This design comes from an exercise in tuning for small area on the open sky130 flow, not from production work. Function was checked by simulation only, so behaviour that the tests miss may differ from the original. Some runs may be left out. An edit can pass the tests and still lose a function that they never use. No activity file was given, so power comes from the tool's default toggle rates.

File: design/flow/config.mk
export PLATFORM = sky130hd
export DESIGN_NAME = uart_box
export DESIGN_NICKNAME = uart_box
export VERILOG_FILES = /design/flow/design.v
export SDC_FILE = /design/flow/constraint.sdc
export NUM_CORES = 4
export LEC_CHECK = 0
export CAP_MARGIN = 20
export CORE_MARGIN = 2
export CORE_UTILIZATION = 50
export SLEW_MARGIN = 20
File: design/flow/constraint.sdc
create_clock -name core_clock -period 10.0 [get_ports {CLK}]
set_input_delay 2.0000 -clock core_clock [delete_from_list [all_inputs] [get_ports {CLK}]]
set_output_delay 2.0000 -clock core_clock [all_outputs]
set_load 0.01 [all_outputs]
File: design/flow/design.v
module serial_tx_box 
(                             
input  wire	      	CLK,		
input  wire       	RST,		
input  wire       	I_STB,       
input  wire [7:0] 	I_DATA,	
output wire       	I_ACK,
output wire       	O_TxD,		
input  wire [15:0] 	CFG_CLK_DIV
);                            
wire       f0_stb;
wire       f0_ack;
reg  [7:0] f0_data [31:0];
reg  [5:0] f0_sel;
wire       f0_full;
wire       f0_rdy;
wire       f1_stb;	
wire       f1_clr;	
reg  [7:0] f1_data;
reg        f1_rdy;
wire       f1_ack;
reg  [15:0] sc_cntl;
reg  [2:0] sc_cnth;
wire       sc_tic;
wire       sc_lde;
integer    tx_state;
reg        tx_bit;
wire       tx_ack;
reg  [8:0] tx_reg;
assign                             f0_stb = f0_ack; 
always@(posedge CLK)
 if(f0_stb)
	begin
		f0_data[5'h00] <= I_DATA;
		f0_data[5'h01] <= f0_data[5'h00];
		f0_data[5'h02] <= f0_data[5'h01];
		f0_data[5'h03] <= f0_data[5'h02];
		f0_data[5'h04] <= f0_data[5'h03];
		f0_data[5'h05] <= f0_data[5'h04];
		f0_data[5'h06] <= f0_data[5'h05];
		f0_data[5'h07] <= f0_data[5'h06];
		f0_data[5'h08] <= f0_data[5'h07];
		f0_data[5'h09] <= f0_data[5'h08];
		f0_data[5'h0A] <= f0_data[5'h09];
		f0_data[5'h0B] <= f0_data[5'h0A];
		f0_data[5'h0C] <= f0_data[5'h0B];
		f0_data[5'h0D] <= f0_data[5'h0C];
		f0_data[5'h0E] <= f0_data[5'h0D];
		f0_data[5'h0F] <= f0_data[5'h0E];
		f0_data[5'h10] <= f0_data[5'h0F];
		f0_data[5'h11] <= f0_data[5'h10];
		f0_data[5'h12] <= f0_data[5'h11];
		f0_data[5'h13] <= f0_data[5'h12];
		f0_data[5'h14] <= f0_data[5'h13];
		f0_data[5'h15] <= f0_data[5'h14];
		f0_data[5'h16] <= f0_data[5'h15];
		f0_data[5'h17] <= f0_data[5'h16];
		f0_data[5'h18] <= f0_data[5'h17];
		f0_data[5'h19] <= f0_data[5'h18];
		f0_data[5'h1A] <= f0_data[5'h19];
		f0_data[5'h1B] <= f0_data[5'h1A];
		f0_data[5'h1C] <= f0_data[5'h1B];
		f0_data[5'h1D] <= f0_data[5'h1C];
		f0_data[5'h1E] <= f0_data[5'h1D];
		f0_data[5'h1F] <= f0_data[5'h1E];
	end
always@(posedge CLK or posedge RST) 
 if(RST)                         f0_sel       <=         - 1;
 else if(~f0_ack &&  f1_stb)     f0_sel       <=  f0_sel - 1;
 else if( f0_ack && ~f1_stb)     f0_sel       <=  f0_sel + 1;
assign                           f0_rdy        = ~f0_sel[5];
assign                           f0_full       =  f0_sel==6'b0_11111;
assign                           f0_ack        = ~f0_full && I_STB;
assign                           I_ACK         =  f0_ack;
assign                           f1_stb        = (f1_ack || ~f1_rdy) && f0_rdy;
assign                           f1_clr        =  f1_ack;
always@(posedge CLK or posedge RST)			   
 if(RST)                         f1_data      <= 0;
 else if(f1_stb)                 f1_data      <= f0_data[f0_sel[4:0]];
always@(posedge CLK or posedge RST)			   
 if(RST)                         f1_rdy       <= 0;
 else if(f1_stb)                 f1_rdy       <= f0_rdy;
 else if(f1_clr)                 f1_rdy       <= 0;
assign                           f1_ack        = tx_ack & f1_rdy;
assign                           sc_tic   = (sc_cntl==CFG_CLK_DIV);
always@(posedge CLK or posedge RST)
 if(RST)                         sc_cntl <= 1; 
 else if(tx_state==0)            sc_cntl <= 1;
 else if(tx_state==13)           sc_cntl <= 1;
 else                            sc_cntl <= (sc_tic) ? 1 : sc_cntl + 1;
always@(posedge CLK or posedge RST)
 if(RST)                         sc_cnth <= 0; 
 else if(tx_state==0)            sc_cnth <= 0;
 else if(tx_state==13)           sc_cnth <= 0;
 else if(sc_tic)                 sc_cnth <= sc_cnth+1;
assign                           sc_lde  = sc_tic && (sc_cnth==3'h0);
always@(posedge CLK or posedge RST)
 if(RST)                         tx_state <= 0;
 else case(tx_state)
  0:   	 if( f1_rdy)            tx_state <= 1; 
  1:      if( sc_lde)            tx_state <= 2;   
  2:      if( sc_lde)            tx_state <= 3;   
  3:      if( sc_lde)            tx_state <= 4;   
  4:      if( sc_lde)            tx_state <= 5;   
  5:      if( sc_lde)            tx_state <= 6;   
  6:      if( sc_lde)            tx_state <= 7;   
  7:      if( sc_lde)            tx_state <= 8;   
  8:      if( sc_lde)            tx_state <= 9;   
  9:      if( sc_lde)            tx_state <= 10;  
 10:      if( sc_lde)            tx_state <= 11;  
 11:      if( sc_lde)            tx_state <= 12; 
 12:      if( sc_lde)            tx_state <= 13;  
 13:      if( f1_rdy)            tx_state <= 1;
     else                        tx_state <= 0;
 endcase
assign                           tx_ack    = (tx_state==1) && sc_lde && f1_rdy;
always@(posedge CLK or posedge RST)
 if(RST)                         tx_reg   <= 9'h1FF;
 else if(tx_state==1  && sc_lde) tx_reg   <= {f1_data,1'b0};
 else if(tx_state==2  && sc_lde) tx_reg   <= {1'b1,tx_reg[8:1]};
 else if(tx_state==3  && sc_lde) tx_reg   <= {1'b1,tx_reg[8:1]};
 else if(tx_state==4  && sc_lde) tx_reg   <= {1'b1,tx_reg[8:1]};
 else if(tx_state==5  && sc_lde) tx_reg   <= {1'b1,tx_reg[8:1]};
 else if(tx_state==6  && sc_lde) tx_reg   <= {1'b1,tx_reg[8:1]};
 else if(tx_state==7  && sc_lde) tx_reg   <= {1'b1,tx_reg[8:1]};
 else if(tx_state==8  && sc_lde) tx_reg   <= {1'b1,tx_reg[8:1]};
 else if(tx_state==9  && sc_lde) tx_reg   <= {1'b1,tx_reg[8:1]};
 else if(tx_state==10 && sc_lde) tx_reg   <= 9'h1FF;
always@(posedge CLK or posedge RST)
 if(RST)                         tx_bit  <= 1'b1; 
 else                            tx_bit  <= tx_reg[0];
assign                           O_TxD    = tx_bit;
endmodule
module serial_rx_box 
(                             
input  wire	      	CLK,		
input  wire       	RST,		
input  wire       	I_RxD,		
output wire       	O_STB,       
output wire [7:0] 	O_DATA,	
input  wire       	O_ACK,
input  wire [15:0] CFG_CLK_DIV
);                            
reg  [15:0] sc_cntl;
reg  [2:0] sc_cnth;
wire       sc_tic;
wire       sc_lde;
wire       f0_stb;
reg  [7:0] f0_data [31:0];
reg  [5:0] f0_sel;
wire       f0_rdy;
wire       f0_full;
wire       f0_wr;
wire       f1_stb;	
wire       f1_clr;	
reg  [7:0] f1_data;
reg        f1_rdy;
wire       f1_ack;
integer    rx_state;
reg  [3:0] rx_filter;
wire       rx_bit;
reg  [7:0] rx_reg;
assign                         sc_tic   = (sc_cntl==CFG_CLK_DIV);
always@(posedge CLK or posedge RST)
 if(RST)                       sc_cntl <= 1; 
 else if(rx_state==0)          sc_cntl <= 1;
 else                          sc_cntl <= (sc_tic) ? 1 : sc_cntl + 1;
always@(posedge CLK or posedge RST)
 if(RST)                       sc_cnth <= 0; 
 else if(rx_state==0)          sc_cnth <= 0;
 else if(sc_tic)               sc_cnth <= sc_cnth+1;
assign                         sc_lde  = sc_tic && (sc_cnth==3'h4);
always@(posedge CLK or posedge RST)
 if(RST)                     rx_filter <= 4'hF;
 else                        rx_filter <= {rx_filter[2:0],I_RxD};
assign                       rx_bit     = rx_filter[3];
always@(posedge CLK or posedge RST)
 if(RST)                     rx_state <= 0;
 else case(rx_state)
  0:   	 if(!rx_bit)        rx_state <= 1; 
  1:      if( sc_lde)        rx_state <= 2;   
  2:      if( sc_lde)        rx_state <= 3;   
  3:      if( sc_lde)        rx_state <= 4;   
  4:      if( sc_lde)        rx_state <= 5;   
  5:      if( sc_lde)        rx_state <= 6;   
  6:      if( sc_lde)        rx_state <= 7;   
  7:      if( sc_lde)        rx_state <= 8;   
  8:      if( sc_lde)        rx_state <= 9;   
  9:      if( sc_lde)        rx_state <= 10;  
 10:      if( sc_lde)        rx_state <= 11;  
 11:                         rx_state <= 0;
 endcase
always@(posedge CLK or posedge RST)
 if(RST)                        rx_reg   <= 0;
 else if(rx_state==2 && sc_lde) rx_reg   <= {rx_bit,rx_reg[7:1]};
 else if(rx_state==3 && sc_lde) rx_reg   <= {rx_bit,rx_reg[7:1]};
 else if(rx_state==4 && sc_lde) rx_reg   <= {rx_bit,rx_reg[7:1]};
 else if(rx_state==5 && sc_lde) rx_reg   <= {rx_bit,rx_reg[7:1]};
 else if(rx_state==6 && sc_lde) rx_reg   <= {rx_bit,rx_reg[7:1]};
 else if(rx_state==7 && sc_lde) rx_reg   <= {rx_bit,rx_reg[7:1]};
 else if(rx_state==8 && sc_lde) rx_reg   <= {rx_bit,rx_reg[7:1]};
 else if(rx_state==9 && sc_lde) rx_reg   <= {rx_bit,rx_reg[7:1]};
assign                          f0_stb    = (rx_state==11);
assign                              f0_full       =  f0_sel==6'b0_11111;
assign                              f0_wr         =  f0_stb && (~f0_full || f1_stb);
always@(posedge CLK)
 if(f0_wr)
	begin
		f0_data[5'h00] <= rx_reg;
		f0_data[5'h01] <= f0_data[5'h00];
		f0_data[5'h02] <= f0_data[5'h01];
		f0_data[5'h03] <= f0_data[5'h02];
		f0_data[5'h04] <= f0_data[5'h03];
		f0_data[5'h05] <= f0_data[5'h04];
		f0_data[5'h06] <= f0_data[5'h05];
		f0_data[5'h07] <= f0_data[5'h06];
		f0_data[5'h08] <= f0_data[5'h07];
		f0_data[5'h09] <= f0_data[5'h08];
		f0_data[5'h0A] <= f0_data[5'h09];
		f0_data[5'h0B] <= f0_data[5'h0A];
		f0_data[5'h0C] <= f0_data[5'h0B];
		f0_data[5'h0D] <= f0_data[5'h0C];
		f0_data[5'h0E] <= f0_data[5'h0D];
		f0_data[5'h0F] <= f0_data[5'h0E];
		f0_data[5'h10] <= f0_data[5'h0F];
		f0_data[5'h11] <= f0_data[5'h10];
		f0_data[5'h12] <= f0_data[5'h11];
		f0_data[5'h13] <= f0_data[5'h12];
		f0_data[5'h14] <= f0_data[5'h13];
		f0_data[5'h15] <= f0_data[5'h14];
		f0_data[5'h16] <= f0_data[5'h15];
		f0_data[5'h17] <= f0_data[5'h16];
		f0_data[5'h18] <= f0_data[5'h17];
		f0_data[5'h19] <= f0_data[5'h18];
		f0_data[5'h1A] <= f0_data[5'h19];
		f0_data[5'h1B] <= f0_data[5'h1A];
		f0_data[5'h1C] <= f0_data[5'h1B];
		f0_data[5'h1D] <= f0_data[5'h1C];
		f0_data[5'h1E] <= f0_data[5'h1D];
		f0_data[5'h1F] <= f0_data[5'h1E];
	end
always@(posedge CLK or posedge RST) 
 if(RST)                            f0_sel       <=         - 1;
 else if(~f0_wr  &&  f1_stb)        f0_sel       <=  f0_sel - 1;
 else if( f0_wr  && ~f1_stb)        f0_sel       <=  f0_sel + 1;
assign                              f0_rdy        = ~f0_sel[5];
assign                              f1_stb        = (f1_ack || ~f1_rdy) && f0_rdy;
assign                              f1_clr        =  f1_ack;
always@(posedge CLK or posedge RST)			   
 if(RST)                            f1_data      <= 0;
 else if(f1_stb)                    f1_data      <= f0_data[f0_sel[4:0]];
 else if(f1_clr)                    f1_data      <= 0;
always@(posedge CLK or posedge RST)			   
 if(RST)                            f1_rdy       <= 0;
 else if(f1_stb)                    f1_rdy       <= f0_rdy;
 else if(f1_clr)                    f1_rdy       <= 0;
assign                              O_DATA        = f1_data;
assign                              O_STB         = f1_rdy;
assign                              f1_ack        = O_ACK & f1_rdy;
endmodule
module uart_box
(
input  wire        CLK,
input  wire        RST,
input  wire        I_STB,
input  wire [7:0]  I_DATA,
output wire        I_ACK,
output wire        O_TxD,
input  wire        I_RxD,
output wire        O_STB,
output wire [7:0]  O_DATA,
input  wire        O_ACK,
input  wire [15:0] CFG_CLK_DIV
);
serial_tx_box tx
(
.CLK        (CLK),
.RST        (RST),
.I_STB      (I_STB),
.I_DATA     (I_DATA),
.I_ACK      (I_ACK),
.O_TxD      (O_TxD),
.CFG_CLK_DIV(CFG_CLK_DIV)
);
serial_rx_box rx
(
.CLK        (CLK),
.RST        (RST),
.I_RxD      (I_RxD),
.O_STB      (O_STB),
.O_DATA     (O_DATA),
.O_ACK      (O_ACK),
.CFG_CLK_DIV(CFG_CLK_DIV)
);
endmodule
File: design/flow/run.sh
#!/bin/bash
# synth_recipe.tcl (not shown) runs the flow's synth.tcl, then flattens the netlist and writes it again
# the make line also repeats each setting of config.mk as NAME=value (left out here)
make -C /OpenROAD-flow-scripts/flow DESIGN_CONFIG=/design/flow/config.mk WORK_HOME=/design/flow/orfs CLKGATE_MAP_FILE= SYNTH_SCRIPT=/design/flow/synth_recipe.tcl finish
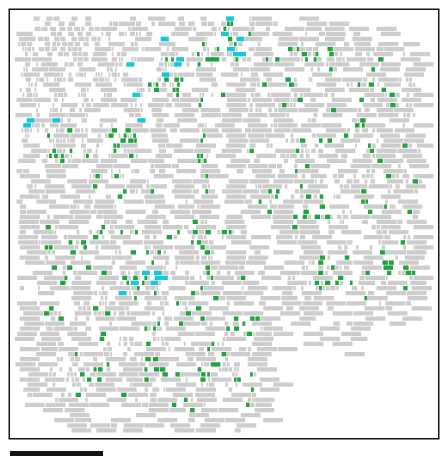
*Logic cells by family, run 1*
Bar = 50 um.
Key: cyan = adder and majority cells [cells 21, most used ha_1]; green = inverting AOI/OAI gates [cells 252, most used o21ai_0, where widely spread]

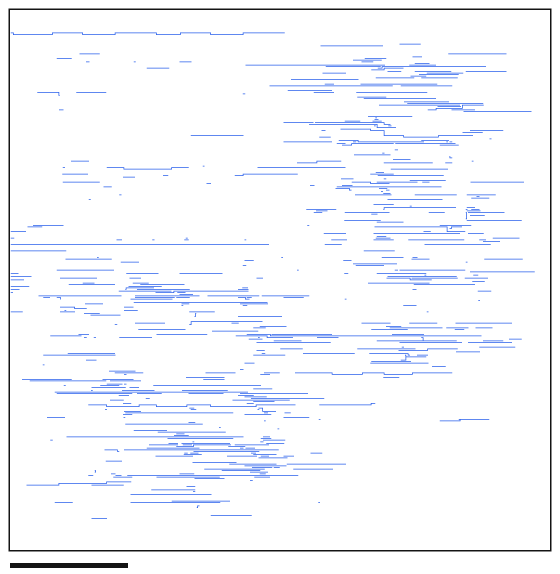
*The metal 3 layer, run 1*
Bar = 50 um.
The longest straight run is 109 um. The layer holds 9.1% of the routed length. The wires run mostly horizontal. 238 nets have wire on it.

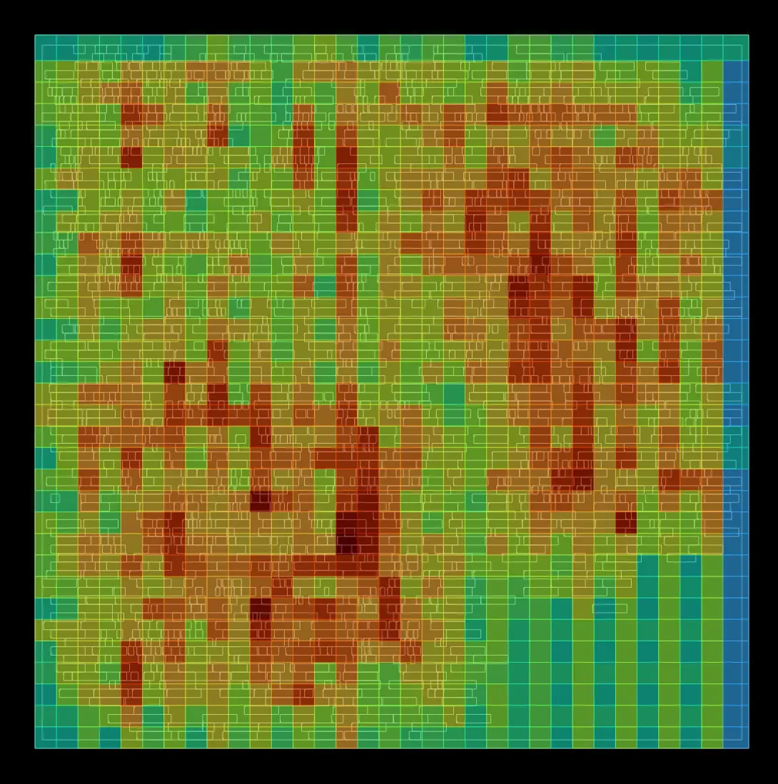
*Routing congestion, run 1*
GR Util met2: 36.44%
M1 GR Usage: 36.21%
post-layout util: 57.37%
met3 usage: 5.690%

==> metrics.md, run 1 <==
| Metric | Value |
|---|---|
| Status | `timing/DRC/antenna clean` |
| Rows | `82` |
| Initial DRC count | `1,984` |
| Final GP Congestion | `0.8358` |
| Data arrival, critical path | `about 4200 ps` |
| Crit path time final | `6154 ps` |
| Routed length per instance | `25.92 um` |
| ANT cells | `0` |
| Clk root buf | `clkbuf_16` |
| Starting Density | `50.57%` |
| Clock Latency Late Sink | `610 ps` |
| Postcts setup bufs | `0` |
| Gr usage total | `between 20% and 30%` |
| Post-Syn Area | `around 0.025 mm2` |
| First-pass GRT wire length | `98,690 um` |
| Vias/cell | `6.366` |
| Fin crit share | `a little over 60%` |
| Max Root-Sink Buffers | `3` |
| Post-Route WL | `65,550 um` |
| CTS Buf Count | `66` |
| Setup TNS | `0 ps` |
| Synth Register Bits | `610` |
| Crit-path max FO | `92` |
| Fraction of layout cells with a size suffix above 1 | `11.63%` |
| Dpl ws | `3873 ps` |
| Sequential fraction of the synthesis area | `70.55%` |
| Worst Skew | `28.28 ps` |
| Remaining Overflow, GRT | `0` |
| CTS Sinks | `610` |
| Drc violations | `0` |
| Finished Cell Area | `0.02873 mm2` |
| Post-Layout Cell Count | `2,529` |
| Htree depth | `3` |
| CTS tree | `built` |
| Largest registers | `rx.f0_data x256, tx.f0_data x256` |
| Hold crit path type | `flip-flop to flip-flop` |
| CP required | `8000 ps` |
| FMAX | `approximately 160 MHz` |
| CP Capture Type | `output pin` |
| Critical Path Source Type | `input pin` |
| Post-CTS Resized | `0` |
| DR vias | `16,100` |
| Total number of yosys warnings | `4` |
| Worst slew margin | `22.23%` |
| Synth unique cells | `80` |
## run 1: cells in the mapped netlist (19+ instances only)
cell type	n	share of area, %
dfstp_2	28	2.9
nor2_1	91	1.3
nor2b_1	25	0.62
nand4_1	41	1.0
clkbuf_1	54	0.80
inv_1	28	0.42
a22oi_1	37	1.1
a32o_1	24	0.95
dfrtp_1	70	6.9
xnor2_1	33	1.1
buf_2	36	0.71
mux2i_1	29	1.1
nand2_1	75	1.1
and3_1	36	0.89
a32oi_1	37	1.3
nand3_1	135	2.7
xor2_1	43	1.5
nor3_1	36	0.71
edfxtp_1	512	61
a31oi_1	22	0.54
ha_1	19	0.94
o21ai_0	47	0.93
a22o_1	24	0.83
a21oi_1	38	0.75
mux2_2	28	1.2
## run 1: routing by layer
layer | vias to the layer above | wire [um] | track usage [%]
met2 | 848 | 29360 | 36.44
met3 | 157 | 5993 | 5.690
li1 | 7028 | - | -
met5 | - | 0 | 0
met4 | 0 | 2533 | 9.517
met1 | 8066 | 27670 | 36.21
## run 1: path summary, 6_finish.rpt
path                                           startpoint                          to  slack, ps  cells after the start
worst min register to register  rx.rx_filter[1]$_DFF_PP1_   rx.rx_filter[2]$_DFF_PP1_        350                      0
min in group asynchronous                             RST       rx.f1_rdy$_DFFE_PP0P_       1710                      2
worst min-delay path            rx.rx_filter[1]$_DFF_PP1_   rx.rx_filter[2]$_DFF_PP1_        350                      0
max in group asynchronous                             RST    rx.sc_cntl[15]$_DFF_PP0_       7300                      3
worst max-delay path                                I_STB                       I_ACK       3850                      4
worst max register to register   tx.f0_sel[3]$_DFFE_PP1P_  tx.f0_data[6][0]$_DFFE_PP_       5690                      6
## run 1: layout by cell type, fill, tap and decap left out, drive strengths merged, types with 39 or more instances in the layout
master         count
edfxtp           512
nand3            135
nor2              91
clkbuf            81
nand2             75
dfrtp             70
o21ai             50
xor2              43
nand4             41
clkdlybuf4s50     39
a21oi             39
## run 1: critical path, stage by stage
cell and delay [ps]:
clkdlybuf4s50_1 520, o21ai_0 300, inv_8 560, clkdlybuf4s50_1 670
## run 1: cell type report
class,instances,area (um2),share of cell area [%]
clock buffers,81,1759,6.124
multi-input cells,1023,6929,24.12
inverters,30,122.6,0.4268
flip-flops and latches,610,17860,62.18
clock inverters,37,510.5,1.777
well taps,672,840.8,2.927
repair buffers,76,701.9,2.443
## run 1: where the power goes
| group | total, W | switching, W | internal, W |
|---|---|---|---|
| logic | 0.00199 | 0.00135 | 0.000634 |
| registers | 0.00303 | 0.000139 | 0.00289 |
| clock network | 0.00258 | 0.00101 | 0.00157 |
| total | 0.00759 | 0.00250 | 0.00509 |
## run 1: per-stage QoR
step	utilization (%)	power (W)	hold slack [ps]
global route	57.37	0.007848	359.5
finish	57.37	0.007592	354.6
floorplan	-	0.004256	345.2
detailed placement	52.78	0.005012	347.8
global placement	52.76	0.005016	346.1
CTS	57.31	0.007586	356.9
## run 1: cell families (layout without fill, tap and decap cells)
kind of cell | Yosys count | count (layout) | share of synthesized area [%]
compound gates | 324 | 324 | 9.528
xor+xnor | 76 | 76 | 2.629
fa+ha+maj | 21 | 21 | 1.097
buf+inv | 134 | 224 | 2.268
flops | 610 | 610 | 70.55
mux | 58 | 58 | 2.436
simple gates | 544 | 544 | 11.49
### Sequential cells grouped by signal name, run 1

Other sequential cells in the stronger grey, the rest of the logic in the fainter grey.
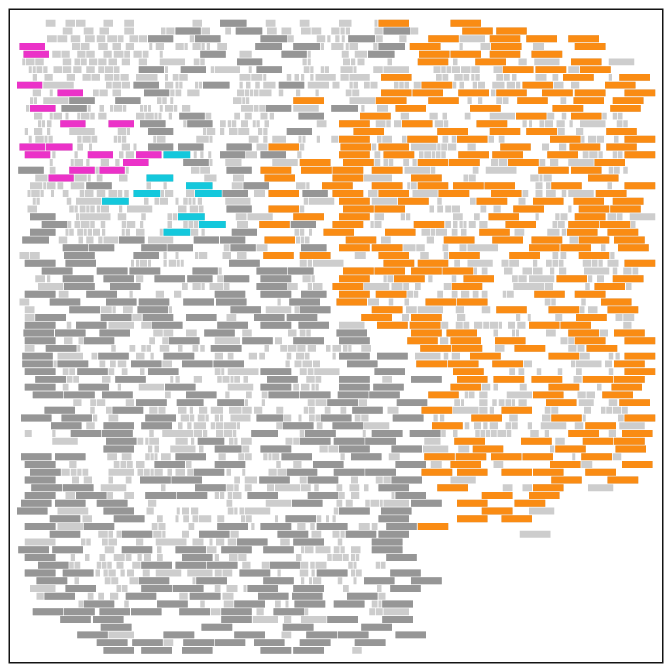

## Run 2: files that changed since run 1, shown whole
==> design/flow/design.v <==
module serial_tx_box
(
input  wire        CLK,
input  wire        RST,
input  wire        I_STB,
input  wire [7:0]  I_DATA,
output wire        I_ACK,
output wire        O_TxD,
input  wire [15:0] CFG_CLK_DIV
);
reg  [7:0]  f0_data [31:0];      
reg  [5:0]  f0_sel;
reg  [7:0]  f1_data;             
reg         f1_rdy;
reg  [7:0]  tx_data;             
reg  [15:0] sc_cntl;
reg  [2:0]  sc_cnth;
reg  [3:0]  tx_state;
reg         tx_bit;
reg         ph;
integer     i;
wire        f0_rdy  = ~f0_sel[5];
wire        f0_full = (f0_sel == 6'b0_11111);
wire        f0_ack  = ~f0_full && I_STB;
wire        sc_tic  = (sc_cntl == CFG_CLK_DIV);
wire        sc_lde  = sc_tic && (sc_cnth == 3'h0);
wire        tx_ack  = (tx_state == 4'd1) && sc_lde;
wire        f1_stb  = (tx_ack || ~f1_rdy) && f0_rdy;
wire        sc_clr  = (tx_state == 4'd0) || (tx_state == 4'd13);
wire        tx_shl  = sc_lde && (tx_state != 4'd1) && (tx_state != 4'd2);
assign      I_ACK   = f0_ack;
assign      O_TxD   = tx_bit;
always @(posedge CLK or posedge RST)
 if (RST)                        ph <= 1'b0;
 else                            ph <= ~ph;
wire [7:0]  f0_nxt [31:0];
wire [7:0]  f0_in   = I_DATA ^ {8{ph}};
wire        f0_ack_n = ~f0_ack;
ph_keep8 k0 (.q(f0_data[0]), .x(f0_in), .en(f0_ack), .en_n(f0_ack_n), .d(f0_nxt[0]));
genvar g;
generate for (g = 1; g < 32; g = g + 1) begin : fk
  ph_keep8 k (.q(f0_data[g]), .x(f0_data[g-1]), .en(f0_ack), .en_n(f0_ack_n), .d(f0_nxt[g]));
end endgenerate
always @(posedge CLK)
 for (i = 0; i < 32; i = i + 1) f0_data[i] <= f0_nxt[i];
always @(posedge CLK or posedge RST)
 if (RST)                        f0_sel <= 6'h3F;
 else if (~f0_ack &&  f1_stb)    f0_sel <= f0_sel - 6'd1;
 else if ( f0_ack && ~f1_stb)    f0_sel <= f0_sel + 6'd1;
wire [31:0] f0_pick_n;
wire [7:0]  f0_out_n;
dec32_n  dc (.a(f0_sel[4:0]), .y_n(f0_pick_n));
mux32x8_n mx (.d({f0_data[31], f0_data[30], f0_data[29], f0_data[28], f0_data[27], f0_data[26],
                  f0_data[25], f0_data[24], f0_data[23], f0_data[22], f0_data[21], f0_data[20],
                  f0_data[19], f0_data[18], f0_data[17], f0_data[16], f0_data[15], f0_data[14],
                  f0_data[13], f0_data[12], f0_data[11], f0_data[10], f0_data[9],  f0_data[8],
                  f0_data[7],  f0_data[6],  f0_data[5],  f0_data[4],  f0_data[3],  f0_data[2],
                  f0_data[1],  f0_data[0]}),
              .s_n(f0_pick_n), .y_n(f0_out_n));
wire [7:0]  f1_nxt;
wire        f1_stb_n = ~f1_stb;
ph_keep8 k1 (.q(f1_data), .x(f0_out_n), .en(f1_stb), .en_n(f1_stb_n), .d(f1_nxt));
always @(posedge CLK)            f1_data <= f1_nxt;
always @(posedge CLK or posedge RST)
 if (RST)                        f1_rdy <= 1'b0;
 else if (f1_stb)                f1_rdy <= 1'b1;
 else if (tx_ack)                f1_rdy <= 1'b0;
always @(posedge CLK)
 if (sc_clr)                     sc_cntl <= 16'd1;
 else                            sc_cntl <= sc_tic ? 16'd1 : sc_cntl + 16'd1;
always @(posedge CLK)
 if (sc_clr)                     sc_cnth <= 3'd0;
 else if (sc_tic)                sc_cnth <= sc_cnth + 3'd1;
always @(posedge CLK or posedge RST)
 if (RST)                        tx_state <= 4'd0;
 else case (tx_state)
  4'd0:     if (f1_rdy)          tx_state <= 4'd1;
  4'd13:    tx_state <= f1_rdy ? 4'd1 : 4'd0;
  default:  if (sc_lde)          tx_state <= tx_state + 4'd1;
 endcase
wire [7:0]  tx_nxtd;
wire        tx_hold = ~(tx_ack | tx_shl);
ph_keep3x8 ks (.q(tx_data), .h(tx_hold), .x(f1_data), .l(tx_ack), .s({tx_data[0], tx_data[7:1]}),
               .sh(tx_shl), .d(tx_nxtd));
always @(posedge CLK)            tx_data <= tx_nxtd;
wire        tx_nxt  = (tx_state == 4'd2) ? 1'b0 :
                      (tx_state >= 4'd3 && tx_state <= 4'd10) ? ~(tx_data[0] ^ ph) : 1'b1;
always @(posedge CLK or posedge RST)
 if (RST)                        tx_bit <= 1'b1;
 else                            tx_bit <= tx_nxt;
endmodule
module serial_rx_box
(
input  wire        CLK,
input  wire        RST,
input  wire        I_RxD,
output wire        O_STB,
output wire [7:0]  O_DATA,
input  wire        O_ACK,
input  wire [15:0] CFG_CLK_DIV
);
reg  [7:0]  f0_data [31:0];      
reg  [5:0]  f0_sel;
reg  [7:0]  f1_data;             
reg         f1_rdy;
reg  [15:0] sc_cntl;
reg  [2:0]  sc_cnth;
reg  [3:0]  rx_state;
reg  [3:0]  rx_filter;
reg  [7:0]  rx_reg;              
reg         ph;
integer     i;
wire        rx_bit  = rx_filter[3];
wire        rx_idle = (rx_state == 4'd0);
wire        sc_tic  = (sc_cntl == CFG_CLK_DIV);
wire        sc_lde  = sc_tic && (sc_cnth == 3'h4);
wire        f0_stb  = (rx_state == 4'd11);
wire        f0_rdy  = ~f0_sel[5];
wire        f0_full = (f0_sel == 6'b0_11111);
wire        f1_ack  = O_ACK && f1_rdy;
wire        f1_stb  = (f1_ack || ~f1_rdy) && f0_rdy;
wire        f0_wr   = f0_stb && (~f0_full || f1_stb);
assign      O_STB   = f1_rdy;
assign      O_DATA  = ~(f1_data ^ {8{ph}});
always @(posedge CLK or posedge RST)
 if (RST)                        ph <= 1'b0;
 else                            ph <= ~ph;
always @(posedge CLK)
 if (rx_idle)                    sc_cntl <= 16'd1;
 else                            sc_cntl <= sc_tic ? 16'd1 : sc_cntl + 16'd1;
always @(posedge CLK)
 if (rx_idle)                    sc_cnth <= 3'd0;
 else if (sc_tic)                sc_cnth <= sc_cnth + 3'd1;
always @(posedge CLK or posedge RST)
 if (RST)                        rx_filter <= 4'hF;
 else                            rx_filter <= {rx_filter[2:0], I_RxD};
always @(posedge CLK or posedge RST)
 if (RST)                        rx_state <= 4'd0;
 else case (rx_state)
  4'd0:     if (!rx_bit)         rx_state <= 4'd1;
  4'd11:                         rx_state <= 4'd0;
  default:  if (sc_lde)          rx_state <= rx_state + 4'd1;
 endcase
wire        rx_sh   = sc_lde && (rx_state != 4'd10);
wire        rx_sh_n = ~rx_sh;
wire [7:0]  rx_nxt;
ph_keep8 kr (.q(rx_reg), .x({rx_bit ^ ph, rx_reg[7:1]}), .en(rx_sh), .en_n(rx_sh_n), .d(rx_nxt));
always @(posedge CLK)            rx_reg <= rx_nxt;
wire [7:0]  f0_nxt [31:0];
wire        f0_wr_n = ~f0_wr;
ph_keep8 k0 (.q(f0_data[0]), .x(rx_reg), .en(f0_wr), .en_n(f0_wr_n), .d(f0_nxt[0]));
genvar g;
generate for (g = 1; g < 32; g = g + 1) begin : fk
  ph_keep8 k (.q(f0_data[g]), .x(f0_data[g-1]), .en(f0_wr), .en_n(f0_wr_n), .d(f0_nxt[g]));
end endgenerate
always @(posedge CLK)
 for (i = 0; i < 32; i = i + 1) f0_data[i] <= f0_nxt[i];
always @(posedge CLK or posedge RST)
 if (RST)                        f0_sel <= 6'h3F;
 else if (~f0_wr &&  f1_stb)     f0_sel <= f0_sel - 6'd1;
 else if ( f0_wr && ~f1_stb)     f0_sel <= f0_sel + 6'd1;
wire [31:0] f0_pick_n;
wire [7:0]  f0_out_n;
dec32_n  dc (.a(f0_sel[4:0]), .y_n(f0_pick_n));
mux32x8_n mx (.d({f0_data[31], f0_data[30], f0_data[29], f0_data[28], f0_data[27], f0_data[26],
                  f0_data[25], f0_data[24], f0_data[23], f0_data[22], f0_data[21], f0_data[20],
                  f0_data[19], f0_data[18], f0_data[17], f0_data[16], f0_data[15], f0_data[14],
                  f0_data[13], f0_data[12], f0_data[11], f0_data[10], f0_data[9],  f0_data[8],
                  f0_data[7],  f0_data[6],  f0_data[5],  f0_data[4],  f0_data[3],  f0_data[2],
                  f0_data[1],  f0_data[0]}),
              .s_n(f0_pick_n), .y_n(f0_out_n));
wire [7:0]  f1_nxt;
wire        f1_stb_n = ~f1_stb;
ph_keep8 k1 (.q(f1_data), .x(f0_out_n), .en(f1_stb), .en_n(f1_stb_n), .d(f1_nxt));
always @(posedge CLK)            f1_data <= f1_nxt;
always @(posedge CLK or posedge RST)
 if (RST)                        f1_rdy <= 1'b0;
 else if (f1_stb)                f1_rdy <= 1'b1;
 else if (f1_ack)                f1_rdy <= 1'b0;
endmodule
module ph_keep8
(
input  wire [7:0]  q,
input  wire [7:0]  x,
input  wire        en,
input  wire        en_n,
output wire [7:0]  d
);
genvar g;
generate for (g = 0; g < 8; g = g + 1) begin : b
  oai22 c (.a1(q[g]), .a2(en), .b1(x[g]), .b2(en_n), .y(d[g]));
end endgenerate
endmodule
module oai22
(
input  wire a1, a2, b1, b2,
output wire y
);
assign y = ~((a1 | a2) & (b1 | b2));
endmodule
module nor2
(
input  wire a, b,
output wire y
);
assign y = ~(a | b);
endmodule
module nand4
(
input  wire a, b, c, d,
output wire y
);
assign y = ~(a & b & c & d);
endmodule
module ph_keep3x8
(
input  wire [7:0]  q,
input  wire        h,
input  wire [7:0]  x,
input  wire        l,
input  wire [7:0]  s,
input  wire        sh,
output wire [7:0]  d
);
genvar g;
generate for (g = 0; g < 8; g = g + 1) begin : b
  aoi222 c (.a1(q[g]), .a2(h), .b1(x[g]), .b2(l), .c1(s[g]), .c2(sh), .y(d[g]));
end endgenerate
endmodule
module aoi222
(
input  wire a1, a2, b1, b2, c1, c2,
output wire y
);
assign y = ~((a1 & a2) | (b1 & b2) | (c1 & c2));
endmodule
module dec32_n
(
input  wire [4:0]  a,
output wire [31:0] y_n
);
genvar g;
generate for (g = 0; g < 32; g = g + 1) begin : d
  assign y_n[g] = ~(a == g);
end endgenerate
endmodule
module mux32x8_n
(
input  wire [255:0] d,
input  wire [31:0]  s_n,
output wire [7:0]   y_n
);
genvar g, k;
generate for (g = 0; g < 8; g = g + 1) begin : b
  wire [15:0] p_n;
  wire [7:0]  q;
  wire [1:0]  r_n;
  for (k = 0; k < 16; k = k + 1) begin : p
    oai22 c (.a1(d[(2*k)*8+g]), .a2(s_n[2*k]), .b1(d[(2*k+1)*8+g]), .b2(s_n[2*k+1]), .y(p_n[k]));
  end
  for (k = 0; k < 8; k = k + 1) begin : r
    nor2 c (.a(p_n[2*k]), .b(p_n[2*k+1]), .y(q[k]));
  end
  nand4 c0 (.a(q[0]), .b(q[1]), .c(q[2]), .d(q[3]), .y(r_n[0]));
  nand4 c1 (.a(q[4]), .b(q[5]), .c(q[6]), .d(q[7]), .y(r_n[1]));
  assign y_n[g] = r_n[0] | r_n[1];
end endgenerate
endmodule
module uart_box
(
input  wire        CLK,
input  wire        RST,
input  wire        I_STB,
input  wire [7:0]  I_DATA,
output wire        I_ACK,
output wire        O_TxD,
input  wire        I_RxD,
output wire        O_STB,
output wire [7:0]  O_DATA,
input  wire        O_ACK,
input  wire [15:0] CFG_CLK_DIV
);
serial_tx_box tx
(
.CLK        (CLK),
.RST        (RST),
.I_STB      (I_STB),
.I_DATA     (I_DATA),
.I_ACK      (I_ACK),
.O_TxD      (O_TxD),
.CFG_CLK_DIV(CFG_CLK_DIV)
);
serial_rx_box rx
(
.CLK        (CLK),
.RST        (RST),
.I_RxD      (I_RxD),
.O_STB      (O_STB),
.O_DATA     (O_DATA),
.O_ACK      (O_ACK),
.CFG_CLK_DIV(CFG_CLK_DIV)
);
endmodule
==> design/flow/config.mk <==
export PLATFORM = sky130hd
export DESIGN_NAME = uart_box
export DESIGN_NICKNAME = uart_box
export VERILOG_FILES = /design/flow/design.v
export SDC_FILE = /design/flow/constraint.sdc
export NUM_CORES = 4
export LEC_CHECK = 0
export CAP_MARGIN = 20
export CORE_MARGIN = 2
export CORE_UTILIZATION = 50
export SLEW_MARGIN = 20
export SYNTH_HIERARCHICAL = 1
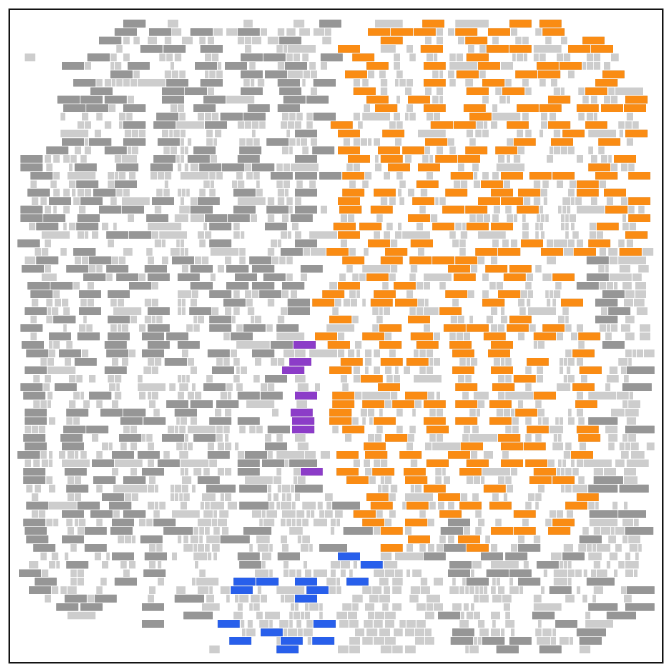
*Sequential cells grouped by signal name, run 2*
Other sequential cells in the stronger grey, the rest of the logic in the fainter grey.
Key: orange = `rx.f0_data` [placed flops 256]; blue = `tx.sc_cntl` [placed flops 16, where bottom middle]; purple = `tx.tx_data` [placed flops 8, where middle]

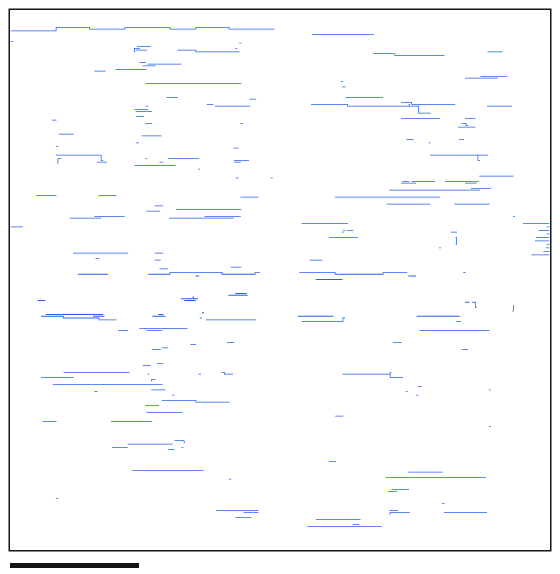
*The metal 3 layer, run 2*
Bar = 50 um.
The layer carries 1,740 um of wire. The longest straight run is 42.3 um. The wires run mostly horizontal. 112 nets have wire on it. The layer holds 3.5% of the routed length.

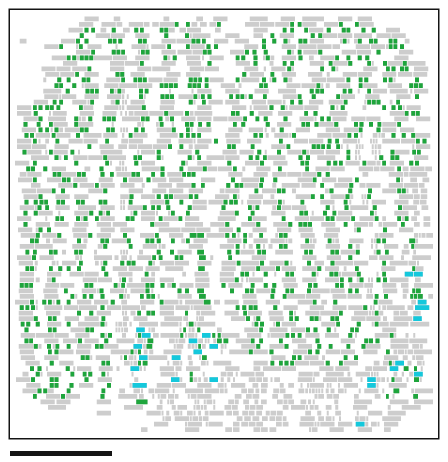
*Logic cells by family, run 2*
Bar = 50 um.
Key: green = inverting AOI/OAI gates [cells 838, most used o22ai_1, where widely spread]; cyan = adder and majority cells [cells 24, most used ha_1]

==> metrics.md, run 2 <==
| Metric | Value |
|---|---|
| Status | `timing/DRC/antenna clean` |
| Largest registers | `rx.f0_data x256, tx.f0_data x256` |
| CTS tree | `built` |
| Clock Latency Late Sink | `620 ps (about the same)` |
| Most frequent cells in the layout | `o22ai_1 (792), dfxtp_1 (582), nor2_1 (178)` |
| CP Capture Type | `output pin` |
| Top post-synthesis cells by area | `dfxtp_1 (55%), o22ai_1 (23%), nor2_1 (3.2%)` |
| Fin crit share | `62.86% (+1.3 points)` |
| Drc violations | `0 (unchanged)` |
| Data arrival, critical path | `4290 ps (+140 ps)` |
| Max-cap violations | `0` |
| Total number of yosys warnings | `12 (+8)` |
| Rows | `75 (-8.5%)` |
| FMAX | `159.1 MHz (-2.1%)` |
| Worst path cell trace | `clkdlybuf4s50_1 -> o21ai_4 -> buf_4 -> inv_6 -> clkdlybuf4s50_1` |
| Post-Layout Cell Count | `2,728 (+7.9%)` |
| Vias/cell | `6.238 (-2.0%)` |
| Post-Syn Area | `0.02116 mm2 (-16%)` |
| Post-CTS Resized | `0 (unchanged)` |
| Setup TNS | `0 ps (unchanged)` |
| Final net count | `2,193` |
| Crit-path max cell delay | `690 ps (+20 ps)` |
| Remaining Overflow, GRT | `0 (unchanged)` |
| Initial DRC count | `1,102 (-44%)` |
| CP required | `8000 ps (about the same)` |
| Commonest cells post-synth | `o22ai_1 (792), dfxtp_1 (582), nor2_1 (178), nand2_1 (97), xor2_1 (48)` |
| First-pass GRT wire length | `81,570 um (-17%)` |
| Most frequent cell after synthesis | `o22ai_1` |
| Sequential fraction of the synthesis area | `58.59% (-12 points)` |
| Slowest CP cell | `buf_4` |
| Clk root buf | `clkbuf_16` |
| Post-DRT Antenna Nets | `0` |
| Final GP Congestion | `0.8449 (+1.1%)` |
| Post-Route WL | `49,870 um (-24%)` |
| ANT cells | `0 (unchanged)` |
| Worst slew margin | `27.87% (+5.6 points)` |
| Starting Density | `50.56% (about the same)` |
| Critical Path Source Type | `input pin` |
| Max Root-Sink Buffers | `3 (unchanged)` |
| Gr usage total | `22.32% (-2.5 points)` |
| WHS | `354.7 ps (+0.1380 ps)` |
| Crit-path max FO | `87 (-5.4%)` |
| Tot Pwr | `0.006470 W (-15%)` |
| Postcts setup bufs | `0 (unchanged)` |
| Fraction of layout cells with a size suffix above 1 | `7.172% (-4.5 points)` |
| CTS Buf Count | `61 (-7.6%)` |
| Synth Register Bits | `611 (+0.16%)` |
| Synth area leader | `dfxtp_1` |
| Hold crit path type | `flip-flop to flip-flop` |
| Most common cell after layout, fill and taps aside | `o22ai_1` |
| CTS Sinks | `611 (+0.16%)` |
| Synth unique cells | `56 (-30%)` |
| Htree depth | `2 (-1)` |
| Crit path time final | `6286 ps (+131.9 ps)` |
| Share of the synthesized area in the top cell type | `55.06% (-5.7 points)` |
| Mapped Cells | `about 2,000` |
| Routed length per instance | `18.28 um (-29%)` |
| P&R area growth vs syn | `14.38%` |
| Worst Skew | `28.21 ps (-0.07450 ps)` |
run 2: path summary, 6_finish.rpt:
| check | from | to | slack (ps) | cells after the start |
|---|---|---|---|---|
| worst min register to register | rx.rx_filter[2]$_DFF_PP1_ | rx.rx_filter[3]$_DFF_PP1_ | 350 | 0 |
| worst max-delay path | I_STB | I_ACK | 3710 | 5 |
| max in group asynchronous | RST | rx.f1_rdy$_DFFE_PP0P_ | 7700 | 2 |
| worst min-delay path | rx.rx_filter[2]$_DFF_PP1_ | rx.rx_filter[3]$_DFF_PP1_ | 350 | 0 |
| min in group asynchronous | RST | tx.tx_state[2]$_DFFE_PP0P_ | 1870 | 2 |
| worst max register to register | tx.f0_sel[3]$_DFFE_PP1P_ | tx.f0_data[11][0]$_DFF_P_ | 6090 | 6 |
run 2: critical path: cells and delay by family:
family          cells  cell delay [ps]
compound gates      1               70
buf+inv             4             2150
run 2: per-layer routing:
layer,up-vias,GRT usage [%],routed length [um],part of all wire [%]
met5,-,0,0,0
met4,0,8.339,1442,2.9
met3,97,2.843,1738,3.5
met2,313,36.28,23310,47
met1,8228,30.56,23390,47
li1,8378,-,-,-
run 2: cells by family after synthesis:
group | synth area share (%)
muxes | 0.5499
adders and majority gates | 1.490
xor gates and xnor gates | 3.642
AOI/OAI and AO/OA | 25.23
DFF | 58.59
and+or+nand+nor | 9.567
buffers and inverters | 0.9342
run 2: area by class of cell:
cell class	count	area (um2)
timing repair buffer	48	457.9
fill	3639	17650
sequential	611	12400
multi-input combinational	1394	8593
tap	539	674.4
clock inverter	37	309.0
inverter	24	102.6
clock buffer	75	1669
run 2: stage by stage:
stage / setup WS (ps) / instance area (um2) / utilization, %
2_1_floorplan: -925.9 / 21180 / -
3_3_place_gp: 3721 / 22220 / 53.10
3_5_place_dp: 3707 / 22220 / 53.10
4_1_cts: 3695 / 24200 / 57.83
5_1_grt: 3559 / 24200 / 57.83
6_report: 3714 / 24200 / 57.83
run 2: modules after synthesis (local to each module, per instance), a selection:
module	cells	times used
serial_tx_box	497	1
oai22	1	792
serial_rx_box	482	1
aoi222	1	8
nand4	1	32
nor2	1	128
run 2: report_power, final:
group	switching [W]	total, W	leakage, nW	internal [W]
registers	0.000263	0.00298	5.43	0.00272
clock network	0.000940	0.00223	0.999	0.00129
logic	0.000736	0.00126	2.83	0.000529
### Routing congestion, run 2

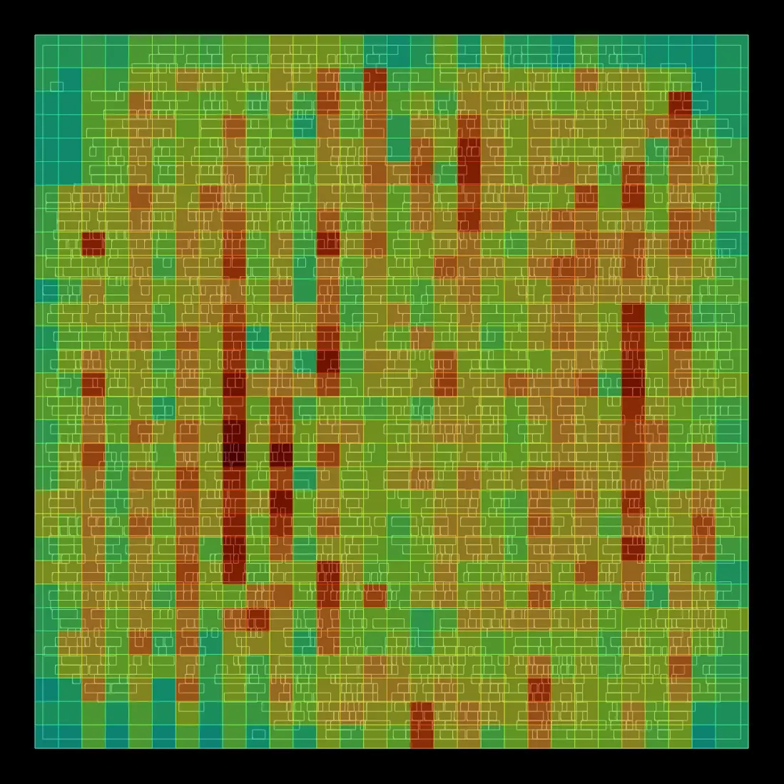

--- run 3 (changed files replaced; the others as in run 2) ---
==> design/flow/design.v <==
module serial_tx_box
(
input  wire        CLK,
input  wire        RST,
input  wire        PH,              
input  wire        I_STB,
input  wire [7:0]  I_DATA,
output wire        I_ACK,
output wire        O_TxD,
input  wire [15:0] CFG_CLK_DIV
);
reg  [7:0]  f0_data [31:0];      
reg  [5:0]  f0_cnt;              
reg  [7:0]  f1_data;             
reg         f1_rdy;
reg  [7:0]  tx_data;             
reg  [2:0]  sc_cnth;
reg  [3:0]  tx_state;
reg         tx_bit;
integer     i;
wire        f0_rdy  = f0_cnt[5];
wire        f0_full = (f0_cnt == 6'b10_0000);
wire        f0_ack  = ~f0_full && I_STB;
wire        sc_tic;
wire        sc_lde  = sc_tic && (sc_cnth == 3'h0);
wire        tx_ack  = (tx_state == 4'd1) && sc_lde;
wire        f1_stb  = (tx_ack || ~f1_rdy) && f0_rdy;
wire        sc_clr  = (tx_state == 4'd0) || (tx_state == 4'd13);
wire        tx_shl  = sc_lde && (tx_state != 4'd1) && (tx_state != 4'd2);
assign      I_ACK   = f0_ack;
assign      O_TxD   = tx_bit;
wire [7:0]  f0_nxt [31:0];
wire [7:0]  f0_in    = I_DATA ^ {8{PH}};
wire        f0_ack_n = ~f0_ack;
ph_keep8 k0 (.q(f0_data[0]), .x(f0_in), .en(f0_ack), .en_n(f0_ack_n), .d(f0_nxt[0]));
genvar g;
generate for (g = 1; g < 32; g = g + 1) begin : fk
  ph_keep8 k (.q(f0_data[g]), .x(f0_data[g-1]), .en(f0_ack), .en_n(f0_ack_n), .d(f0_nxt[g]));
end endgenerate
always @(posedge CLK)
 for (i = 0; i < 32; i = i + 1) f0_data[i] <= f0_nxt[i];
always @(posedge CLK or posedge RST)
 if (RST)                        f0_cnt <= 6'h00;
 else if (~f0_ack &&  f1_stb)    f0_cnt <= f0_cnt + 6'd1;
 else if ( f0_ack && ~f1_stb)    f0_cnt <= f0_cnt - 6'd1;
wire [31:0] f0_pick_n;
wire [7:0]  f0_out_n;
dec32_n  dc (.a_n(f0_cnt[4:0]), .y_n(f0_pick_n));
mux32x8_n mx (.d({f0_data[31], f0_data[30], f0_data[29], f0_data[28], f0_data[27], f0_data[26],
                  f0_data[25], f0_data[24], f0_data[23], f0_data[22], f0_data[21], f0_data[20],
                  f0_data[19], f0_data[18], f0_data[17], f0_data[16], f0_data[15], f0_data[14],
                  f0_data[13], f0_data[12], f0_data[11], f0_data[10], f0_data[9],  f0_data[8],
                  f0_data[7],  f0_data[6],  f0_data[5],  f0_data[4],  f0_data[3],  f0_data[2],
                  f0_data[1],  f0_data[0]}),
              .s_n(f0_pick_n), .y_n(f0_out_n));
wire [7:0]  f1_nxt;
wire        f1_stb_n = ~f1_stb;
ph_keep8 k1 (.q(f1_data), .x(f0_out_n), .en(f1_stb), .en_n(f1_stb_n), .d(f1_nxt));
always @(posedge CLK)            f1_data <= f1_nxt;
always @(posedge CLK or posedge RST)
 if (RST)                        f1_rdy <= 1'b0;
 else if (f1_stb)                f1_rdy <= 1'b1;
 else if (tx_ack)                f1_rdy <= 1'b0;
scaler16 sc (.CLK(CLK), .ld(sc_clr), .div(CFG_CLK_DIV), .tic(sc_tic));
always @(posedge CLK)
 if (sc_clr)                     sc_cnth <= 3'd0;
 else if (sc_tic)                sc_cnth <= sc_cnth + 3'd1;
always @(posedge CLK or posedge RST)
 if (RST)                        tx_state <= 4'd0;
 else case (tx_state)
  4'd0:     if (f1_rdy)          tx_state <= 4'd1;
  4'd13:    tx_state <= f1_rdy ? 4'd1 : 4'd0;
  default:  if (sc_lde)          tx_state <= tx_state + 4'd1;
 endcase
wire [7:0]  tx_nxtd;
wire        tx_hold = ~(tx_ack | tx_shl);
ph_keep3x8 ks (.q(tx_data), .h(tx_hold), .x(f1_data), .l(tx_ack), .s({tx_data[0], tx_data[7:1]}),
               .sh(tx_shl), .d(tx_nxtd));
always @(posedge CLK)            tx_data <= tx_nxtd;
wire        tx_nxt  = (tx_state == 4'd2) ? 1'b0 :
                      (tx_state >= 4'd3 && tx_state <= 4'd10) ? ~(tx_data[0] ^ PH) : 1'b1;
always @(posedge CLK or posedge RST)
 if (RST)                        tx_bit <= 1'b1;
 else                            tx_bit <= tx_nxt;
endmodule
module serial_rx_box
(
input  wire        CLK,
input  wire        RST,
input  wire        PH,              
input  wire        I_RxD,
output wire        O_STB,
output wire [7:0]  O_DATA,
input  wire        O_ACK,
input  wire [15:0] CFG_CLK_DIV
);
reg  [7:0]  f0_data [31:0];      
reg  [5:0]  f0_cnt;              
reg  [7:0]  f1_data;             
reg         f1_rdy;
reg  [2:0]  sc_cnth;
reg  [3:0]  rx_state;
reg  [3:0]  rx_filter_n;         
reg  [7:0]  rx_reg;              
integer     i;
wire        rx_bit  = ~rx_filter_n[3];
wire        rx_idle = (rx_state == 4'd0);
wire        sc_tic;
wire        sc_lde  = sc_tic && (sc_cnth == 3'h4);
wire        f0_stb  = (rx_state == 4'd11);
wire        f0_rdy  = f0_cnt[5];
wire        f0_full = (f0_cnt == 6'b10_0000);
wire        f1_ack  = O_ACK && f1_rdy;
wire        f1_stb  = (f1_ack || ~f1_rdy) && f0_rdy;
wire        f0_wr   = f0_stb && (~f0_full || f1_stb);
assign      O_STB   = f1_rdy;
assign      O_DATA  = ~(f1_data ^ {8{PH}});
scaler16 sc (.CLK(CLK), .ld(rx_idle), .div(CFG_CLK_DIV), .tic(sc_tic));
always @(posedge CLK)
 if (rx_idle)                    sc_cnth <= 3'd0;
 else if (sc_tic)                sc_cnth <= sc_cnth + 3'd1;
always @(posedge CLK or posedge RST)
 if (RST)                        rx_filter_n <= 4'h0;
 else                            rx_filter_n <= {rx_filter_n[2:0], ~I_RxD};
always @(posedge CLK or posedge RST)
 if (RST)                        rx_state <= 4'd0;
 else case (rx_state)
  4'd0:     if (!rx_bit)         rx_state <= 4'd1;
  4'd11:                         rx_state <= 4'd0;
  default:  if (sc_lde)          rx_state <= rx_state + 4'd1;
 endcase
wire        rx_sh   = sc_lde && (rx_state != 4'd10);
wire        rx_sh_n = ~rx_sh;
wire [7:0]  rx_nxt;
ph_keep8 kr (.q(rx_reg), .x({rx_bit ^ PH, rx_reg[7:1]}), .en(rx_sh), .en_n(rx_sh_n), .d(rx_nxt));
always @(posedge CLK)            rx_reg <= rx_nxt;
wire [7:0]  f0_nxt [31:0];
wire        f0_wr_n = ~f0_wr;
ph_keep8 k0 (.q(f0_data[0]), .x(rx_reg), .en(f0_wr), .en_n(f0_wr_n), .d(f0_nxt[0]));
genvar g;
generate for (g = 1; g < 32; g = g + 1) begin : fk
  ph_keep8 k (.q(f0_data[g]), .x(f0_data[g-1]), .en(f0_wr), .en_n(f0_wr_n), .d(f0_nxt[g]));
end endgenerate
always @(posedge CLK)
 for (i = 0; i < 32; i = i + 1) f0_data[i] <= f0_nxt[i];
always @(posedge CLK or posedge RST)
 if (RST)                        f0_cnt <= 6'h00;
 else if (~f0_wr &&  f1_stb)     f0_cnt <= f0_cnt + 6'd1;
 else if ( f0_wr && ~f1_stb)     f0_cnt <= f0_cnt - 6'd1;
wire [31:0] f0_pick_n;
wire [7:0]  f0_out_n;
dec32_n  dc (.a_n(f0_cnt[4:0]), .y_n(f0_pick_n));
mux32x8_n mx (.d({f0_data[31], f0_data[30], f0_data[29], f0_data[28], f0_data[27], f0_data[26],
                  f0_data[25], f0_data[24], f0_data[23], f0_data[22], f0_data[21], f0_data[20],
                  f0_data[19], f0_data[18], f0_data[17], f0_data[16], f0_data[15], f0_data[14],
                  f0_data[13], f0_data[12], f0_data[11], f0_data[10], f0_data[9],  f0_data[8],
                  f0_data[7],  f0_data[6],  f0_data[5],  f0_data[4],  f0_data[3],  f0_data[2],
                  f0_data[1],  f0_data[0]}),
              .s_n(f0_pick_n), .y_n(f0_out_n));
wire [7:0]  f1_nxt;
wire        f1_stb_n = ~f1_stb;
ph_keep8 k1 (.q(f1_data), .x(f0_out_n), .en(f1_stb), .en_n(f1_stb_n), .d(f1_nxt));
always @(posedge CLK)            f1_data <= f1_nxt;
always @(posedge CLK or posedge RST)
 if (RST)                        f1_rdy <= 1'b0;
 else if (f1_stb)                f1_rdy <= 1'b1;
 else if (f1_ack)                f1_rdy <= 1'b0;
endmodule
module uart_box
(
input  wire        CLK,
input  wire        RST,
input  wire        I_STB,
input  wire [7:0]  I_DATA,
output wire        I_ACK,
output wire        O_TxD,
input  wire        I_RxD,
output wire        O_STB,
output wire [7:0]  O_DATA,
input  wire        O_ACK,
input  wire [15:0] CFG_CLK_DIV
);
reg ph;
always @(posedge CLK or posedge RST)
 if (RST)  ph <= 1'b0;
 else      ph <= ~ph;
serial_tx_box tx
(
.CLK        (CLK),
.RST        (RST),
.PH         (ph),
.I_STB      (I_STB),
.I_DATA     (I_DATA),
.I_ACK      (I_ACK),
.O_TxD      (O_TxD),
.CFG_CLK_DIV(CFG_CLK_DIV)
);
serial_rx_box rx
(
.CLK        (CLK),
.RST        (RST),
.PH         (ph),
.I_RxD      (I_RxD),
.O_STB      (O_STB),
.O_DATA     (O_DATA),
.O_ACK      (O_ACK),
.CFG_CLK_DIV(CFG_CLK_DIV)
);
endmodule
module ph_keep8
(
input  wire [7:0]  q,
input  wire [7:0]  x,
input  wire        en,
input  wire        en_n,
output wire [7:0]  d
);
genvar g;
generate for (g = 0; g < 8; g = g + 1) begin : b
  oai22 c (.a1(q[g]), .a2(en), .b1(x[g]), .b2(en_n), .y(d[g]));
end endgenerate
endmodule
module ph_keep3x8
(
input  wire [7:0]  q,
input  wire        h,
input  wire [7:0]  x,
input  wire        l,
input  wire [7:0]  s,
input  wire        sh,
output wire [7:0]  d
);
genvar g;
generate for (g = 0; g < 8; g = g + 1) begin : b
  aoi222 c (.a1(q[g]), .a2(h), .b1(x[g]), .b2(l), .c1(s[g]), .c2(sh), .y(d[g]));
end endgenerate
endmodule
module dec32_n
(
input  wire [4:0]  a_n,
output wire [31:0] y_n
);
wire [4:0] a;
wire [7:0] hi;
wire [3:0] lo;
genvar g;
generate for (g = 0; g < 5; g = g + 1) begin : i
  inv1 c (.a(a_n[g]), .y(a[g]));
end endgenerate
generate for (g = 0; g < 8; g = g + 1) begin : h
  and3 c (.a(g & 1 ? a[2] : a_n[2]), .b(g & 2 ? a[3] : a_n[3]), .c(g & 4 ? a[4] : a_n[4]), .y(hi[g]));
end endgenerate
generate for (g = 0; g < 4; g = g + 1) begin : l
  nor2 c (.a(g & 1 ? a_n[0] : a[0]), .b(g & 2 ? a_n[1] : a[1]), .y(lo[g]));
end endgenerate
generate for (g = 0; g < 32; g = g + 1) begin : d
  nand2 c (.a(hi[g / 4]), .b(lo[g % 4]), .y(y_n[g]));
end endgenerate
endmodule
module scaler16
(
input  wire        CLK,
input  wire        ld,
input  wire [15:0] div,
output wire        tic
);
reg  [15:0] q;
wire [15:0] d;
wire [16:0] t;
wire [15:0] s_n;
wire        load;
assign t[0] = 1'b1;
genvar g;
generate for (g = 0; g < 16; g = g + 1) begin : b
  xnor2 x (.a(q[g]), .b(t[g]), .y(s_n[g]));
  mux2i m (.a0(s_n[g]), .a1(div[g]), .s(load), .y(d[g]));
  if (g < 15) begin : c
    and2 a (.a(q[g]), .b(t[g]), .y(t[g+1]));
  end
end endgenerate
assign t[16] = 1'b0;
assign tic  = (q == 16'hFFFE);
assign load = ld | tic;
always @(posedge CLK) q <= d;
endmodule
module mux32x8_n
(
input  wire [255:0] d,
input  wire [31:0]  s_n,
output wire [7:0]   y_n
);
genvar g, k;
generate for (g = 0; g < 8; g = g + 1) begin : b
  wire [15:0] p_n;
  wire [7:0]  q;
  wire [1:0]  r_n;
  for (k = 0; k < 16; k = k + 1) begin : p
    oai22 c (.a1(d[(2*k)*8+g]), .a2(s_n[2*k]), .b1(d[(2*k+1)*8+g]), .b2(s_n[2*k+1]), .y(p_n[k]));
  end
  for (k = 0; k < 8; k = k + 1) begin : r
    nor2 c (.a(p_n[2*k]), .b(p_n[2*k+1]), .y(q[k]));
  end
  nand4 c0 (.a(q[0]), .b(q[1]), .c(q[2]), .d(q[3]), .y(r_n[0]));
  nand4 c1 (.a(q[4]), .b(q[5]), .c(q[6]), .d(q[7]), .y(r_n[1]));
  assign y_n[g] = r_n[0] | r_n[1];
end endgenerate
endmodule
module oai22
(
input  wire a1, a2, b1, b2,
output wire y
);
assign y = ~((a1 | a2) & (b1 | b2));
endmodule
module aoi222
(
input  wire a1, a2, b1, b2, c1, c2,
output wire y
);
assign y = ~((a1 & a2) | (b1 & b2) | (c1 & c2));
endmodule
module nor2
(
input  wire a, b,
output wire y
);
assign y = ~(a | b);
endmodule
module nand4
(
input  wire a, b, c, d,
output wire y
);
assign y = ~(a & b & c & d);
endmodule
module inv1
(
input  wire a,
output wire y
);
assign y = ~a;
endmodule
module nand2
(
input  wire a, b,
output wire y
);
assign y = ~(a & b);
endmodule
module and2
(
input  wire a, b,
output wire y
);
assign y = a & b;
endmodule
module and3
(
input  wire a, b, c,
output wire y
);
assign y = a & b & c;
endmodule
module xnor2
(
input  wire a, b,
output wire y
);
assign y = ~(a ^ b);
endmodule
module mux2i
(
input  wire a0, a1, s,
output wire y
);
assign y = ~(s ? a1 : a0);
endmodule
==> design/flow/config.mk <==
export PLATFORM = sky130hd
export DESIGN_NAME = uart_box
export DESIGN_NICKNAME = uart_box
export VERILOG_FILES = /design/flow/design.v
export SDC_FILE = /design/flow/constraint.sdc
export NUM_CORES = 4
export LEC_CHECK = 0
export CAP_MARGIN = 20
export CORE_MARGIN = 2
export CORE_UTILIZATION = 50
export CTS_BUF_LIST = sky130_fd_sc_hd__clkbuf_4 sky130_fd_sc_hd__clkbuf_8
export CTS_CLUSTER_SIZE = 30
export SLEW_MARGIN = 20
export SYNTH_HIERARCHICAL = 1
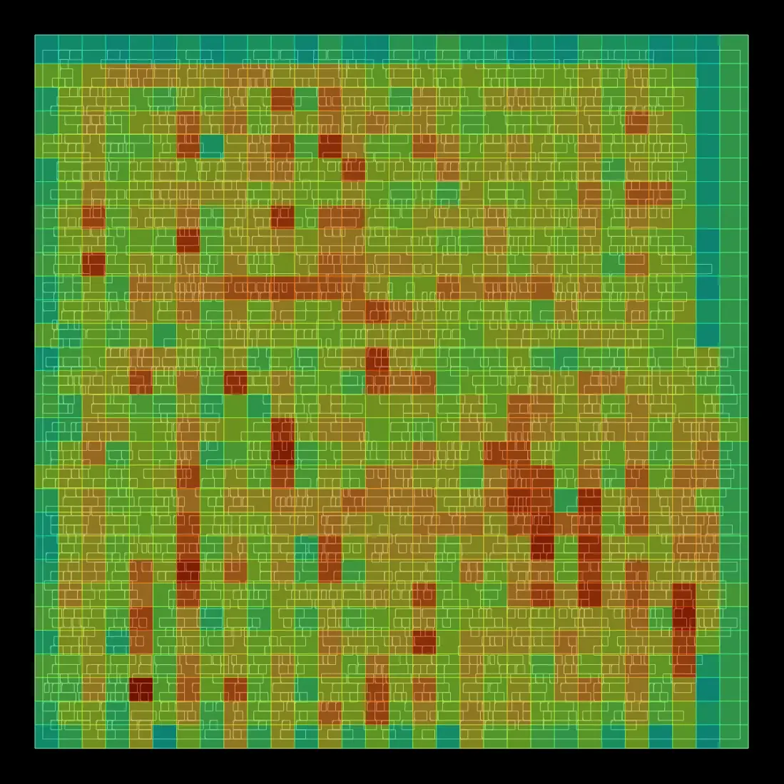
*Routing congestion, run 3*
GR Util met2: 31.93%
met3 usage: 4.558%
post-layout util: 59.17%
GRT busiest layer: met2

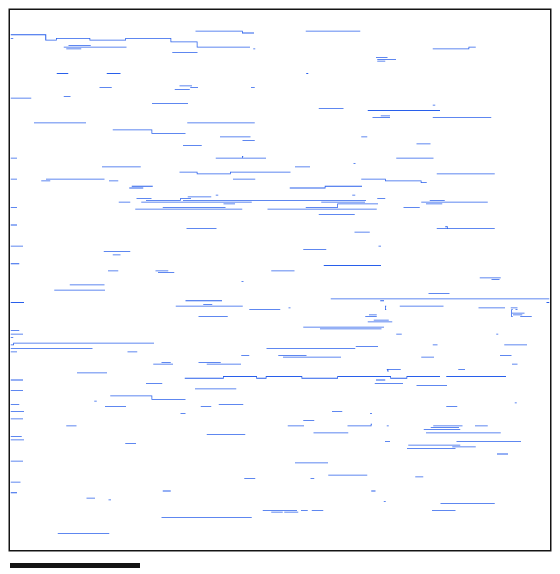
*The metal 3 layer, run 3*
Bar = 50 um.
The layer carries 2,370 um of wire. The wires run mostly horizontal.

==> metrics.md, run 3 <==
| Metric | Value |
|---|---|
| Max-cap violations | `0 (unchanged)` |
| Largest registers | `rx.f0_data x256, tx.f0_data x256` |
| Most common cell after layout, fill and taps aside | `o22ai_1` |
| Clock Latency Late Sink | `660 ps (+40 ps)` |
| Most frequent cells in the layout | `o22ai_1 (794), dfxtp_1 (582), nor2_1 (154)` |
| Drc violations | `0 (unchanged)` |
| Status | `timing/DRC/antenna clean` |
| CTS Buf Count | `99 (+62%)` |
| Postcts setup bufs | `0 (unchanged)` |
| Worst path cell trace | `clkdlybuf4s50_1 -> nand2_8 -> inv_6 -> clkdlybuf4s50_1` |
| Total number of yosys warnings | `14 (+2)` |
| CP Capture Type | `output pin` |
| Synth area leader | `dfxtp_1` |
| Mapped Cells | `1,987 (-3.0%)` |
| Worst Skew | `17.71 ps (-10.49 ps)` |
| Data arrival, critical path | `4390 ps (+100 ps)` |
| Routed length per instance | `17.41 um (-4.8%)` |
| Gr usage total | `21.35% (-0.97 points)` |
| Final net count | `2,182 (-0.50%)` |
| Crit path time final | `6391 ps (+105.5 ps)` |
| Post-Syn Area | `0.02090 mm2 (-1.2%)` |
| Post-CTS Resized | `0 (unchanged)` |
| Post-Route WL | `47,720 um (-4.3%)` |
| Synth Register Bits | `610 (-0.16%)` |
| Final GP Congestion | `0.7956 (-5.8%)` |
| First-pass GRT wire length | `77,350 um (-5.2%)` |
| CTS tree | `built` |
| Sequential fraction of the synthesis area | `59.10% (+0.51 points)` |
| Share of the synthesized area in the top cell type | `55.74% (+0.69 points)` |
| Max Root-Sink Buffers | `3 (unchanged)` |
| Worst slew margin | `21.60% (-6.3 points)` |
| Post-DRT Antenna Nets | `0 (unchanged)` |
| Clk root buf | `clkbuf_8` |
| Critical Path Source Type | `input pin` |
| M1 GR Usage | `30.81% (+0.25 points)` |
| Vias/cell | `6.036 (-3.2%)` |
| Rows | `74 (-1.3%)` |
| Post-Layout Cell Count | `2,741 (+0.48%)` |
| CTS Sinks | `610 (-0.16%)` |
| FMAX | `156.5 MHz (-1.7%)` |
| Starting Density | `50.96% (+0.40 points)` |
| CP required | `8000 ps (about the same)` |
| Initial DRC count | `1,423 (+29%)` |
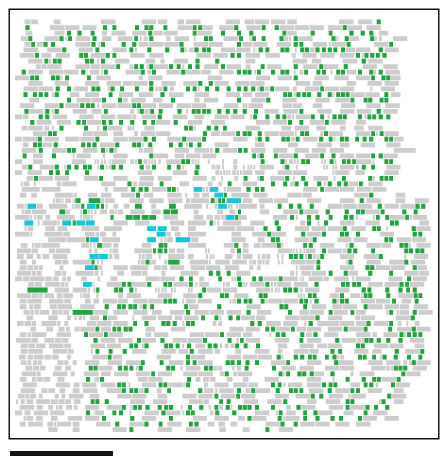
*Logic cells by family, run 3*
Bar = 50 um.
Key: green = inverting AOI/OAI gates [cells 830, most used o22ai_1, where widely spread]; cyan = adder and majority cells [cells 22, most used ha_1]

## run 3: cell count changes in the layout (fill, tap and decap cells not counted), sizes merged, moves of 18 or more
cell    delta
clkbuf    +86
mux2i     +32
nand2     -18
and2      +26
nor2      -24
xor2      -32
## run 3: cell families (layout without fill, tap and decap cells)
group,Yosys count,count (layout),synth area share (%)
AOI/OAI and AO/OA,835,835,25.25
xor gates and xnor gates,65,65,2.724
adders and majority gates,22,22,1.389
other,2,5,0.03593
DFF,610,610,59.10
buffers and inverters,39,258,0.7962
and+or+nand+nor,370,370,8.500
muxes,44,44,2.203
## run 3: through the flow
step | power [W] | TNS, ps | setup slack, ps | instance area (um2) | hold slack (ps)
after floorplan | 0.004086 | -246590 | -963.2 | 20950 | 331.2
after global placement | 0.004374 | 0 | 3655 | 22080 | 334.1
after detailed placement | 0.004438 | 0 | 3646 | 22080 | 334.7
after CTS | 0.006746 | 0 | 3641 | 24270 | 349.1
after global routing | 0.007038 | 0 | 3474 | 24270 | 371.6
final | 0.006698 | 0 | 3609 | 24270 | 347.4
## run 3: worst max-delay path, delay by kind of cell
kind,cells,cell delay (ps)
buffers and inverters,3,1860
and+or+nand+nor,1,460
## run 3: per-module statistics from Yosys (local to each module, per instance), a selection
module         times used  cell area [um2]
scaler16                2            377.9
oai22                 792            6.256
mux32x8_n               2            50.05
serial_tx_box           1             6554
aoi222                  8            10.01
serial_rx_box           1             6548
xnor2                  32            8.758
## run 3: routing by layer
metal | share of wire [%] | up-vias
li1 | - | 8285
met1 | 49 | 7814
met2 | 44 | 360
met3 | 5.0 | 85
met4 | 2.0 | 2
met5 | 0.027 | -
## run 3: cell type report
type / instances / area (um2)
fillers: 3502 / 16750
inverters: 32 / 140.1
flip-flops and latches: 610 / 12350
diodes: 1 / 2.502
multi-input cells: 1340 / 8449
repair buffers: 48 / 470.5
well taps: 532 / 665.6
clock buffers: 161 / 2041
clock inverters: 17 / 148.9
## run 3: final timing paths
check	start	end	cells after the start
setup / recovery	I_STB	I_ACK	4
hold / removal	rx.rx_filter_n[2]$_DFF_PP0_	rx.rx_filter_n[3]$_DFF_PP0_	0
setup reg to reg	tx.sc.q[0]$_DFF_P_	tx.f0_cnt[5]$_DFFE_PP0P_	15
hold reg to reg	rx.rx_filter_n[2]$_DFF_PP0_	rx.rx_filter_n[3]$_DFF_PP0_	0
max in group asynchronous	RST	rx.f0_cnt[5]$_DFFE_PP0P_	2
min in group asynchronous	RST	ph$_DFF_PP0_	2
## run 3: report_power, final
group / switching, W / internal (W) / leakage (nW) / total, W
Combinational: 0.000574 / 0.000495 / 2.73 / 0.00107
Clock: 0.000951 / 0.00134 / 1.17 / 0.00229
Sequential: 0.000392 / 0.00295 / 5.45 / 0.00334
Total: 0.00192 / 0.00478 / 9.35 / 0.00670
### Sequential cells grouped by signal name, run 3

Other sequential cells in the stronger grey, the rest of the logic in the fainter grey.
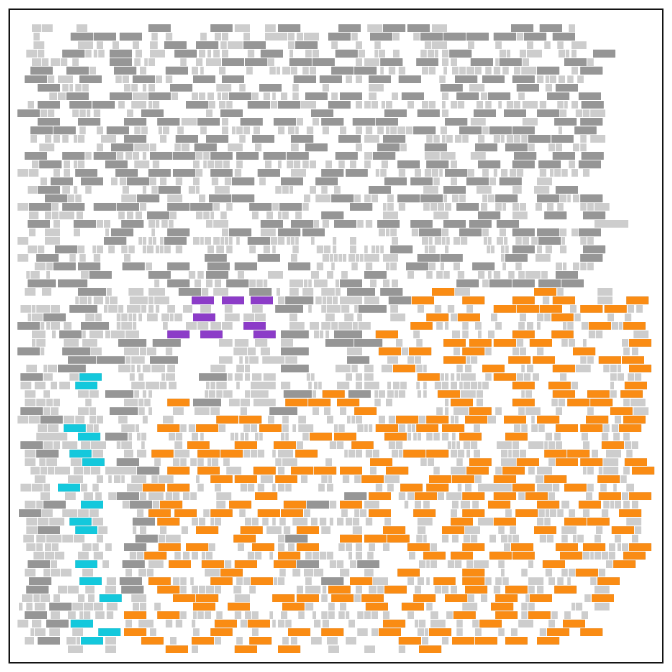

==> run 4, diff against run 3 <==
--- a/design/flow/config.mk
+++ b/design/flow/config.mk
@@ -8,7 +8,5 @@
 export CAP_MARGIN = 20
 export CORE_MARGIN = 2
 export CORE_UTILIZATION = 50
-export CTS_BUF_LIST = sky130_fd_sc_hd__clkbuf_4 sky130_fd_sc_hd__clkbuf_8
-export CTS_CLUSTER_SIZE = 30
 export SLEW_MARGIN = 20
 export SYNTH_HIERARCHICAL = 1
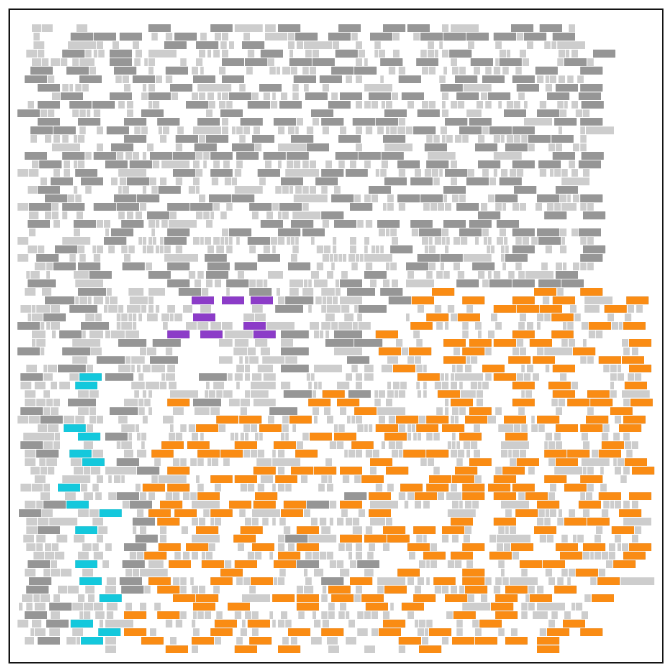
*Sequential cells grouped by signal name, run 4*
Other sequential cells in the stronger grey, the rest of the logic in the fainter grey.
Key: purple = `tx.tx_data` [placed flops 8]; cyan = `rx.sc.q` [placed flops 16]; orange = `rx.f0_data` [placed flops 256]
Another 330 sequential cells are not coloured.

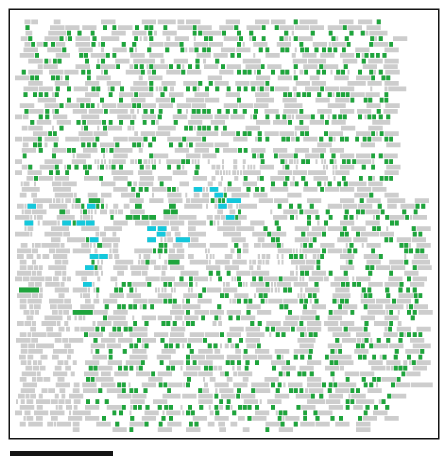
*Logic cells by family, run 4*
Bar = 50 um.
Key: green = inverting AOI/OAI gates [cells 830, most used o22ai_1, where widely spread]; cyan = adder and majority cells [cells 22, most used ha_1]

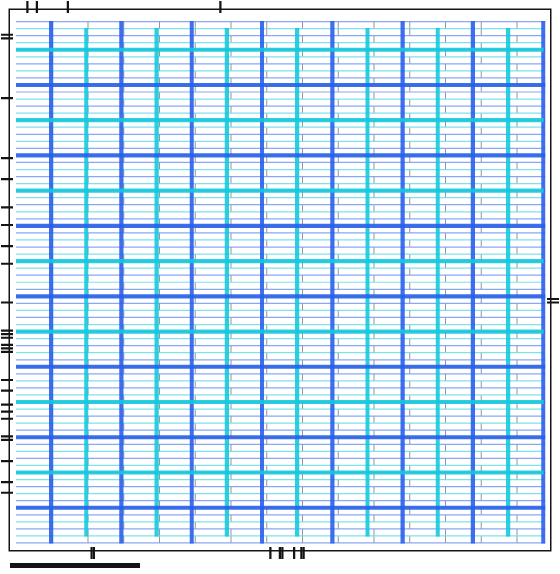
*Floorplan with the power grid, run 4*
Bar = 50 um. Pins as bars on the die edge. Tap cells in grey.
Key: blue = VSS; cyan = VDD
15 straps on met4. 532 tap cells. The core has 74 rows.

==> metrics.md, run 4 <==
| Metric | Value |
|---|---|
| Initial DRC count | `1,421 (-0.14%)` |
| CP required | `8000 ps (about the same)` |
| Power Internal | `0.004813 W (+0.67%)` |
| Share of the synthesized area in the top cell type | `55.74% (unchanged)` |
| R2R Path Start | `tx.sc.q[0]$_DFF_P_` |
| Final GP Congestion | `0.7956 (unchanged)` |
| CTS tree | `built` |
| FMAX | `156.4 MHz (about the same)` |
| Max Root-Sink Buffers | `3 (unchanged)` |
| Rows | `74 (unchanged)` |
| Crit path time final | `6394 ps (+2.580 ps)` |
| Critical Path Source Type | `input pin` |
| Clk root buf | `clkbuf_16` |
| Drc violations | `0 (unchanged)` |
| Post-DRT Antenna Nets | `0 (unchanged)` |
| Starting Density | `50.96% (unchanged)` |
| CP Capture Type | `output pin` |
| First-pass GRT wire length | `76,850 um (-0.64%)` |
| Min-Delay Startpoint | `rx.rx_filter_n[0]$_DFF_PP0_` |
| Worst Skew | `21.10 ps (+3.388 ps)` |
| Mapped Cells | `1,987 (unchanged)` |
| Vias/cell | `6.143 (+1.8%)` |
| Post-layout util | `58.76% (-0.41 points)` |
| WP buf/inv | `3 (unchanged)` |
| Synth area leader | `dfxtp_1` |
| Post-Syn Area | `0.02090 mm2 (unchanged)` |
| Area post-placement | `0.02208 mm2 (unchanged)` |
| Final net count | `2,144 (-1.7%)` |
| Worst path cell trace | `clkdlybuf4s50_1 -> nand2_8 -> inv_6 -> clkdlybuf4s50_1` |
| Status | `timing/DRC/antenna clean` |
| Sequential fraction of the synthesis area | `59.10% (unchanged)` |
| Max-cap violations | `0 (unchanged)` |
==> run 4: per-layer routing <==
layer	up-vias	track usage (%)	wire, um
li1	8180	-	-
met4	2	5.358	837
met1	7794	30.90	23380
met5	-	0	13
met3	66	4.317	2477
met2	371	31.89	20600
==> run 4: layout make-up <==
type | instances | area [um2]
fillers | 3504 | 16920
flip-flops and latches | 610 | 12350
multi-input cells | 1340 | 8449
clock buffers | 91 | 1779
well taps | 532 | 665.6
repair buffers | 48 | 470.5
clock inverters | 18 | 240.2
inverters | 32 | 140.1
diodes | 1 | 2.502
==> run 4: logic make-up (layout without fill, tap and decap cells) <==
family	after synthesis	in the layout	share of synthesized area [%]
multiplexers	44	44	2.203
AO/OA/AOI/OAI	835	835	25.25
XOR/XNOR	65	65	2.724
adder cells (fa/ha/maj)	22	22	1.389
AND/OR/NAND/NOR	370	370	8.500
other	2	5	0.03593
buffers and inverters	39	189	0.7962
flip-flops	610	610	59.10
==> run 4: power by group through the flow <==
| stage | sequential [W] | combinational, W | clock, W |
|---|---|---|---|
| floorplan | 0.00329 | 0.000794 | 0 |
| global placement | 0.00336 | 0.00102 | 0 |
| detailed placement | 0.00338 | 0.00106 | 0 |
| CTS | 0.00333 | 0.00106 | 0.00234 |
| global route | 0.00341 | 0.00117 | 0.00244 |
| finish | 0.00334 | 0.00107 | 0.00228 |
==> run 4: worst reg2reg max path: stages, from the launching register on <==
cell and delay, ps:
dfxtp_1 330, nand4b_1 310, nor4_1 790, and3b_1 410
and3_2 330, nand2b_4 160, nand2_1 190, inv_1 280
ha_1 220, inv_1 120, ha_1 300, a21oi_1 160
nor2b_1 80, a31oi_1 210, mux2i_1 240, xnor2_1 130
==> run 4: worst paths after layout <==
| check | to | slack [ps] | cells past startpoint |
|---|---|---|---|
| setup / recovery | I_ACK | 3610 | 4 |
| hold / removal | rx.rx_filter_n[1]$_DFF_PP0_ | 360 | 0 |
| setup reg to reg | tx.f0_cnt[5]$_DFFE_PP0P_ | 5670 | 15 |
| hold reg to reg | rx.rx_filter_n[1]$_DFF_PP0_ | 360 | 0 |
| max in group asynchronous | rx.f0_cnt[4]$_DFFE_PP0P_ | 7730 | 2 |
| min in group asynchronous | ph$_DFF_PP0_ | 1610 | 2 |
==> run 4: stage by stage <==
stage	total power, W	cells	setup TNS, ps	hold WS [ps]	worst slack (ps)
after floorplan	0.004086	1989	-246590	331.2	-963.2
after global placement	0.004374	2562	0	334.1	3655
after detailed placement	0.004438	2562	0	334.7	3646
after CTS	0.006731	2671	0	362.5	3637
after global routing	0.007023	2671	0	369.8	3466
final	0.006687	2672	0	359.4	3606
==> run 4: modules after synthesis, one instance, submodules excluded, excerpt <==
module | cell area [um2] | flops+latches | cells | copies in the design
serial_rx_box | 6548 | 290 | 379 | 1
xnor2 | 8.758 | 0 | 1 | 32
aoi222 | 10.01 | 0 | 1 | 8
uart_box | 32.53 | 1 | 3 | 1
nand2 | 3.754 | 0 | 1 | 64
nand4 | 6.256 | 0 | 1 | 32
mux2i | 10.01 | 0 | 1 | 32
inv1 | 3.754 | 0 | 1 | 10
mux32x8_n | 50.05 | 0 | 8 | 2
### The metal 3 layer, run 4

Bar = 50 um.
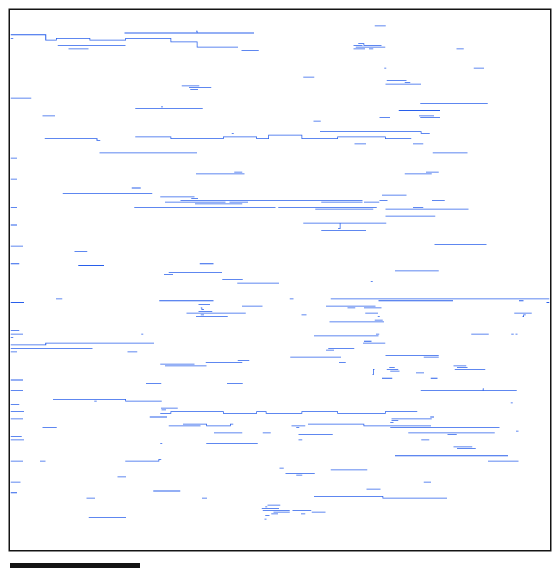

==> run 5, diff against run 4 <==
--- a/design/flow/config.mk
+++ b/design/flow/config.mk
@@ -8,5 +8,8 @@
 export CAP_MARGIN = 20
 export CORE_MARGIN = 2
 export CORE_UTILIZATION = 50
+export CTS_BUF_LIST = sky130_fd_sc_hd__clkbuf_8
+export CTS_CLUSTER_DIAMETER = 120
+export CTS_CLUSTER_SIZE = 16
 export SLEW_MARGIN = 20
 export SYNTH_HIERARCHICAL = 1
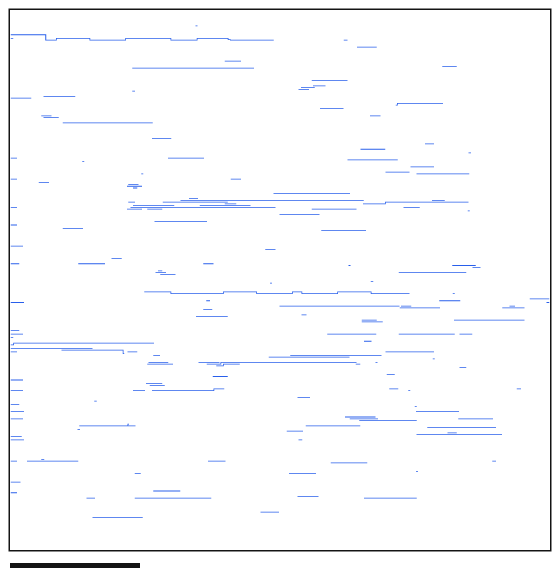
*The metal 3 layer, run 5*
Bar = 50 um.
106 nets have wire on it. The layer holds 4.1% of the routed length. The layer carries 1,910 um of wire. The longest straight run is 70.4 um.

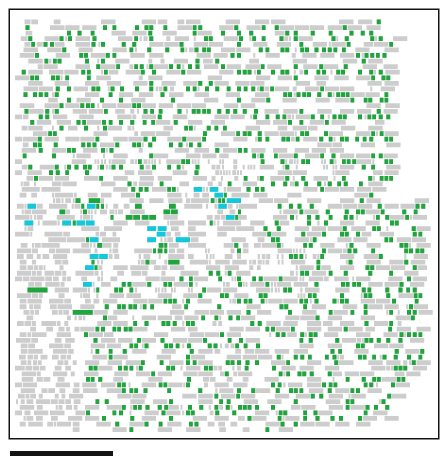
*Logic cells by family, run 5*
Bar = 50 um.
Key: cyan = adder and majority cells [cells 22, most used ha_1]; green = inverting AOI/OAI gates [cells 830, most used o22ai_1, where widely spread]

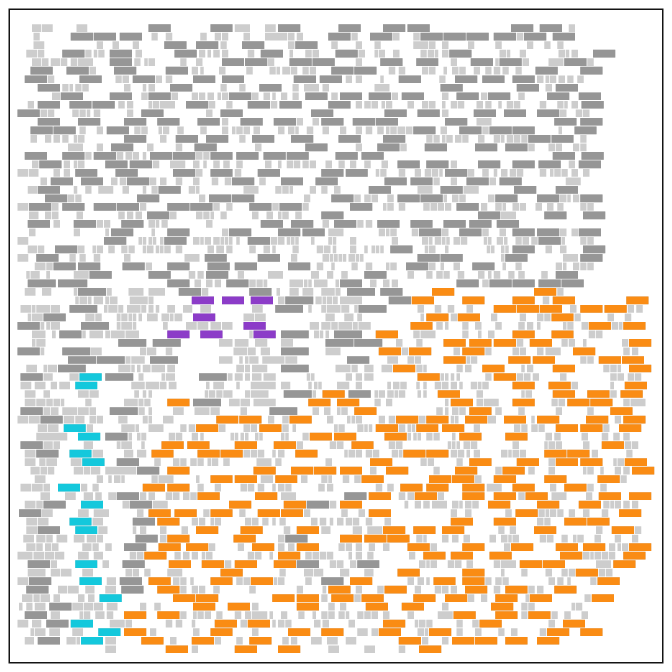
*Sequential cells grouped by signal name, run 5*
Other sequential cells in the stronger grey, the rest of the logic in the fainter grey.
Key: cyan = `rx.sc.q` [placed flops 16, where bottom left]; purple = `tx.tx_data` [placed flops 8]; orange = `rx.f0_data` [placed flops 256]
Another 330 sequential cells are not coloured.

==> metrics.md, run 5 <==
| Metric | Value |
|---|---|
| Status | `timing/DRC/antenna clean` |
| Crit-path max cell delay | `650 ps` |
| Max-cap violations | `0 (unchanged)` |
| CTS tree | `built` |
| Starting Density | `50.96% (unchanged)` |
| R2R Path Start | `tx.sc.q[9]$_DFF_P_` |
| Clk slew on worst S/H paths | `110 ps` |
| Critical Path Source Type | `input pin` |
| Slowest CP cell | `inv_6` |
| Post-Route WL | `approximately 47,000 um` |
| FFs w/ async S/R, synth | `4.590%` |
| Tot Pwr | `0.005559 W (-17%)` |
| Drc violations | `0 (unchanged)` |
| Worst Skew | `50.32 ps (+29.22 ps)` |
| Post-Layout Cell Count | `2,616 (-2.1%)` |
| Hold crit path type | `flip-flop to flip-flop` |
| Post-CTS Resized | `0` |
| Slew @ Worst Pin | `1144 ps` |
| PD cells | `244.4 mW/mm2` |
| First-pass GRT wire length | `75,580 um (-1.7%)` |
| Final net count | `2,127 (-0.79%)` |
| Capture point of the worst reg-to-reg path | `tx.f0_cnt[5]$_DFFE_PP0P_` |
| Worst path cell trace | `clkdlybuf4s50_1 -> nand2_8 -> inv_6 -> clkdlybuf4s50_1` |
| Most frequent CP cell | `clkdlybuf4s50_1` |
| Max Root-Sink Buffers | `3 (unchanged)` |
| CTS Buf Count | `44` |
| Fin crit share | `between 60% and 70%` |
| Post-Syn Area | `0.02090 mm2 (unchanged)` |
| Crit path time final | `6383 ps (-10.51 ps)` |
| Hold endpoint | `rx.rx_filter_n[3]$_DFF_PP0_` |
| Initial DRC count | `1,334 (-6.1%)` |
| Pin count of the biggest net entering global routing | `258` |
| Detailed placement HPWL | `30,350 um` |
| FMAX | `156.7 MHz (+0.16%)` |
| EDFF count, synth | `0` |
| Post-DRT Antenna Nets | `0 (unchanged)` |
| WP buf/inv | `3 (unchanged)` |
| Hold Path Depth | `0 (unchanged)` |
| Setup TNS | `0 ps (unchanged)` |
| Sequential fraction of the synthesis area | `59.10% (unchanged)` |
| Synth area leader | `dfxtp_1` |
| Clock Latency Late Sink | `640 ps` |
| Area post-placement | `0.02208 mm2 (unchanged)` |
| FF-to-FF path depth | `15 (unchanged)` |
| Placed cells | `2,562 (unchanged)` |
| Share of the synthesized area in the top cell type | `55.74% (unchanged)` |
| Mapped Cells | `1,987 (unchanged)` |
| Fraction of layout cells with a size suffix above 1 | `3.841%` |
| Register-to-Register Setup Slack | `5750 ps (+80 ps)` |
| VDD IR max | `roughly 0.17 mV` |
| CP required | `8000 ps (about the same)` |
| Vias/cell | `6.143 (about the same)` |
| Clk root buf | `clkbuf_8` |
| Min-Delay Startpoint | `rx.rx_filter_n[2]$_DFF_PP0_` |
| Rows | `74 (unchanged)` |
| RSZ-0062 raised after global routing | `false` |
| Final GP Congestion | `0.7956 (unchanged)` |
| Postcts setup bufs | `0` |
| CP Capture Type | `output pin` |
[run 5: Yosys stat by module, one instance, submodules excluded, a selection]
module / area, um2 / flip-flops and latches
inv1: 3.754 / 0
mux2i: 10.01 / 0
mux32x8_n: 50.05 / 0
nand4: 6.256 / 0
nor2: 3.754 / 0
oai22: 6.256 / 0
scaler16: 377.9 / 16
uart_box: 32.53 / 1
[run 5: routing by layer]
metal | track usage, % | part of all wire (%)
met3 | 3.381 | 4.1
met2 | 31.37 | 43
met4 | 5.830 | 1.8
met5 | 0 | 0.028
met1 | 30.79 | 51
[run 5: worst max path at each step]
stage          startpoint                  endpoint  slack, ps  cells after the start
6_report            I_STB                     I_ACK       3620                      4
5_1_grt             I_STB                     I_ACK       3470                      4
4_1_cts             I_STB                     I_ACK       3640                      4
3_5_place_dp        I_STB                     I_ACK       3650                      4
3_3_place_gp        I_STB                     I_ACK       3650                      4
2_1_floorplan       O_ACK  rx.f0_data[0][0]$_DFF_P_       -960                      6
[run 5: cell type report]
type	instances	area, um2
Inverter	32	140.1
Fill cell	3640	18270
Clock buffer	45	619.3
Tap cell	532	665.6
Timing Repair Buffer	48	470.5
Clock inverter	8	42.54
Sequential cell	610	12350
Antenna cell	1	2.502
Multi-Input combinational cell	1340	8449
[run 5: cells by family after synthesis]
group | Yosys count | synth area share (%)
fa+ha+maj | 22 | 1.389
buf+inv | 39 | 0.7962
mux | 44 | 2.203
compound gates | 835 | 25.25
simple gates | 370 | 8.500
flops | 610 | 59.10
other cells | 2 | 0.03593
xor+xnor | 65 | 2.724
[run 5: power by group]
part           internal [W]  switching [W]  leakage, nW
registers           0.00294       0.000393         5.45
logic              0.000495       0.000569         2.73
clock network      0.000413       0.000750        0.368
total               0.00385        0.00171         8.54
[run 5: through the flow]
stage | utilization [%] | hold WS, ps | setup WS [ps]
3_3_place_gp | 53.82 | 334.1 | 3655
4_1_cts | 55.44 | 354.4 | 3644
6_report | 55.45 | 349.7 | 3617
3_5_place_dp | 53.82 | 334.7 | 3646
5_1_grt | 55.44 | 369.8 | 3472
2_1_floorplan | - | 331.2 | -963.2
### Routing congestion, run 5

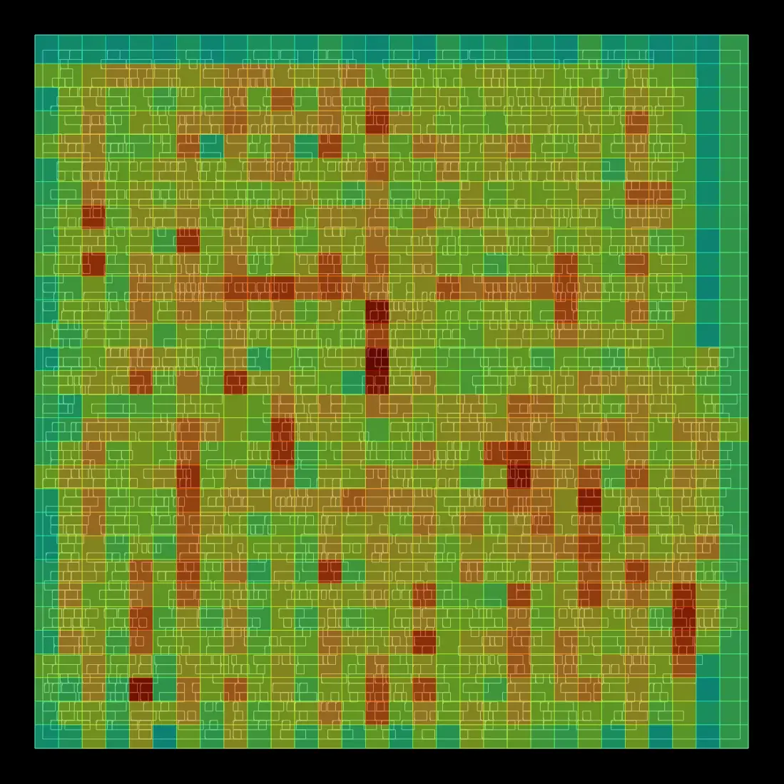

==> run 6, diff against run 5 <==
--- a/design/flow/config.mk
+++ b/design/flow/config.mk
@@ -7,7 +7,7 @@
 export LEC_CHECK = 0
 export CAP_MARGIN = 20
 export CORE_MARGIN = 2
-export CORE_UTILIZATION = 50
+export CORE_UTILIZATION = 70
 export CTS_BUF_LIST = sky130_fd_sc_hd__clkbuf_8
 export CTS_CLUSTER_DIAMETER = 120
 export CTS_CLUSTER_SIZE = 16
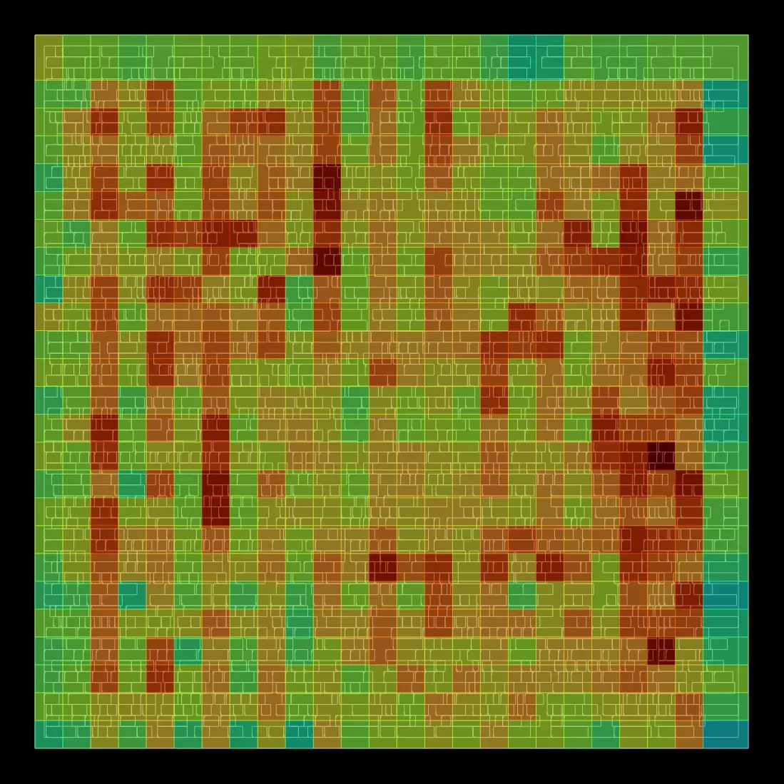
*Routing congestion, run 6*
M1 GR Usage: 39.79%
met3 usage: 3.028%
gr usage total: 29.06%
post-layout util: 76.64%

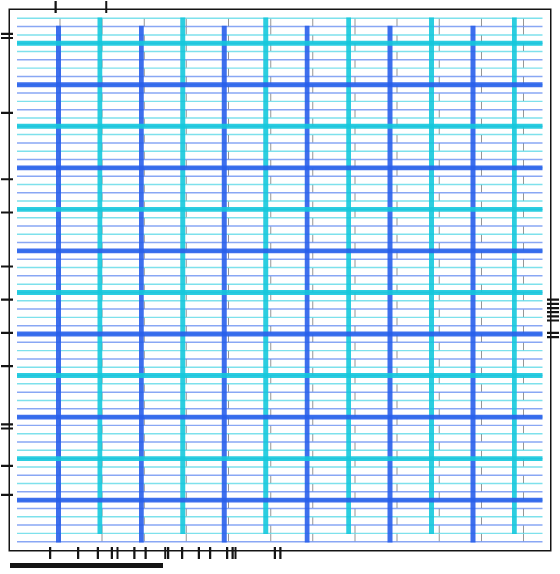
*Floorplan with the power grid, run 6*
Bar = 50 um. Pins as bars on the die edge. Tap cells in grey.
Key: blue = VSS; cyan = VDD
12 straps on met4. 40 signal pins sit on the boundary.

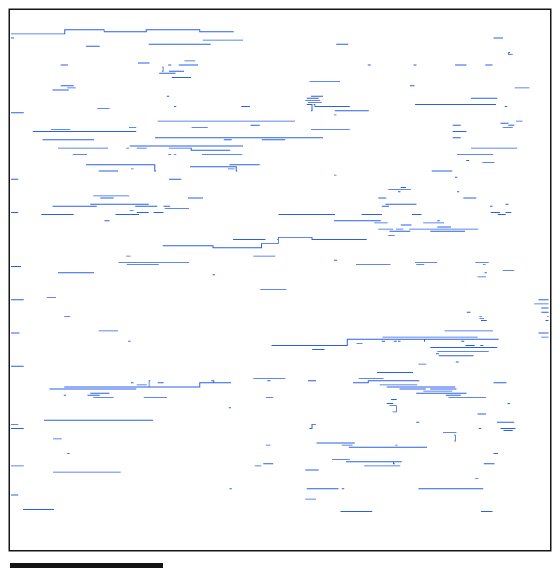
*The metal 3 layer, run 6*
Bar = 50 um.
The wires run mostly horizontal. The layer carries 1,850 um of wire. 155 nets have wire on it. The longest straight run is 54.7 um. The layer holds 4.0% of the routed length.

==> metrics.md, run 6 <==
| Metric | Value |
|---|---|
| Status | `timing/DRC/antenna clean` |
| Critical Path Source Type | `input pin` |
| Initial DRC count | `1,516 (+14%)` |
| Mapped Cells | `1,987 (unchanged)` |
| Multi-input logic area | `0.008449 mm2 (unchanged)` |
| Post-Syn Area | `0.02090 mm2 (unchanged)` |
| Clk root buf | `clkbuf_8` |
| Post-DRT Antenna Nets | `0 (unchanged)` |
| Post-CTS Resized | `0 (unchanged)` |
| WHS | `358.0 ps (+8.308 ps)` |
| Switching Power | `0.001696 W (-0.91%)` |
| Clock Power Share | `20.7% (-0.2 points)` |
| Fin crit share | `67.42% (+3.6 points)` |
| Crit path time final | `6742 ps (+358.9 ps)` |
| Drc violations | `0 (unchanged)` |
| Share of the synthesized area in the top cell type | `55.74% (unchanged)` |
| VDD IR max | `0.1764 mV (+6.6%)` |
| Fraction of layout cells with a size suffix above 1 | `3.887% (+0.046 points)` |
| Slew @ Worst Pin | `1042 ps (-102.3 ps)` |
| Final net count | `2,126 (-0.047%)` |
| Max-cap violations | `0 (unchanged)` |
| Starting Density | `70.90% (+20 points)` |
| FMAX | `148.3 MHz (-5.3%)` |
| CP Capture Type | `output pin` |
| Detailed placement HPWL | `30,350 um (about the same)` |
| FFs w/ async S/R, synth | `4.590% (unchanged)` |
| FF+latch area | `0.01235 mm2 (unchanged)` |
| First-pass GRT wire length | `75,480 um (-0.13%)` |
| ANT cells | `0 (-1)` |
| Power share of the sequential group | `60.4% (+0.4 points)` |
| Max Root-Sink Buffers | `3 (unchanged)` |
| Rows | `63 (-15%)` |
| Hold crit path type | `flip-flop to flip-flop` |
| Power Internal | `0.003849 W (about the same)` |
| Clk slew on worst S/H paths | `100 ps (about the same)` |
| PD cells | `245.4 mW/mm2 (+0.39%)` |
| Setup TNS | `0 ps (unchanged)` |
| Area post-placement | `0.02188 mm2 (-0.87%)` |
| CP required | `8000 ps (about the same)` |
-- run 6: cells by family after synthesis --
logic type	Yosys count	share of synthesized area, %
AO/OA/AOI/OAI	835	25.25
flip-flops	610	59.10
AND/OR/NAND/NOR	370	8.500
XOR/XNOR	65	2.724
multiplexers	44	2.203
buffers and inverters	39	0.7962
adder cells (fa/ha/maj)	22	1.389
other	2	0.03593
-- run 6: metal layers --
metal	track usage (%)	vias to the layer above	wire [um]
met1	39.79	8095	20970
li1	-	8103	-
met4	13.15	0	1880
met5	0	-	0
met2	46.86	408	21830
met3	3.028	115	1853
-- run 6: stage by stage --
step	utilization, %	std cells	setup slack (ps)
2_1_floorplan	-	1989	-963.2
3_3_place_gp	74.23	2418	3366
3_5_place_dp	74.23	2418	3334
4_1_cts	76.53	2473	3324
5_1_grt	76.64	2474	3113
6_report	76.64	2474	3258
-- run 6: final timing paths --
| path | from | endpoint | slack, ps | depth (start not counted) |
|---|---|---|---|---|
| hold / removal | rx.rx_filter_n[2]$_DFF_PP0_ | rx.rx_filter_n[3]$_DFF_PP0_ | 360 | 0 |
| max in group asynchronous | RST | rx.rx_filter_n[1]$_DFF_PP0_ | 7510 | 2 |
| setup / recovery | I_STB | I_ACK | 3260 | 4 |
| min in group asynchronous | RST | ph$_DFF_PP0_ | 1810 | 2 |
| hold reg to reg | rx.rx_filter_n[2]$_DFF_PP0_ | rx.rx_filter_n[3]$_DFF_PP0_ | 360 | 0 |
| setup reg to reg | tx.sc.q[10]$_DFF_P_ | tx.f0_cnt[5]$_DFFE_PP0P_ | 5680 | 15 |
-- run 6: final cells by class --
| class | count | area share (%) |
|---|---|---|
| clock buffer | 45 | 2.741 |
| clock inverter | 10 | 0.2547 |
| inverter | 32 | 0.6091 |
| multi-input combinational | 1340 | 37.39 |
| sequential | 610 | 54.67 |
| tap | 390 | 2.160 |
| timing repair buffer | 47 | 2.171 |
-- run 6: per-module statistics from Yosys, one instance, submodules excluded, excerpt --
module         flops+latches  area (um2)  copies in the design  cells inside
and3                       0       6.256                    16             1
mux2i                      0       10.01                    32             1
mux32x8_n                  0       50.05                     2             8
nand2                      0       3.754                    64             1
nand4                      0       6.256                    32             1
serial_rx_box            290        6548                     1           379
-- run 6: critical path, cell delays in order --
cell and delay (ps):
clkdlybuf4s50_1 560, nand2_8 430, inv_6 930, clkdlybuf4s50_1 690
-- run 6: power groups by stage --
stage               Clock [W]  Combinational, W  Sequential [W]
finish                0.00115           0.00105         0.00335
global route          0.00125           0.00115         0.00342
CTS                   0.00117           0.00103         0.00334
detailed placement          0           0.00103         0.00339
global placement            0          0.000985         0.00337
floorplan                   0          0.000794         0.00329
### Logic cells by family, run 6

Bar = 50 um.
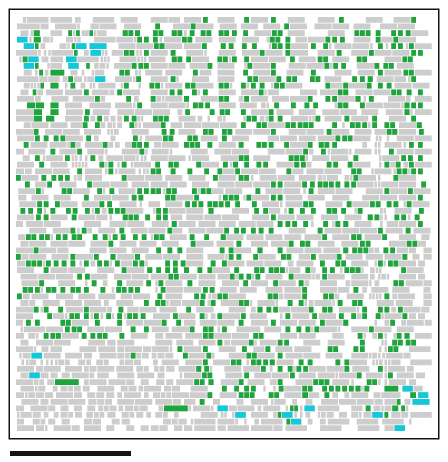

==> run 7: a larger rewrite; changed files in full <==
==> design/flow/design.v <==
module serial_tx_box
(
input  wire        CLK,
input  wire        RST,
input  wire        PH,              
input  wire        I_STB,
input  wire [7:0]  I_DATA,
output wire        I_ACK,
output wire        O_TxD,
input  wire [15:0] CFG_CLK_DIV
);
reg  [7:0]  f0_data [31:0];      
reg  [5:0]  f0_cnt;              
reg  [7:0]  f1_data;             
reg         f1_rdy;
reg  [7:0]  tx_data;             
reg         tx_busy;             
reg  [6:0]  tx_cnt;              
reg         tx_bit;
integer     i;
wire        f0_rdy  = f0_cnt[5];
wire        f0_full = (f0_cnt == 6'b10_0000);
wire        f0_ack  = ~f0_full && I_STB;
wire        sc_tic;
wire [3:0]  tx_bitn = tx_cnt[6:3];
wire        sc_lde  = sc_tic && (tx_cnt[2:0] == 3'h7);
wire        tx_last = (tx_bitn == 4'd12);                   
wire        tx_ack  = tx_busy && (tx_bitn == 4'd0) && sc_lde;
wire        f1_stb  = (tx_ack || ~f1_rdy) && f0_rdy;
wire        sc_clr  = ~tx_busy || tx_last;
wire        tx_shl  = sc_lde && (tx_bitn >= 4'd2);
assign      I_ACK   = f0_ack;
assign      O_TxD   = tx_bit;
wire [7:0]  f0_nxt [31:0];
wire [7:0]  f0_in    = I_DATA ^ {8{PH}};
wire        f0_ack_n = ~f0_ack;
ph_keep8 k0 (.q(f0_data[0]), .x(f0_in), .en(f0_ack), .en_n(f0_ack_n), .d(f0_nxt[0]));
genvar g;
generate for (g = 1; g < 32; g = g + 1) begin : fk
  ph_keep8 k (.q(f0_data[g]), .x(f0_data[g-1]), .en(f0_ack), .en_n(f0_ack_n), .d(f0_nxt[g]));
end endgenerate
always @(posedge CLK)
 for (i = 0; i < 32; i = i + 1) f0_data[i] <= f0_nxt[i];
always @(posedge CLK or posedge RST)
 if (RST)                        f0_cnt <= 6'h00;
 else if (~f0_ack &&  f1_stb)    f0_cnt <= f0_cnt + 6'd1;
 else if ( f0_ack && ~f1_stb)    f0_cnt <= f0_cnt - 6'd1;
wire [31:0] f0_pick;
wire [7:0]  f0_out;
dec32    dc (.a_n(f0_cnt[4:0]), .y(f0_pick));
mux32x8  mx (.d({f0_data[31], f0_data[30], f0_data[29], f0_data[28], f0_data[27], f0_data[26],
                  f0_data[25], f0_data[24], f0_data[23], f0_data[22], f0_data[21], f0_data[20],
                  f0_data[19], f0_data[18], f0_data[17], f0_data[16], f0_data[15], f0_data[14],
                  f0_data[13], f0_data[12], f0_data[11], f0_data[10], f0_data[9],  f0_data[8],
                  f0_data[7],  f0_data[6],  f0_data[5],  f0_data[4],  f0_data[3],  f0_data[2],
                  f0_data[1],  f0_data[0]}),
              .s(f0_pick), .y(f0_out));
wire [7:0]  f1_nxt;
wire        f1_stb_n = ~f1_stb;
ph_keep8 k1 (.q(f1_data), .x(f0_out), .en(f1_stb), .en_n(f1_stb_n), .d(f1_nxt));
always @(posedge CLK)            f1_data <= f1_nxt;
always @(posedge CLK or posedge RST)
 if (RST)                        f1_rdy <= 1'b0;
 else if (f1_stb)                f1_rdy <= 1'b1;
 else if (tx_ack)                f1_rdy <= 1'b0;
scaler16 sc (.CLK(CLK), .ld(sc_clr), .div(CFG_CLK_DIV), .tic(sc_tic));
always @(posedge CLK or posedge RST)
 if (RST)                        tx_busy <= 1'b0;
 else if (~tx_busy)              tx_busy <= f1_rdy;
 else if (tx_last)               tx_busy <= f1_rdy;
always @(posedge CLK)
 if (sc_clr)                     tx_cnt <= 7'h07;
 else if (sc_tic)                tx_cnt <= tx_cnt + 7'd1;
wire [7:0]  tx_nxtd;
wire        tx_hold = ~(tx_ack | tx_shl);
ph_keep3x8 ks (.q(tx_data), .h(tx_hold), .x(f1_data), .l(tx_ack), .s({tx_data[0], tx_data[7:1]}),
               .sh(tx_shl), .d(tx_nxtd));
always @(posedge CLK)            tx_data <= tx_nxtd;
wire        tx_nxt  = ~tx_busy ? 1'b1 :
                      (tx_bitn == 4'd1) ? 1'b0 :
                      (tx_bitn >= 4'd2 && tx_bitn <= 4'd9) ? (tx_data[0] ^ PH) : 1'b1;
always @(posedge CLK or posedge RST)
 if (RST)                        tx_bit <= 1'b1;
 else                            tx_bit <= tx_nxt;
endmodule
module serial_rx_box
(
input  wire        CLK,
input  wire        RST,
input  wire        PH,              
input  wire        I_RxD,
output wire        O_STB,
output wire [7:0]  O_DATA,
input  wire        O_ACK,
input  wire [15:0] CFG_CLK_DIV
);
reg  [7:0]  f0_data [31:0];      
reg  [5:0]  f0_cnt;              
reg  [7:0]  f1_data;             
reg         f1_rdy;
reg         rx_busy;             
reg  [6:0]  rx_cnt;              
reg  [3:0]  rx_filter_n;         
reg  [7:0]  rx_reg;              
integer     i;
wire        rx_bit  = ~rx_filter_n[3];
wire        rx_idle = ~rx_busy;
wire [3:0]  rx_bitn = rx_cnt[6:3];
wire        sc_tic;
wire        sc_lde  = sc_tic && (rx_cnt[2:0] == 3'h7);
wire        f0_stb  = rx_busy && (rx_bitn == 4'd10);
wire        f0_rdy  = f0_cnt[5];
wire        f0_full = (f0_cnt == 6'b10_0000);
wire        f1_ack  = O_ACK && f1_rdy;
wire        f1_stb  = (f1_ack || ~f1_rdy) && f0_rdy;
wire        f0_wr   = f0_stb && (~f0_full || f1_stb);
assign      O_STB   = f1_rdy;
assign      O_DATA  = f1_data ^ {8{PH}};
scaler16 sc (.CLK(CLK), .ld(rx_idle), .div(CFG_CLK_DIV), .tic(sc_tic));
always @(posedge CLK or posedge RST)
 if (RST)                        rx_filter_n <= 4'h0;
 else                            rx_filter_n <= {rx_filter_n[2:0], ~I_RxD};
always @(posedge CLK or posedge RST)
 if (RST)                        rx_busy <= 1'b0;
 else if (rx_idle)               rx_busy <= ~rx_bit;
 else if (f0_stb)                rx_busy <= 1'b0;
always @(posedge CLK)
 if (rx_idle)                    rx_cnt <= 7'h03;
 else if (sc_tic)                rx_cnt <= rx_cnt + 7'd1;
wire        rx_sh   = sc_lde && (rx_bitn != 4'd9);
wire        rx_sh_n = ~rx_sh;
wire [7:0]  rx_nxt;
ph_keep8 kr (.q(rx_reg), .x({rx_bit ^ PH, rx_reg[7:1]}), .en(rx_sh), .en_n(rx_sh_n), .d(rx_nxt));
always @(posedge CLK)            rx_reg <= rx_nxt;
wire [7:0]  f0_nxt [31:0];
wire        f0_wr_n = ~f0_wr;
ph_keep8 k0 (.q(f0_data[0]), .x(rx_reg), .en(f0_wr), .en_n(f0_wr_n), .d(f0_nxt[0]));
genvar g;
generate for (g = 1; g < 32; g = g + 1) begin : fk
  ph_keep8 k (.q(f0_data[g]), .x(f0_data[g-1]), .en(f0_wr), .en_n(f0_wr_n), .d(f0_nxt[g]));
end endgenerate
always @(posedge CLK)
 for (i = 0; i < 32; i = i + 1) f0_data[i] <= f0_nxt[i];
always @(posedge CLK or posedge RST)
 if (RST)                        f0_cnt <= 6'h00;
 else if (~f0_wr &&  f1_stb)     f0_cnt <= f0_cnt + 6'd1;
 else if ( f0_wr && ~f1_stb)     f0_cnt <= f0_cnt - 6'd1;
wire [31:0] f0_pick;
wire [7:0]  f0_out;
dec32    dc (.a_n(f0_cnt[4:0]), .y(f0_pick));
mux32x8  mx (.d({f0_data[31], f0_data[30], f0_data[29], f0_data[28], f0_data[27], f0_data[26],
                  f0_data[25], f0_data[24], f0_data[23], f0_data[22], f0_data[21], f0_data[20],
                  f0_data[19], f0_data[18], f0_data[17], f0_data[16], f0_data[15], f0_data[14],
                  f0_data[13], f0_data[12], f0_data[11], f0_data[10], f0_data[9],  f0_data[8],
                  f0_data[7],  f0_data[6],  f0_data[5],  f0_data[4],  f0_data[3],  f0_data[2],
                  f0_data[1],  f0_data[0]}),
              .s(f0_pick), .y(f0_out));
wire [7:0]  f1_nxt;
wire        f1_stb_n = ~f1_stb;
ph_keep8 k1 (.q(f1_data), .x(f0_out), .en(f1_stb), .en_n(f1_stb_n), .d(f1_nxt));
always @(posedge CLK)            f1_data <= f1_nxt;
always @(posedge CLK or posedge RST)
 if (RST)                        f1_rdy <= 1'b0;
 else if (f1_stb)                f1_rdy <= 1'b1;
 else if (f1_ack)                f1_rdy <= 1'b0;
endmodule
module uart_box
(
input  wire        CLK,
input  wire        RST,
input  wire        I_STB,
input  wire [7:0]  I_DATA,
output wire        I_ACK,
output wire        O_TxD,
input  wire        I_RxD,
output wire        O_STB,
output wire [7:0]  O_DATA,
input  wire        O_ACK,
input  wire [15:0] CFG_CLK_DIV
);
reg ph;
always @(posedge CLK or posedge RST)
 if (RST)  ph <= 1'b0;
 else      ph <= ~ph;
serial_tx_box tx
(
.CLK        (CLK),
.RST        (RST),
.PH         (ph),
.I_STB      (I_STB),
.I_DATA     (I_DATA),
.I_ACK      (I_ACK),
.O_TxD      (O_TxD),
.CFG_CLK_DIV(CFG_CLK_DIV)
);
serial_rx_box rx
(
.CLK        (CLK),
.RST        (RST),
.PH         (ph),
.I_RxD      (I_RxD),
.O_STB      (O_STB),
.O_DATA     (O_DATA),
.O_ACK      (O_ACK),
.CFG_CLK_DIV(CFG_CLK_DIV)
);
endmodule
module ph_keep8
(
input  wire [7:0]  q,
input  wire [7:0]  x,
input  wire        en,
input  wire        en_n,
output wire [7:0]  d
);
genvar g;
generate for (g = 0; g < 8; g = g + 1) begin : b
  oai22 c (.a1(q[g]), .a2(en), .b1(x[g]), .b2(en_n), .y(d[g]));
end endgenerate
endmodule
module ph_keep3x8
(
input  wire [7:0]  q,
input  wire        h,
input  wire [7:0]  x,
input  wire        l,
input  wire [7:0]  s,
input  wire        sh,
output wire [7:0]  d
);
genvar g;
generate for (g = 0; g < 8; g = g + 1) begin : b
  aoi222 c (.a1(q[g]), .a2(h), .b1(x[g]), .b2(l), .c1(s[g]), .c2(sh), .y(d[g]));
end endgenerate
endmodule
module dec32
(
input  wire [4:0]  a_n,
output wire [31:0] y
);
wire [4:0] a;
wire [7:0] hi_n;
wire [3:0] lo_n;
genvar g;
generate for (g = 0; g < 5; g = g + 1) begin : i
  inv1 c (.a(a_n[g]), .y(a[g]));
end endgenerate
generate for (g = 0; g < 8; g = g + 1) begin : h
  nand3 c (.a(g & 1 ? a[2] : a_n[2]), .b(g & 2 ? a[3] : a_n[3]), .c(g & 4 ? a[4] : a_n[4]), .y(hi_n[g]));
end endgenerate
generate for (g = 0; g < 4; g = g + 1) begin : l
  nand2 c (.a(g & 1 ? a[0] : a_n[0]), .b(g & 2 ? a[1] : a_n[1]), .y(lo_n[g]));
end endgenerate
generate for (g = 0; g < 32; g = g + 1) begin : d
  nor2 c (.a(hi_n[g / 4]), .b(lo_n[g % 4]), .y(y[g]));
end endgenerate
endmodule
module scaler16
(
input  wire        CLK,
input  wire        ld,
input  wire [15:0] div,
output wire        tic
);
reg  [15:0] q;
wire [15:0] d;
wire [15:0] t;                   
wire [15:0] s_n;                 
wire        load, load_n;
assign t[1]   = q[0];
assign s_n[0] = q[0];
genvar g;
generate for (g = 1; g < 16; g = g + 1) begin : b
  xnor2 x (.a(q[g]), .b(t[g]), .y(s_n[g]));
  if (g < 15) begin : c
    and2 a (.a(q[g]), .b(t[g]), .y(t[g+1]));
  end
end endgenerate
generate for (g = 0; g < 16; g = g + 1) begin : m
  oai22 o (.a1(s_n[g]), .a2(load), .b1(div[g]), .b2(load_n), .y(d[g]));
end endgenerate
assign tic    = (q == 16'hFFFE);
assign load   = ld | tic;
assign load_n = ~load;
always @(posedge CLK) q <= d;
endmodule
module mux32x8
(
input  wire [255:0] d,
input  wire [31:0]  s,
output wire [7:0]   y
);
genvar g, k;
generate for (g = 0; g < 8; g = g + 1) begin : b
  wire [11:0] p_n;
  wire [2:0]  q;
  for (k = 0; k < 10; k = k + 1) begin : p
    aoi222 c (.a1(d[(3*k)*8+g]), .a2(s[3*k]), .b1(d[(3*k+1)*8+g]), .b2(s[3*k+1]),
              .c1(d[(3*k+2)*8+g]), .c2(s[3*k+2]), .y(p_n[k]));
  end
  nand2 c30 (.a(d[30*8+g]), .b(s[30]), .y(p_n[10]));
  nand2 c31 (.a(d[31*8+g]), .b(s[31]), .y(p_n[11]));
  for (k = 0; k < 3; k = k + 1) begin : r
    nand4 c (.a(p_n[4*k]), .b(p_n[4*k+1]), .c(p_n[4*k+2]), .d(p_n[4*k+3]), .y(q[k]));
  end
  or3 c (.a(q[0]), .b(q[1]), .c(q[2]), .y(y[g]));
end endgenerate
endmodule
module oai22
(
input  wire a1, a2, b1, b2,
output wire y
);
assign y = ~((a1 | a2) & (b1 | b2));
endmodule
module aoi222
(
input  wire a1, a2, b1, b2, c1, c2,
output wire y
);
assign y = ~((a1 & a2) | (b1 & b2) | (c1 & c2));
endmodule
module nor2
(
input  wire a, b,
output wire y
);
assign y = ~(a | b);
endmodule
module nand4
(
input  wire a, b, c, d,
output wire y
);
assign y = ~(a & b & c & d);
endmodule
module inv1
(
input  wire a,
output wire y
);
assign y = ~a;
endmodule
module nand2
(
input  wire a, b,
output wire y
);
assign y = ~(a & b);
endmodule
module and2
(
input  wire a, b,
output wire y
);
assign y = a & b;
endmodule
module and3
(
input  wire a, b, c,
output wire y
);
assign y = a & b & c;
endmodule
module xnor2
(
input  wire a, b,
output wire y
);
assign y = ~(a ^ b);
endmodule
module mux2i
(
input  wire a0, a1, s,
output wire y
);
assign y = ~(s ? a1 : a0);
endmodule
module nand3
(
input  wire a, b, c,
output wire y
);
assign y = ~(a & b & c);
endmodule
module or3
(
input  wire a, b, c,
output wire y
);
assign y = a | b | c;
endmodule
==> design/flow/config.mk <==
export PLATFORM = sky130hd
export DESIGN_NAME = uart_box
export DESIGN_NICKNAME = uart_box
export VERILOG_FILES = /design/flow/design.v
export SDC_FILE = /design/flow/constraint.sdc
export NUM_CORES = 4
export LEC_CHECK = 0
export CAP_MARGIN = 20
export CORE_MARGIN = 2
export CORE_UTILIZATION = 50
export CTS_BUF_LIST = sky130_fd_sc_hd__clkbuf_8
export CTS_CLUSTER_DIAMETER = 120
export CTS_CLUSTER_SIZE = 16
export SLEW_MARGIN = 20
export SYNTH_HIERARCHICAL = 1
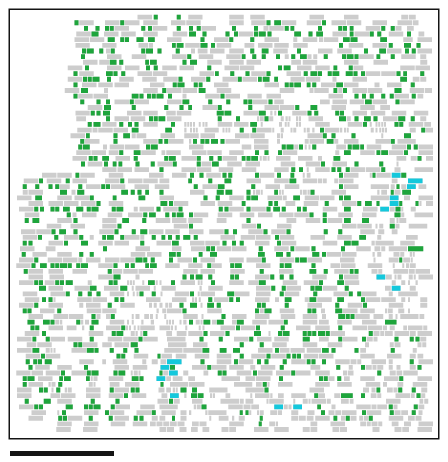
*Logic cells by family, run 7*
Bar = 50 um.
Key: green = inverting AOI/OAI gates [cells 765, most used o22ai_1, where widely spread]; cyan = adder and majority cells [cells 15, most used ha_1]

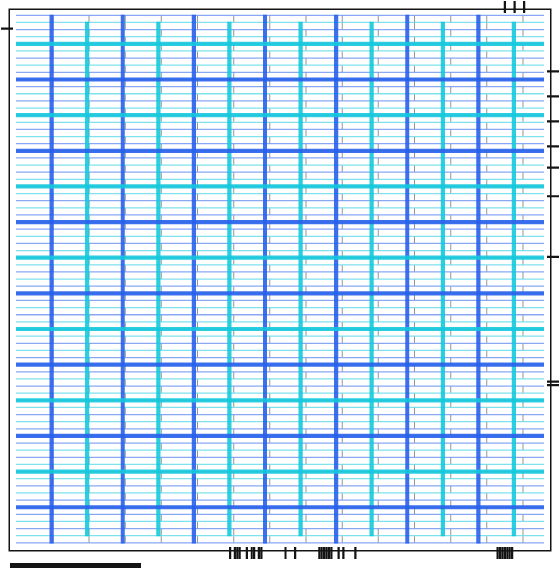
*Floorplan with the power grid, run 7*
Bar = 50 um. Pins as bars on the die edge. Tap cells in grey.
Key: blue = VSS; cyan = VDD
The core has 74 rows. 14 straps on met5. 14 straps on met4.

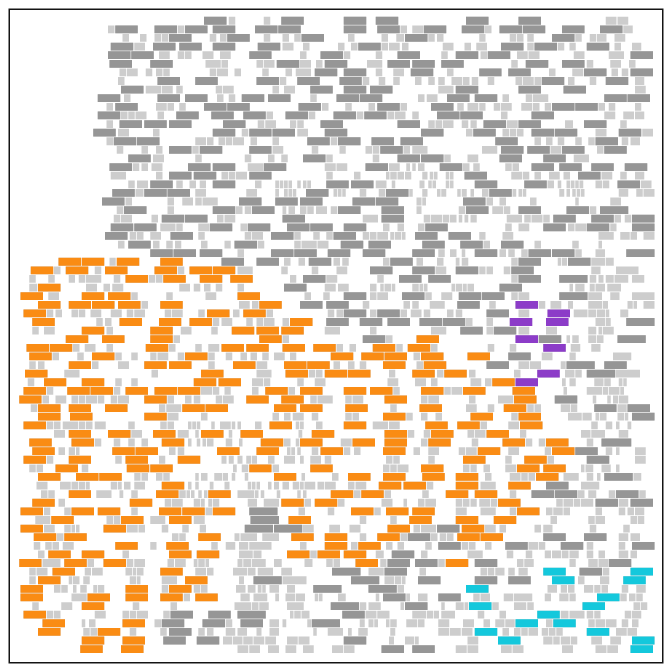
*Sequential cells grouped by signal name, run 7*
Other sequential cells in the stronger grey, the rest of the logic in the fainter grey.
Key: purple = `tx.tx_data` [placed flops 8, where right middle]; orange = `rx.f0_data` [placed flops 256]; cyan = `rx.sc.q` [placed flops 16, where bottom right]
Another 332 sequential cells are not coloured.

==> metrics.md, run 7 <==
| Metric | Value |
|---|---|
| Status | `timing/DRC/antenna clean` |
| CP Capture Type | `output pin` |
| Slowest CP cell | `inv_6` |
| Starting Density | `50.33% (-21 points)` |
| Critical Path Source Type | `input pin` |
| Crit-path max cell delay | `780 ps (-150 ps)` |
| Slew @ Worst Pin | `1003 ps (-38.31 ps)` |
| Delay-heaviest family, CP | `buffers and inverters` |
| Most frequent CP cell | `clkdlybuf4s50_1` |
| Power share of the sequential group | `61.9% (+1.5 points)` |
| Max-cap violations | `0 (unchanged)` |
| Final net count | `1,927 (-9.4%)` |
| WP buf/inv | `3 (unchanged)` |
| Setup TNS | `0 ps (unchanged)` |
| Switching Power | `0.001716 W (+1.2%)` |
| Post-Syn Area | `0.02041 mm2 (-2.4%)` |
| Post-DRT Antenna Nets | `0 (unchanged)` |
| Detailed placement HPWL | `32,730 um (+7.8%)` |
| Share of the synthesized area in the top cell type | `57.87% (+2.1 points)` |
| FFs w/ async S/R, synth | `3.595% (-1.0 points)` |
| Post-CTS Resized | `0 (unchanged)` |
| Crit path time final | `6590 ps (-152.1 ps)` |
| Clk root buf | `clkbuf_8` |
| Initial DRC count | `1,903 (+26%)` |
| Rows | `74 (+17%)` |
| Power Internal | `0.003806 W (-1.1%)` |
| Fraction of layout cells with a size suffix above 1 | `4.237% (+0.35 points)` |
| Clk slew on worst S/H paths | `100 ps (about the same)` |
run 7: cell count changes in the layout (fill, tap and decap cells not counted), sizes merged, moves of 10 or more:
| cell | before | now |
|---|---|---|
| or2 | 16 | 0 |
| and3 | 18 | 1 |
| nand3 | 3 | 19 |
| mux2i | 38 | 3 |
| inv | 40 | 29 |
| nand2 | 80 | 56 |
| nor2 | 154 | 76 |
| nand4 | 40 | 60 |
| or3 | 0 | 18 |
| a222oi | 8 | 168 |
| xnor2 | 49 | 39 |
| o22ai | 794 | 568 |
run 7: per-stage QoR:
stage	hold WS [ps]	std cells	util [%]	power (W)	cell area [um2]
final	358.5	2421	54.79	0.005522	22220
after floorplan	331.2	1793	-	0.004017	20420
after detailed placement	337.9	2369	53.17	0.004393	21560
after global routing	367.9	2420	54.78	0.005810	22220
after CTS	362.4	2420	54.78	0.005547	22220
after global placement	334.4	2369	53.17	0.004341	21560
run 7: power by group through the flow:
stage / Sequential, W / Combinational (W) / Clock [W]
floorplan: 0.00333 / 0.000691 / 0
global placement: 0.00344 / 0.000903 / 0
detailed placement: 0.00346 / 0.000937 / 0
CTS: 0.00340 / 0.000941 / 0.00120
global route: 0.00348 / 0.00103 / 0.00129
finish: 0.00342 / 0.000947 / 0.00116
run 7: kinds of logic after synthesis:
group	count (synthesis)	share of synthesized area (%)
DFF	612	60.58
AOI/OAI and AO/OA	778	27.28
and+or+nand+nor	285	7.265
buffers and inverters	31	0.6437
muxes	8	0.4966
adders and majority gates	15	0.9932
xor gates and xnor gates	64	2.746
run 7: final timing paths:
kind | cells after the start | start | end | slack (ps)
min in group asynchronous | 2 | RST | ph$_DFF_PP0_ | 1660
hold / removal | 0 | rx.rx_filter_n[2]$_DFF_PP0_ | rx.rx_filter_n[3]$_DFF_PP0_ | 360
max in group asynchronous | 2 | RST | rx.rx_filter_n[2]$_DFF_PP0_ | 7790
hold reg to reg | 0 | rx.rx_filter_n[2]$_DFF_PP0_ | rx.rx_filter_n[3]$_DFF_PP0_ | 360
setup / recovery | 4 | I_STB | I_ACK | 3410
setup reg to reg | 13 | tx.sc.q[8]$_DFF_P_ | tx.f0_cnt[5]$_DFFE_PP0P_ | 6210
run 7: cell type report:
cell class | instances | area [um2]
Antenna cell | 1 | 2.502
Inverter | 24 | 100.1
Multi-Input combinational cell | 1150 | 7953
Clock inverter | 6 | 35.03
Fill cell | 3550 | 18340
Sequential cell | 612 | 12360
Tap cell | 532 | 665.6
Clock buffer | 45 | 619.3
Timing Repair Buffer | 51 | 480.5
run 7: layer usage:
metal | up-vias | share of wire (%) | GRT usage (%) | wire length (um)
li1 | 7750 | - | - | -
met2 | 422 | 43 | 34.55 | 22310
met3 | 60 | 5.9 | 3.910 | 3052
met1 | 8010 | 49 | 35.70 | 25090
met5 | - | 0.025 | 0 | 13
met4 | 2 | 1.6 | 5.408 | 831
run 7: per-module statistics from Yosys (local to each module, per instance), excerpt:
| module | area, um2 | cells |
|---|---|---|
| and2 | 6.256 | 1 |
| aoi222 | 10.01 | 1 |
| inv1 | 3.754 | 1 |
| nand2 | 3.754 | 1 |
| nand3 | 5.005 | 1 |
| nand4 | 6.256 | 1 |
| nor2 | 3.754 | 1 |
| oai22 | 6.256 | 1 |
| or3 | 6.256 | 1 |
| scaler16 | 377.9 | 24 |
| serial_rx_box | 6525 | 372 |
| serial_tx_box | 6515 | 382 |
| uart_box | 32.53 | 3 |
| xnor2 | 8.758 | 1 |
### The metal 3 layer, run 7

Bar = 50 um.
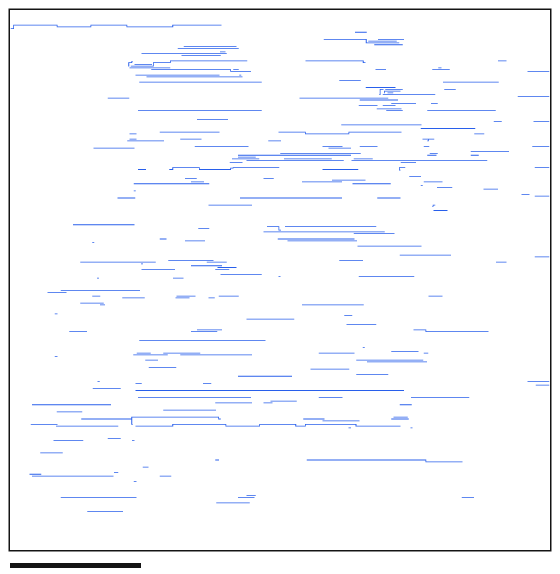

==> run 8, diff against run 7 <==
==> design/flow/flow/run.sh (new file) <==
#!/bin/bash
# Layout flow: the standard ORFS flow (standard.sh, unchanged synthesis) with two settings
# changed through ORFS's own variables:
#  - clock tree: clkbuf_8 buffers, clusters of at most 16 sinks, no dummy loads
#  - port buffers: sky130_fd_sc_hd__buf_1 on every input and output port
# Each tool's full output stays in orfs/logs/ (ORFS's per-step logs) and in flow_make.log here.
set -euo pipefail
export CTS_ARGS="-sink_clustering_enable -repair_clock_nets -dont_use_dummy_load -buf_list sky130_fd_sc_hd__clkbuf_8 -sink_clustering_size 16 -sink_clustering_max_diameter 120"
export BUFFER_PORTS_ARGS="-buffer_cell sky130_fd_sc_hd__buf_1"
bash standard.sh > flow_make.log 2>&1
==> design/flow/standard.sh (new file) <==
#!/bin/bash
# synth_recipe.tcl (not shown) runs the flow's synth.tcl, then flattens the netlist and writes it again
# the make line also repeats each setting of config.mk as NAME=value (left out here)
make -C /OpenROAD-flow-scripts/flow DESIGN_CONFIG=/design/flow/config.mk WORK_HOME=/design/flow/orfs CLKGATE_MAP_FILE= SYNTH_SCRIPT=/design/flow/synth_recipe.tcl "${@:-finish}"
removed: design/flow/run.sh
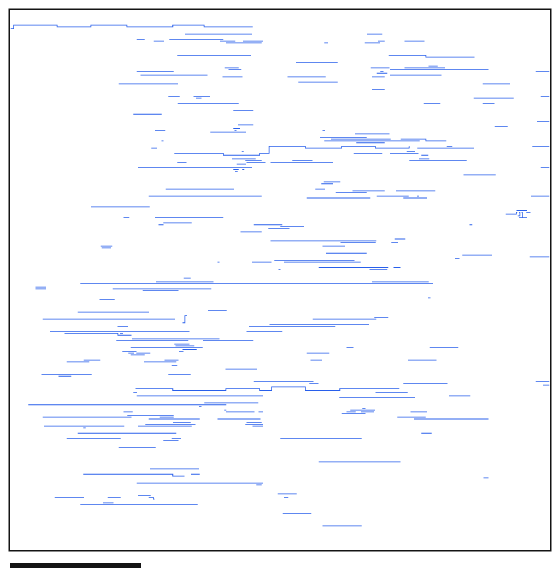
*The metal 3 layer, run 8*
Bar = 50 um.
The layer holds 6.4% of the routed length. The longest straight run is 134 um. The layer carries 3,280 um of wire. 177 nets have wire on it. The wires run mostly horizontal.

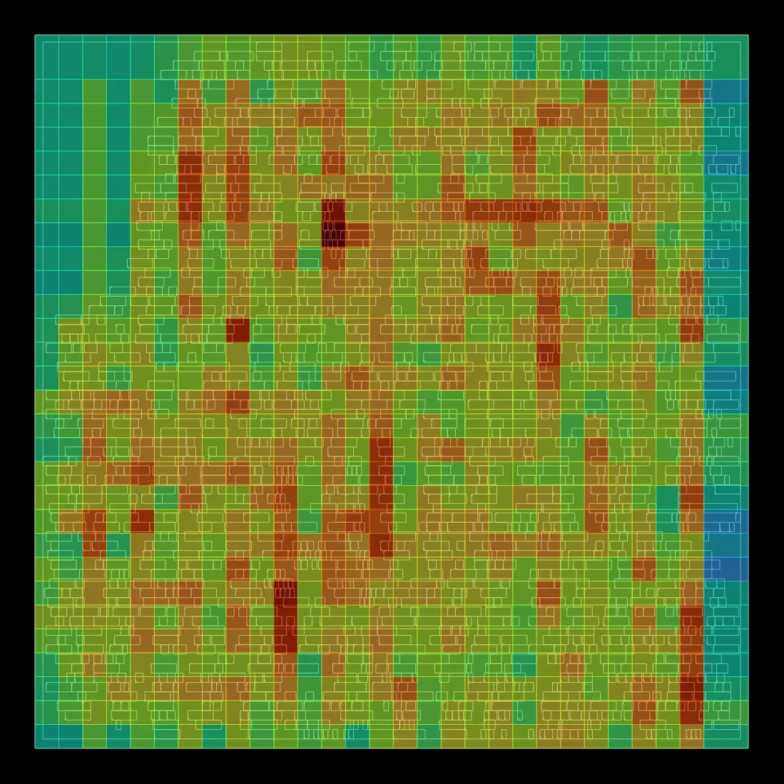
*Routing congestion, run 8*
post-layout util: 54.06%
met3 usage: 3.532%

==> metrics.md, run 8 <==
| Metric | Value |
|---|---|
| M1 GR Usage | `36.81% (+1.1 points)` |
| Slew @ Worst Pin | `1059 ps (+55.96 ps)` |
| Post-Layout Cell Count | `2,413 (-0.33%)` |
| Starting Density | `50.33% (unchanged)` |
| Placed cells | `2,369 (unchanged)` |
| Post-CTS Resized | `0 (unchanged)` |
| Max-cap violations | `0 (unchanged)` |
| Multi-input logic area | `0.007953 mm2 (unchanged)` |
| Status | `timing/DRC/antenna clean` |
| Filler cells | `3,593 (+1.2%)` |
| Share of the synthesized area in the top cell type | `57.87% (unchanged)` |
| Critical Path Source Type | `input pin` |
| Fraction of layout cells with a size suffix above 1 | `4.147% (-0.091 points)` |
| FF-to-FF path depth | `7 (-6)` |
| GRT busiest layer | `met1` |
| Hold endpoint | `rx.rx_filter_n[3]$_DFF_PP0_` |
| Clk slew on worst S/H paths | `100 ps (about the same)` |
| Capture point of the worst reg-to-reg path | `tx.f0_data[22][5]$_DFF_P_` |
| Post-DRT Antenna Nets | `0 (unchanged)` |
| ANT cells | `0 (-1)` |
| Register-to-Register Setup Slack | `5940 ps (-270 ps)` |
| Detailed placement HPWL | `32,570 um (-0.47%)` |
| Final net count | `1,927 (unchanged)` |
| Initial DRC count | `2,022 (+6.3%)` |
| Post-Syn Area | `0.02041 mm2 (unchanged)` |
| Hold Path Depth | `0 (unchanged)` |
| Min-Delay Startpoint | `rx.rx_filter_n[2]$_DFF_PP0_` |
| Setup TNS | `0 ps (unchanged)` |
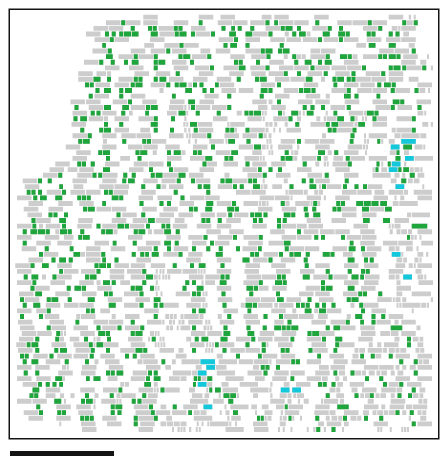
*Logic cells by family, run 8*
Bar = 50 um.
Key: green = inverting AOI/OAI gates [cells 765, most used o22ai_1, where widely spread]; cyan = adder and majority cells [cells 15, most used ha_1]

run 8: cell counts after synthesis:
Identical to the previous run, type by type.
run 8: worst max path at each step:
stage	endpoint
2_1_floorplan	rx.f0_data[0][0]$_DFF_P_
3_3_place_gp	I_ACK
3_5_place_dp	tx.f0_data[24][0]$_DFF_P_
4_1_cts	I_ACK
5_1_grt	I_ACK
6_report	I_ACK
run 8: area by class of cell:
class / instances / share of cell area [%]
clock buffer: 44 / 2.762
inverter: 24 / 0.4566
multi-input combinational: 1150 / 36.27
sequential: 612 / 56.39
tap: 532 / 3.036
timing repair buffer: 51 / 1.079
run 8: critical path: stages:
cell and delay, ps:
buf_1 190, nand2_8 340, inv_6 460, buf_1 190
run 8: per-layer routing:
metal  share of wire [%]  routed length [um]
met5                   0                   0
met4                 1.2                 604
met2                  43               21890
met1                  49               25230
met3                 6.4                3283
run 8: cells by family after synthesis:
logic type	synth area share, %
AO/OA/AOI/OAI	27.28
flip-flops	60.58
AND/OR/NAND/NOR	7.265
XOR/XNOR	2.746
buffers and inverters	0.6437
adder cells (fa/ha/maj)	0.9932
multiplexers	0.4966
run 8: through the flow:
| step | utilization (%) | total power (W) | hold WS, ps | area [um2] |
|---|---|---|---|---|
| finish | 54.06 | 0.005486 | 356.5 | 21920 |
| global route | 54.06 | 0.005773 | 378.1 | 21920 |
| CTS | 54.06 | 0.005510 | 360.4 | 21920 |
| detailed placement | 52.57 | 0.004381 | 336.3 | 21320 |
| global placement | 52.57 | 0.004336 | 333.5 | 21320 |
| floorplan | - | 0.004017 | 331.2 | 20420 |
run 8: modules after synthesis, one instance, submodules excluded, excerpt:
module / cell area, um2 / flops+latches / cells inside / times used
nand3: 5.005 / 0 / 1 / 16
oai22: 6.256 / 0 / 1 / 568
serial_tx_box: 6515 / 288 / 382 / 1
nor2: 3.754 / 0 / 1 / 64
uart_box: 32.53 / 1 / 3 / 1
aoi222: 10.01 / 0 / 1 / 168
inv1: 3.754 / 0 / 1 / 10
run 8: report_power, final:
group | total, W | internal [W] | switching, W | leakage [nW]
sequential | 0.00341 | 0.00297 | 0.000445 | 5.40
clock | 0.00113 | 0.000396 | 0.000735 | 0.316
combinational | 0.000941 | 0.000419 | 0.000522 | 2.05

==> re-timing with driven ports <==
The results above use ideal ports. As a check the final layouts listed here were re-extracted and re-timed, cells and wires unchanged.
Step 1: set_driving_cell puts a clkbuf_16 on CLK and a buf_2 on each other input, an assumption about the parent block.
Step 2 adds t to the input delays and takes it off the output delays; t is the mean of the earliest and latest rising clock arrival at the registers after step 1. Input paths then give back, and output paths get back, about the clock's delay inside the block.
a / b / c = ideal ports / drivers / drivers and shift; a / b = the first two.
run	t (ns)	setup slack, ns	worst data-port slew with drivers (ns)
run 1	0.654	3.846 / 3.815 / 3.815	0.05
run 2	0.654	3.714 / 3.681 / 3.681	0.06
run 3	0.712	3.609 / 3.586 / 3.586	0.06
run 4	0.655	3.606 / 3.583 / 3.583	0.06
run 5	0.671	3.617 / 3.594 / 3.594	0.06
run 6	0.643	3.258 / 3.233 / 3.233	0.05
run 7	0.674	3.410 / 3.386 / 3.386	0.06
run 8	0.666	4.737 / 4.705 / 4.618	0.06
After both steps setup and hold are still met in every run listed. For run 8, which loses most, drivers alone change the setup slack by -0.032 ns; drivers and shift together by -0.119 ns.
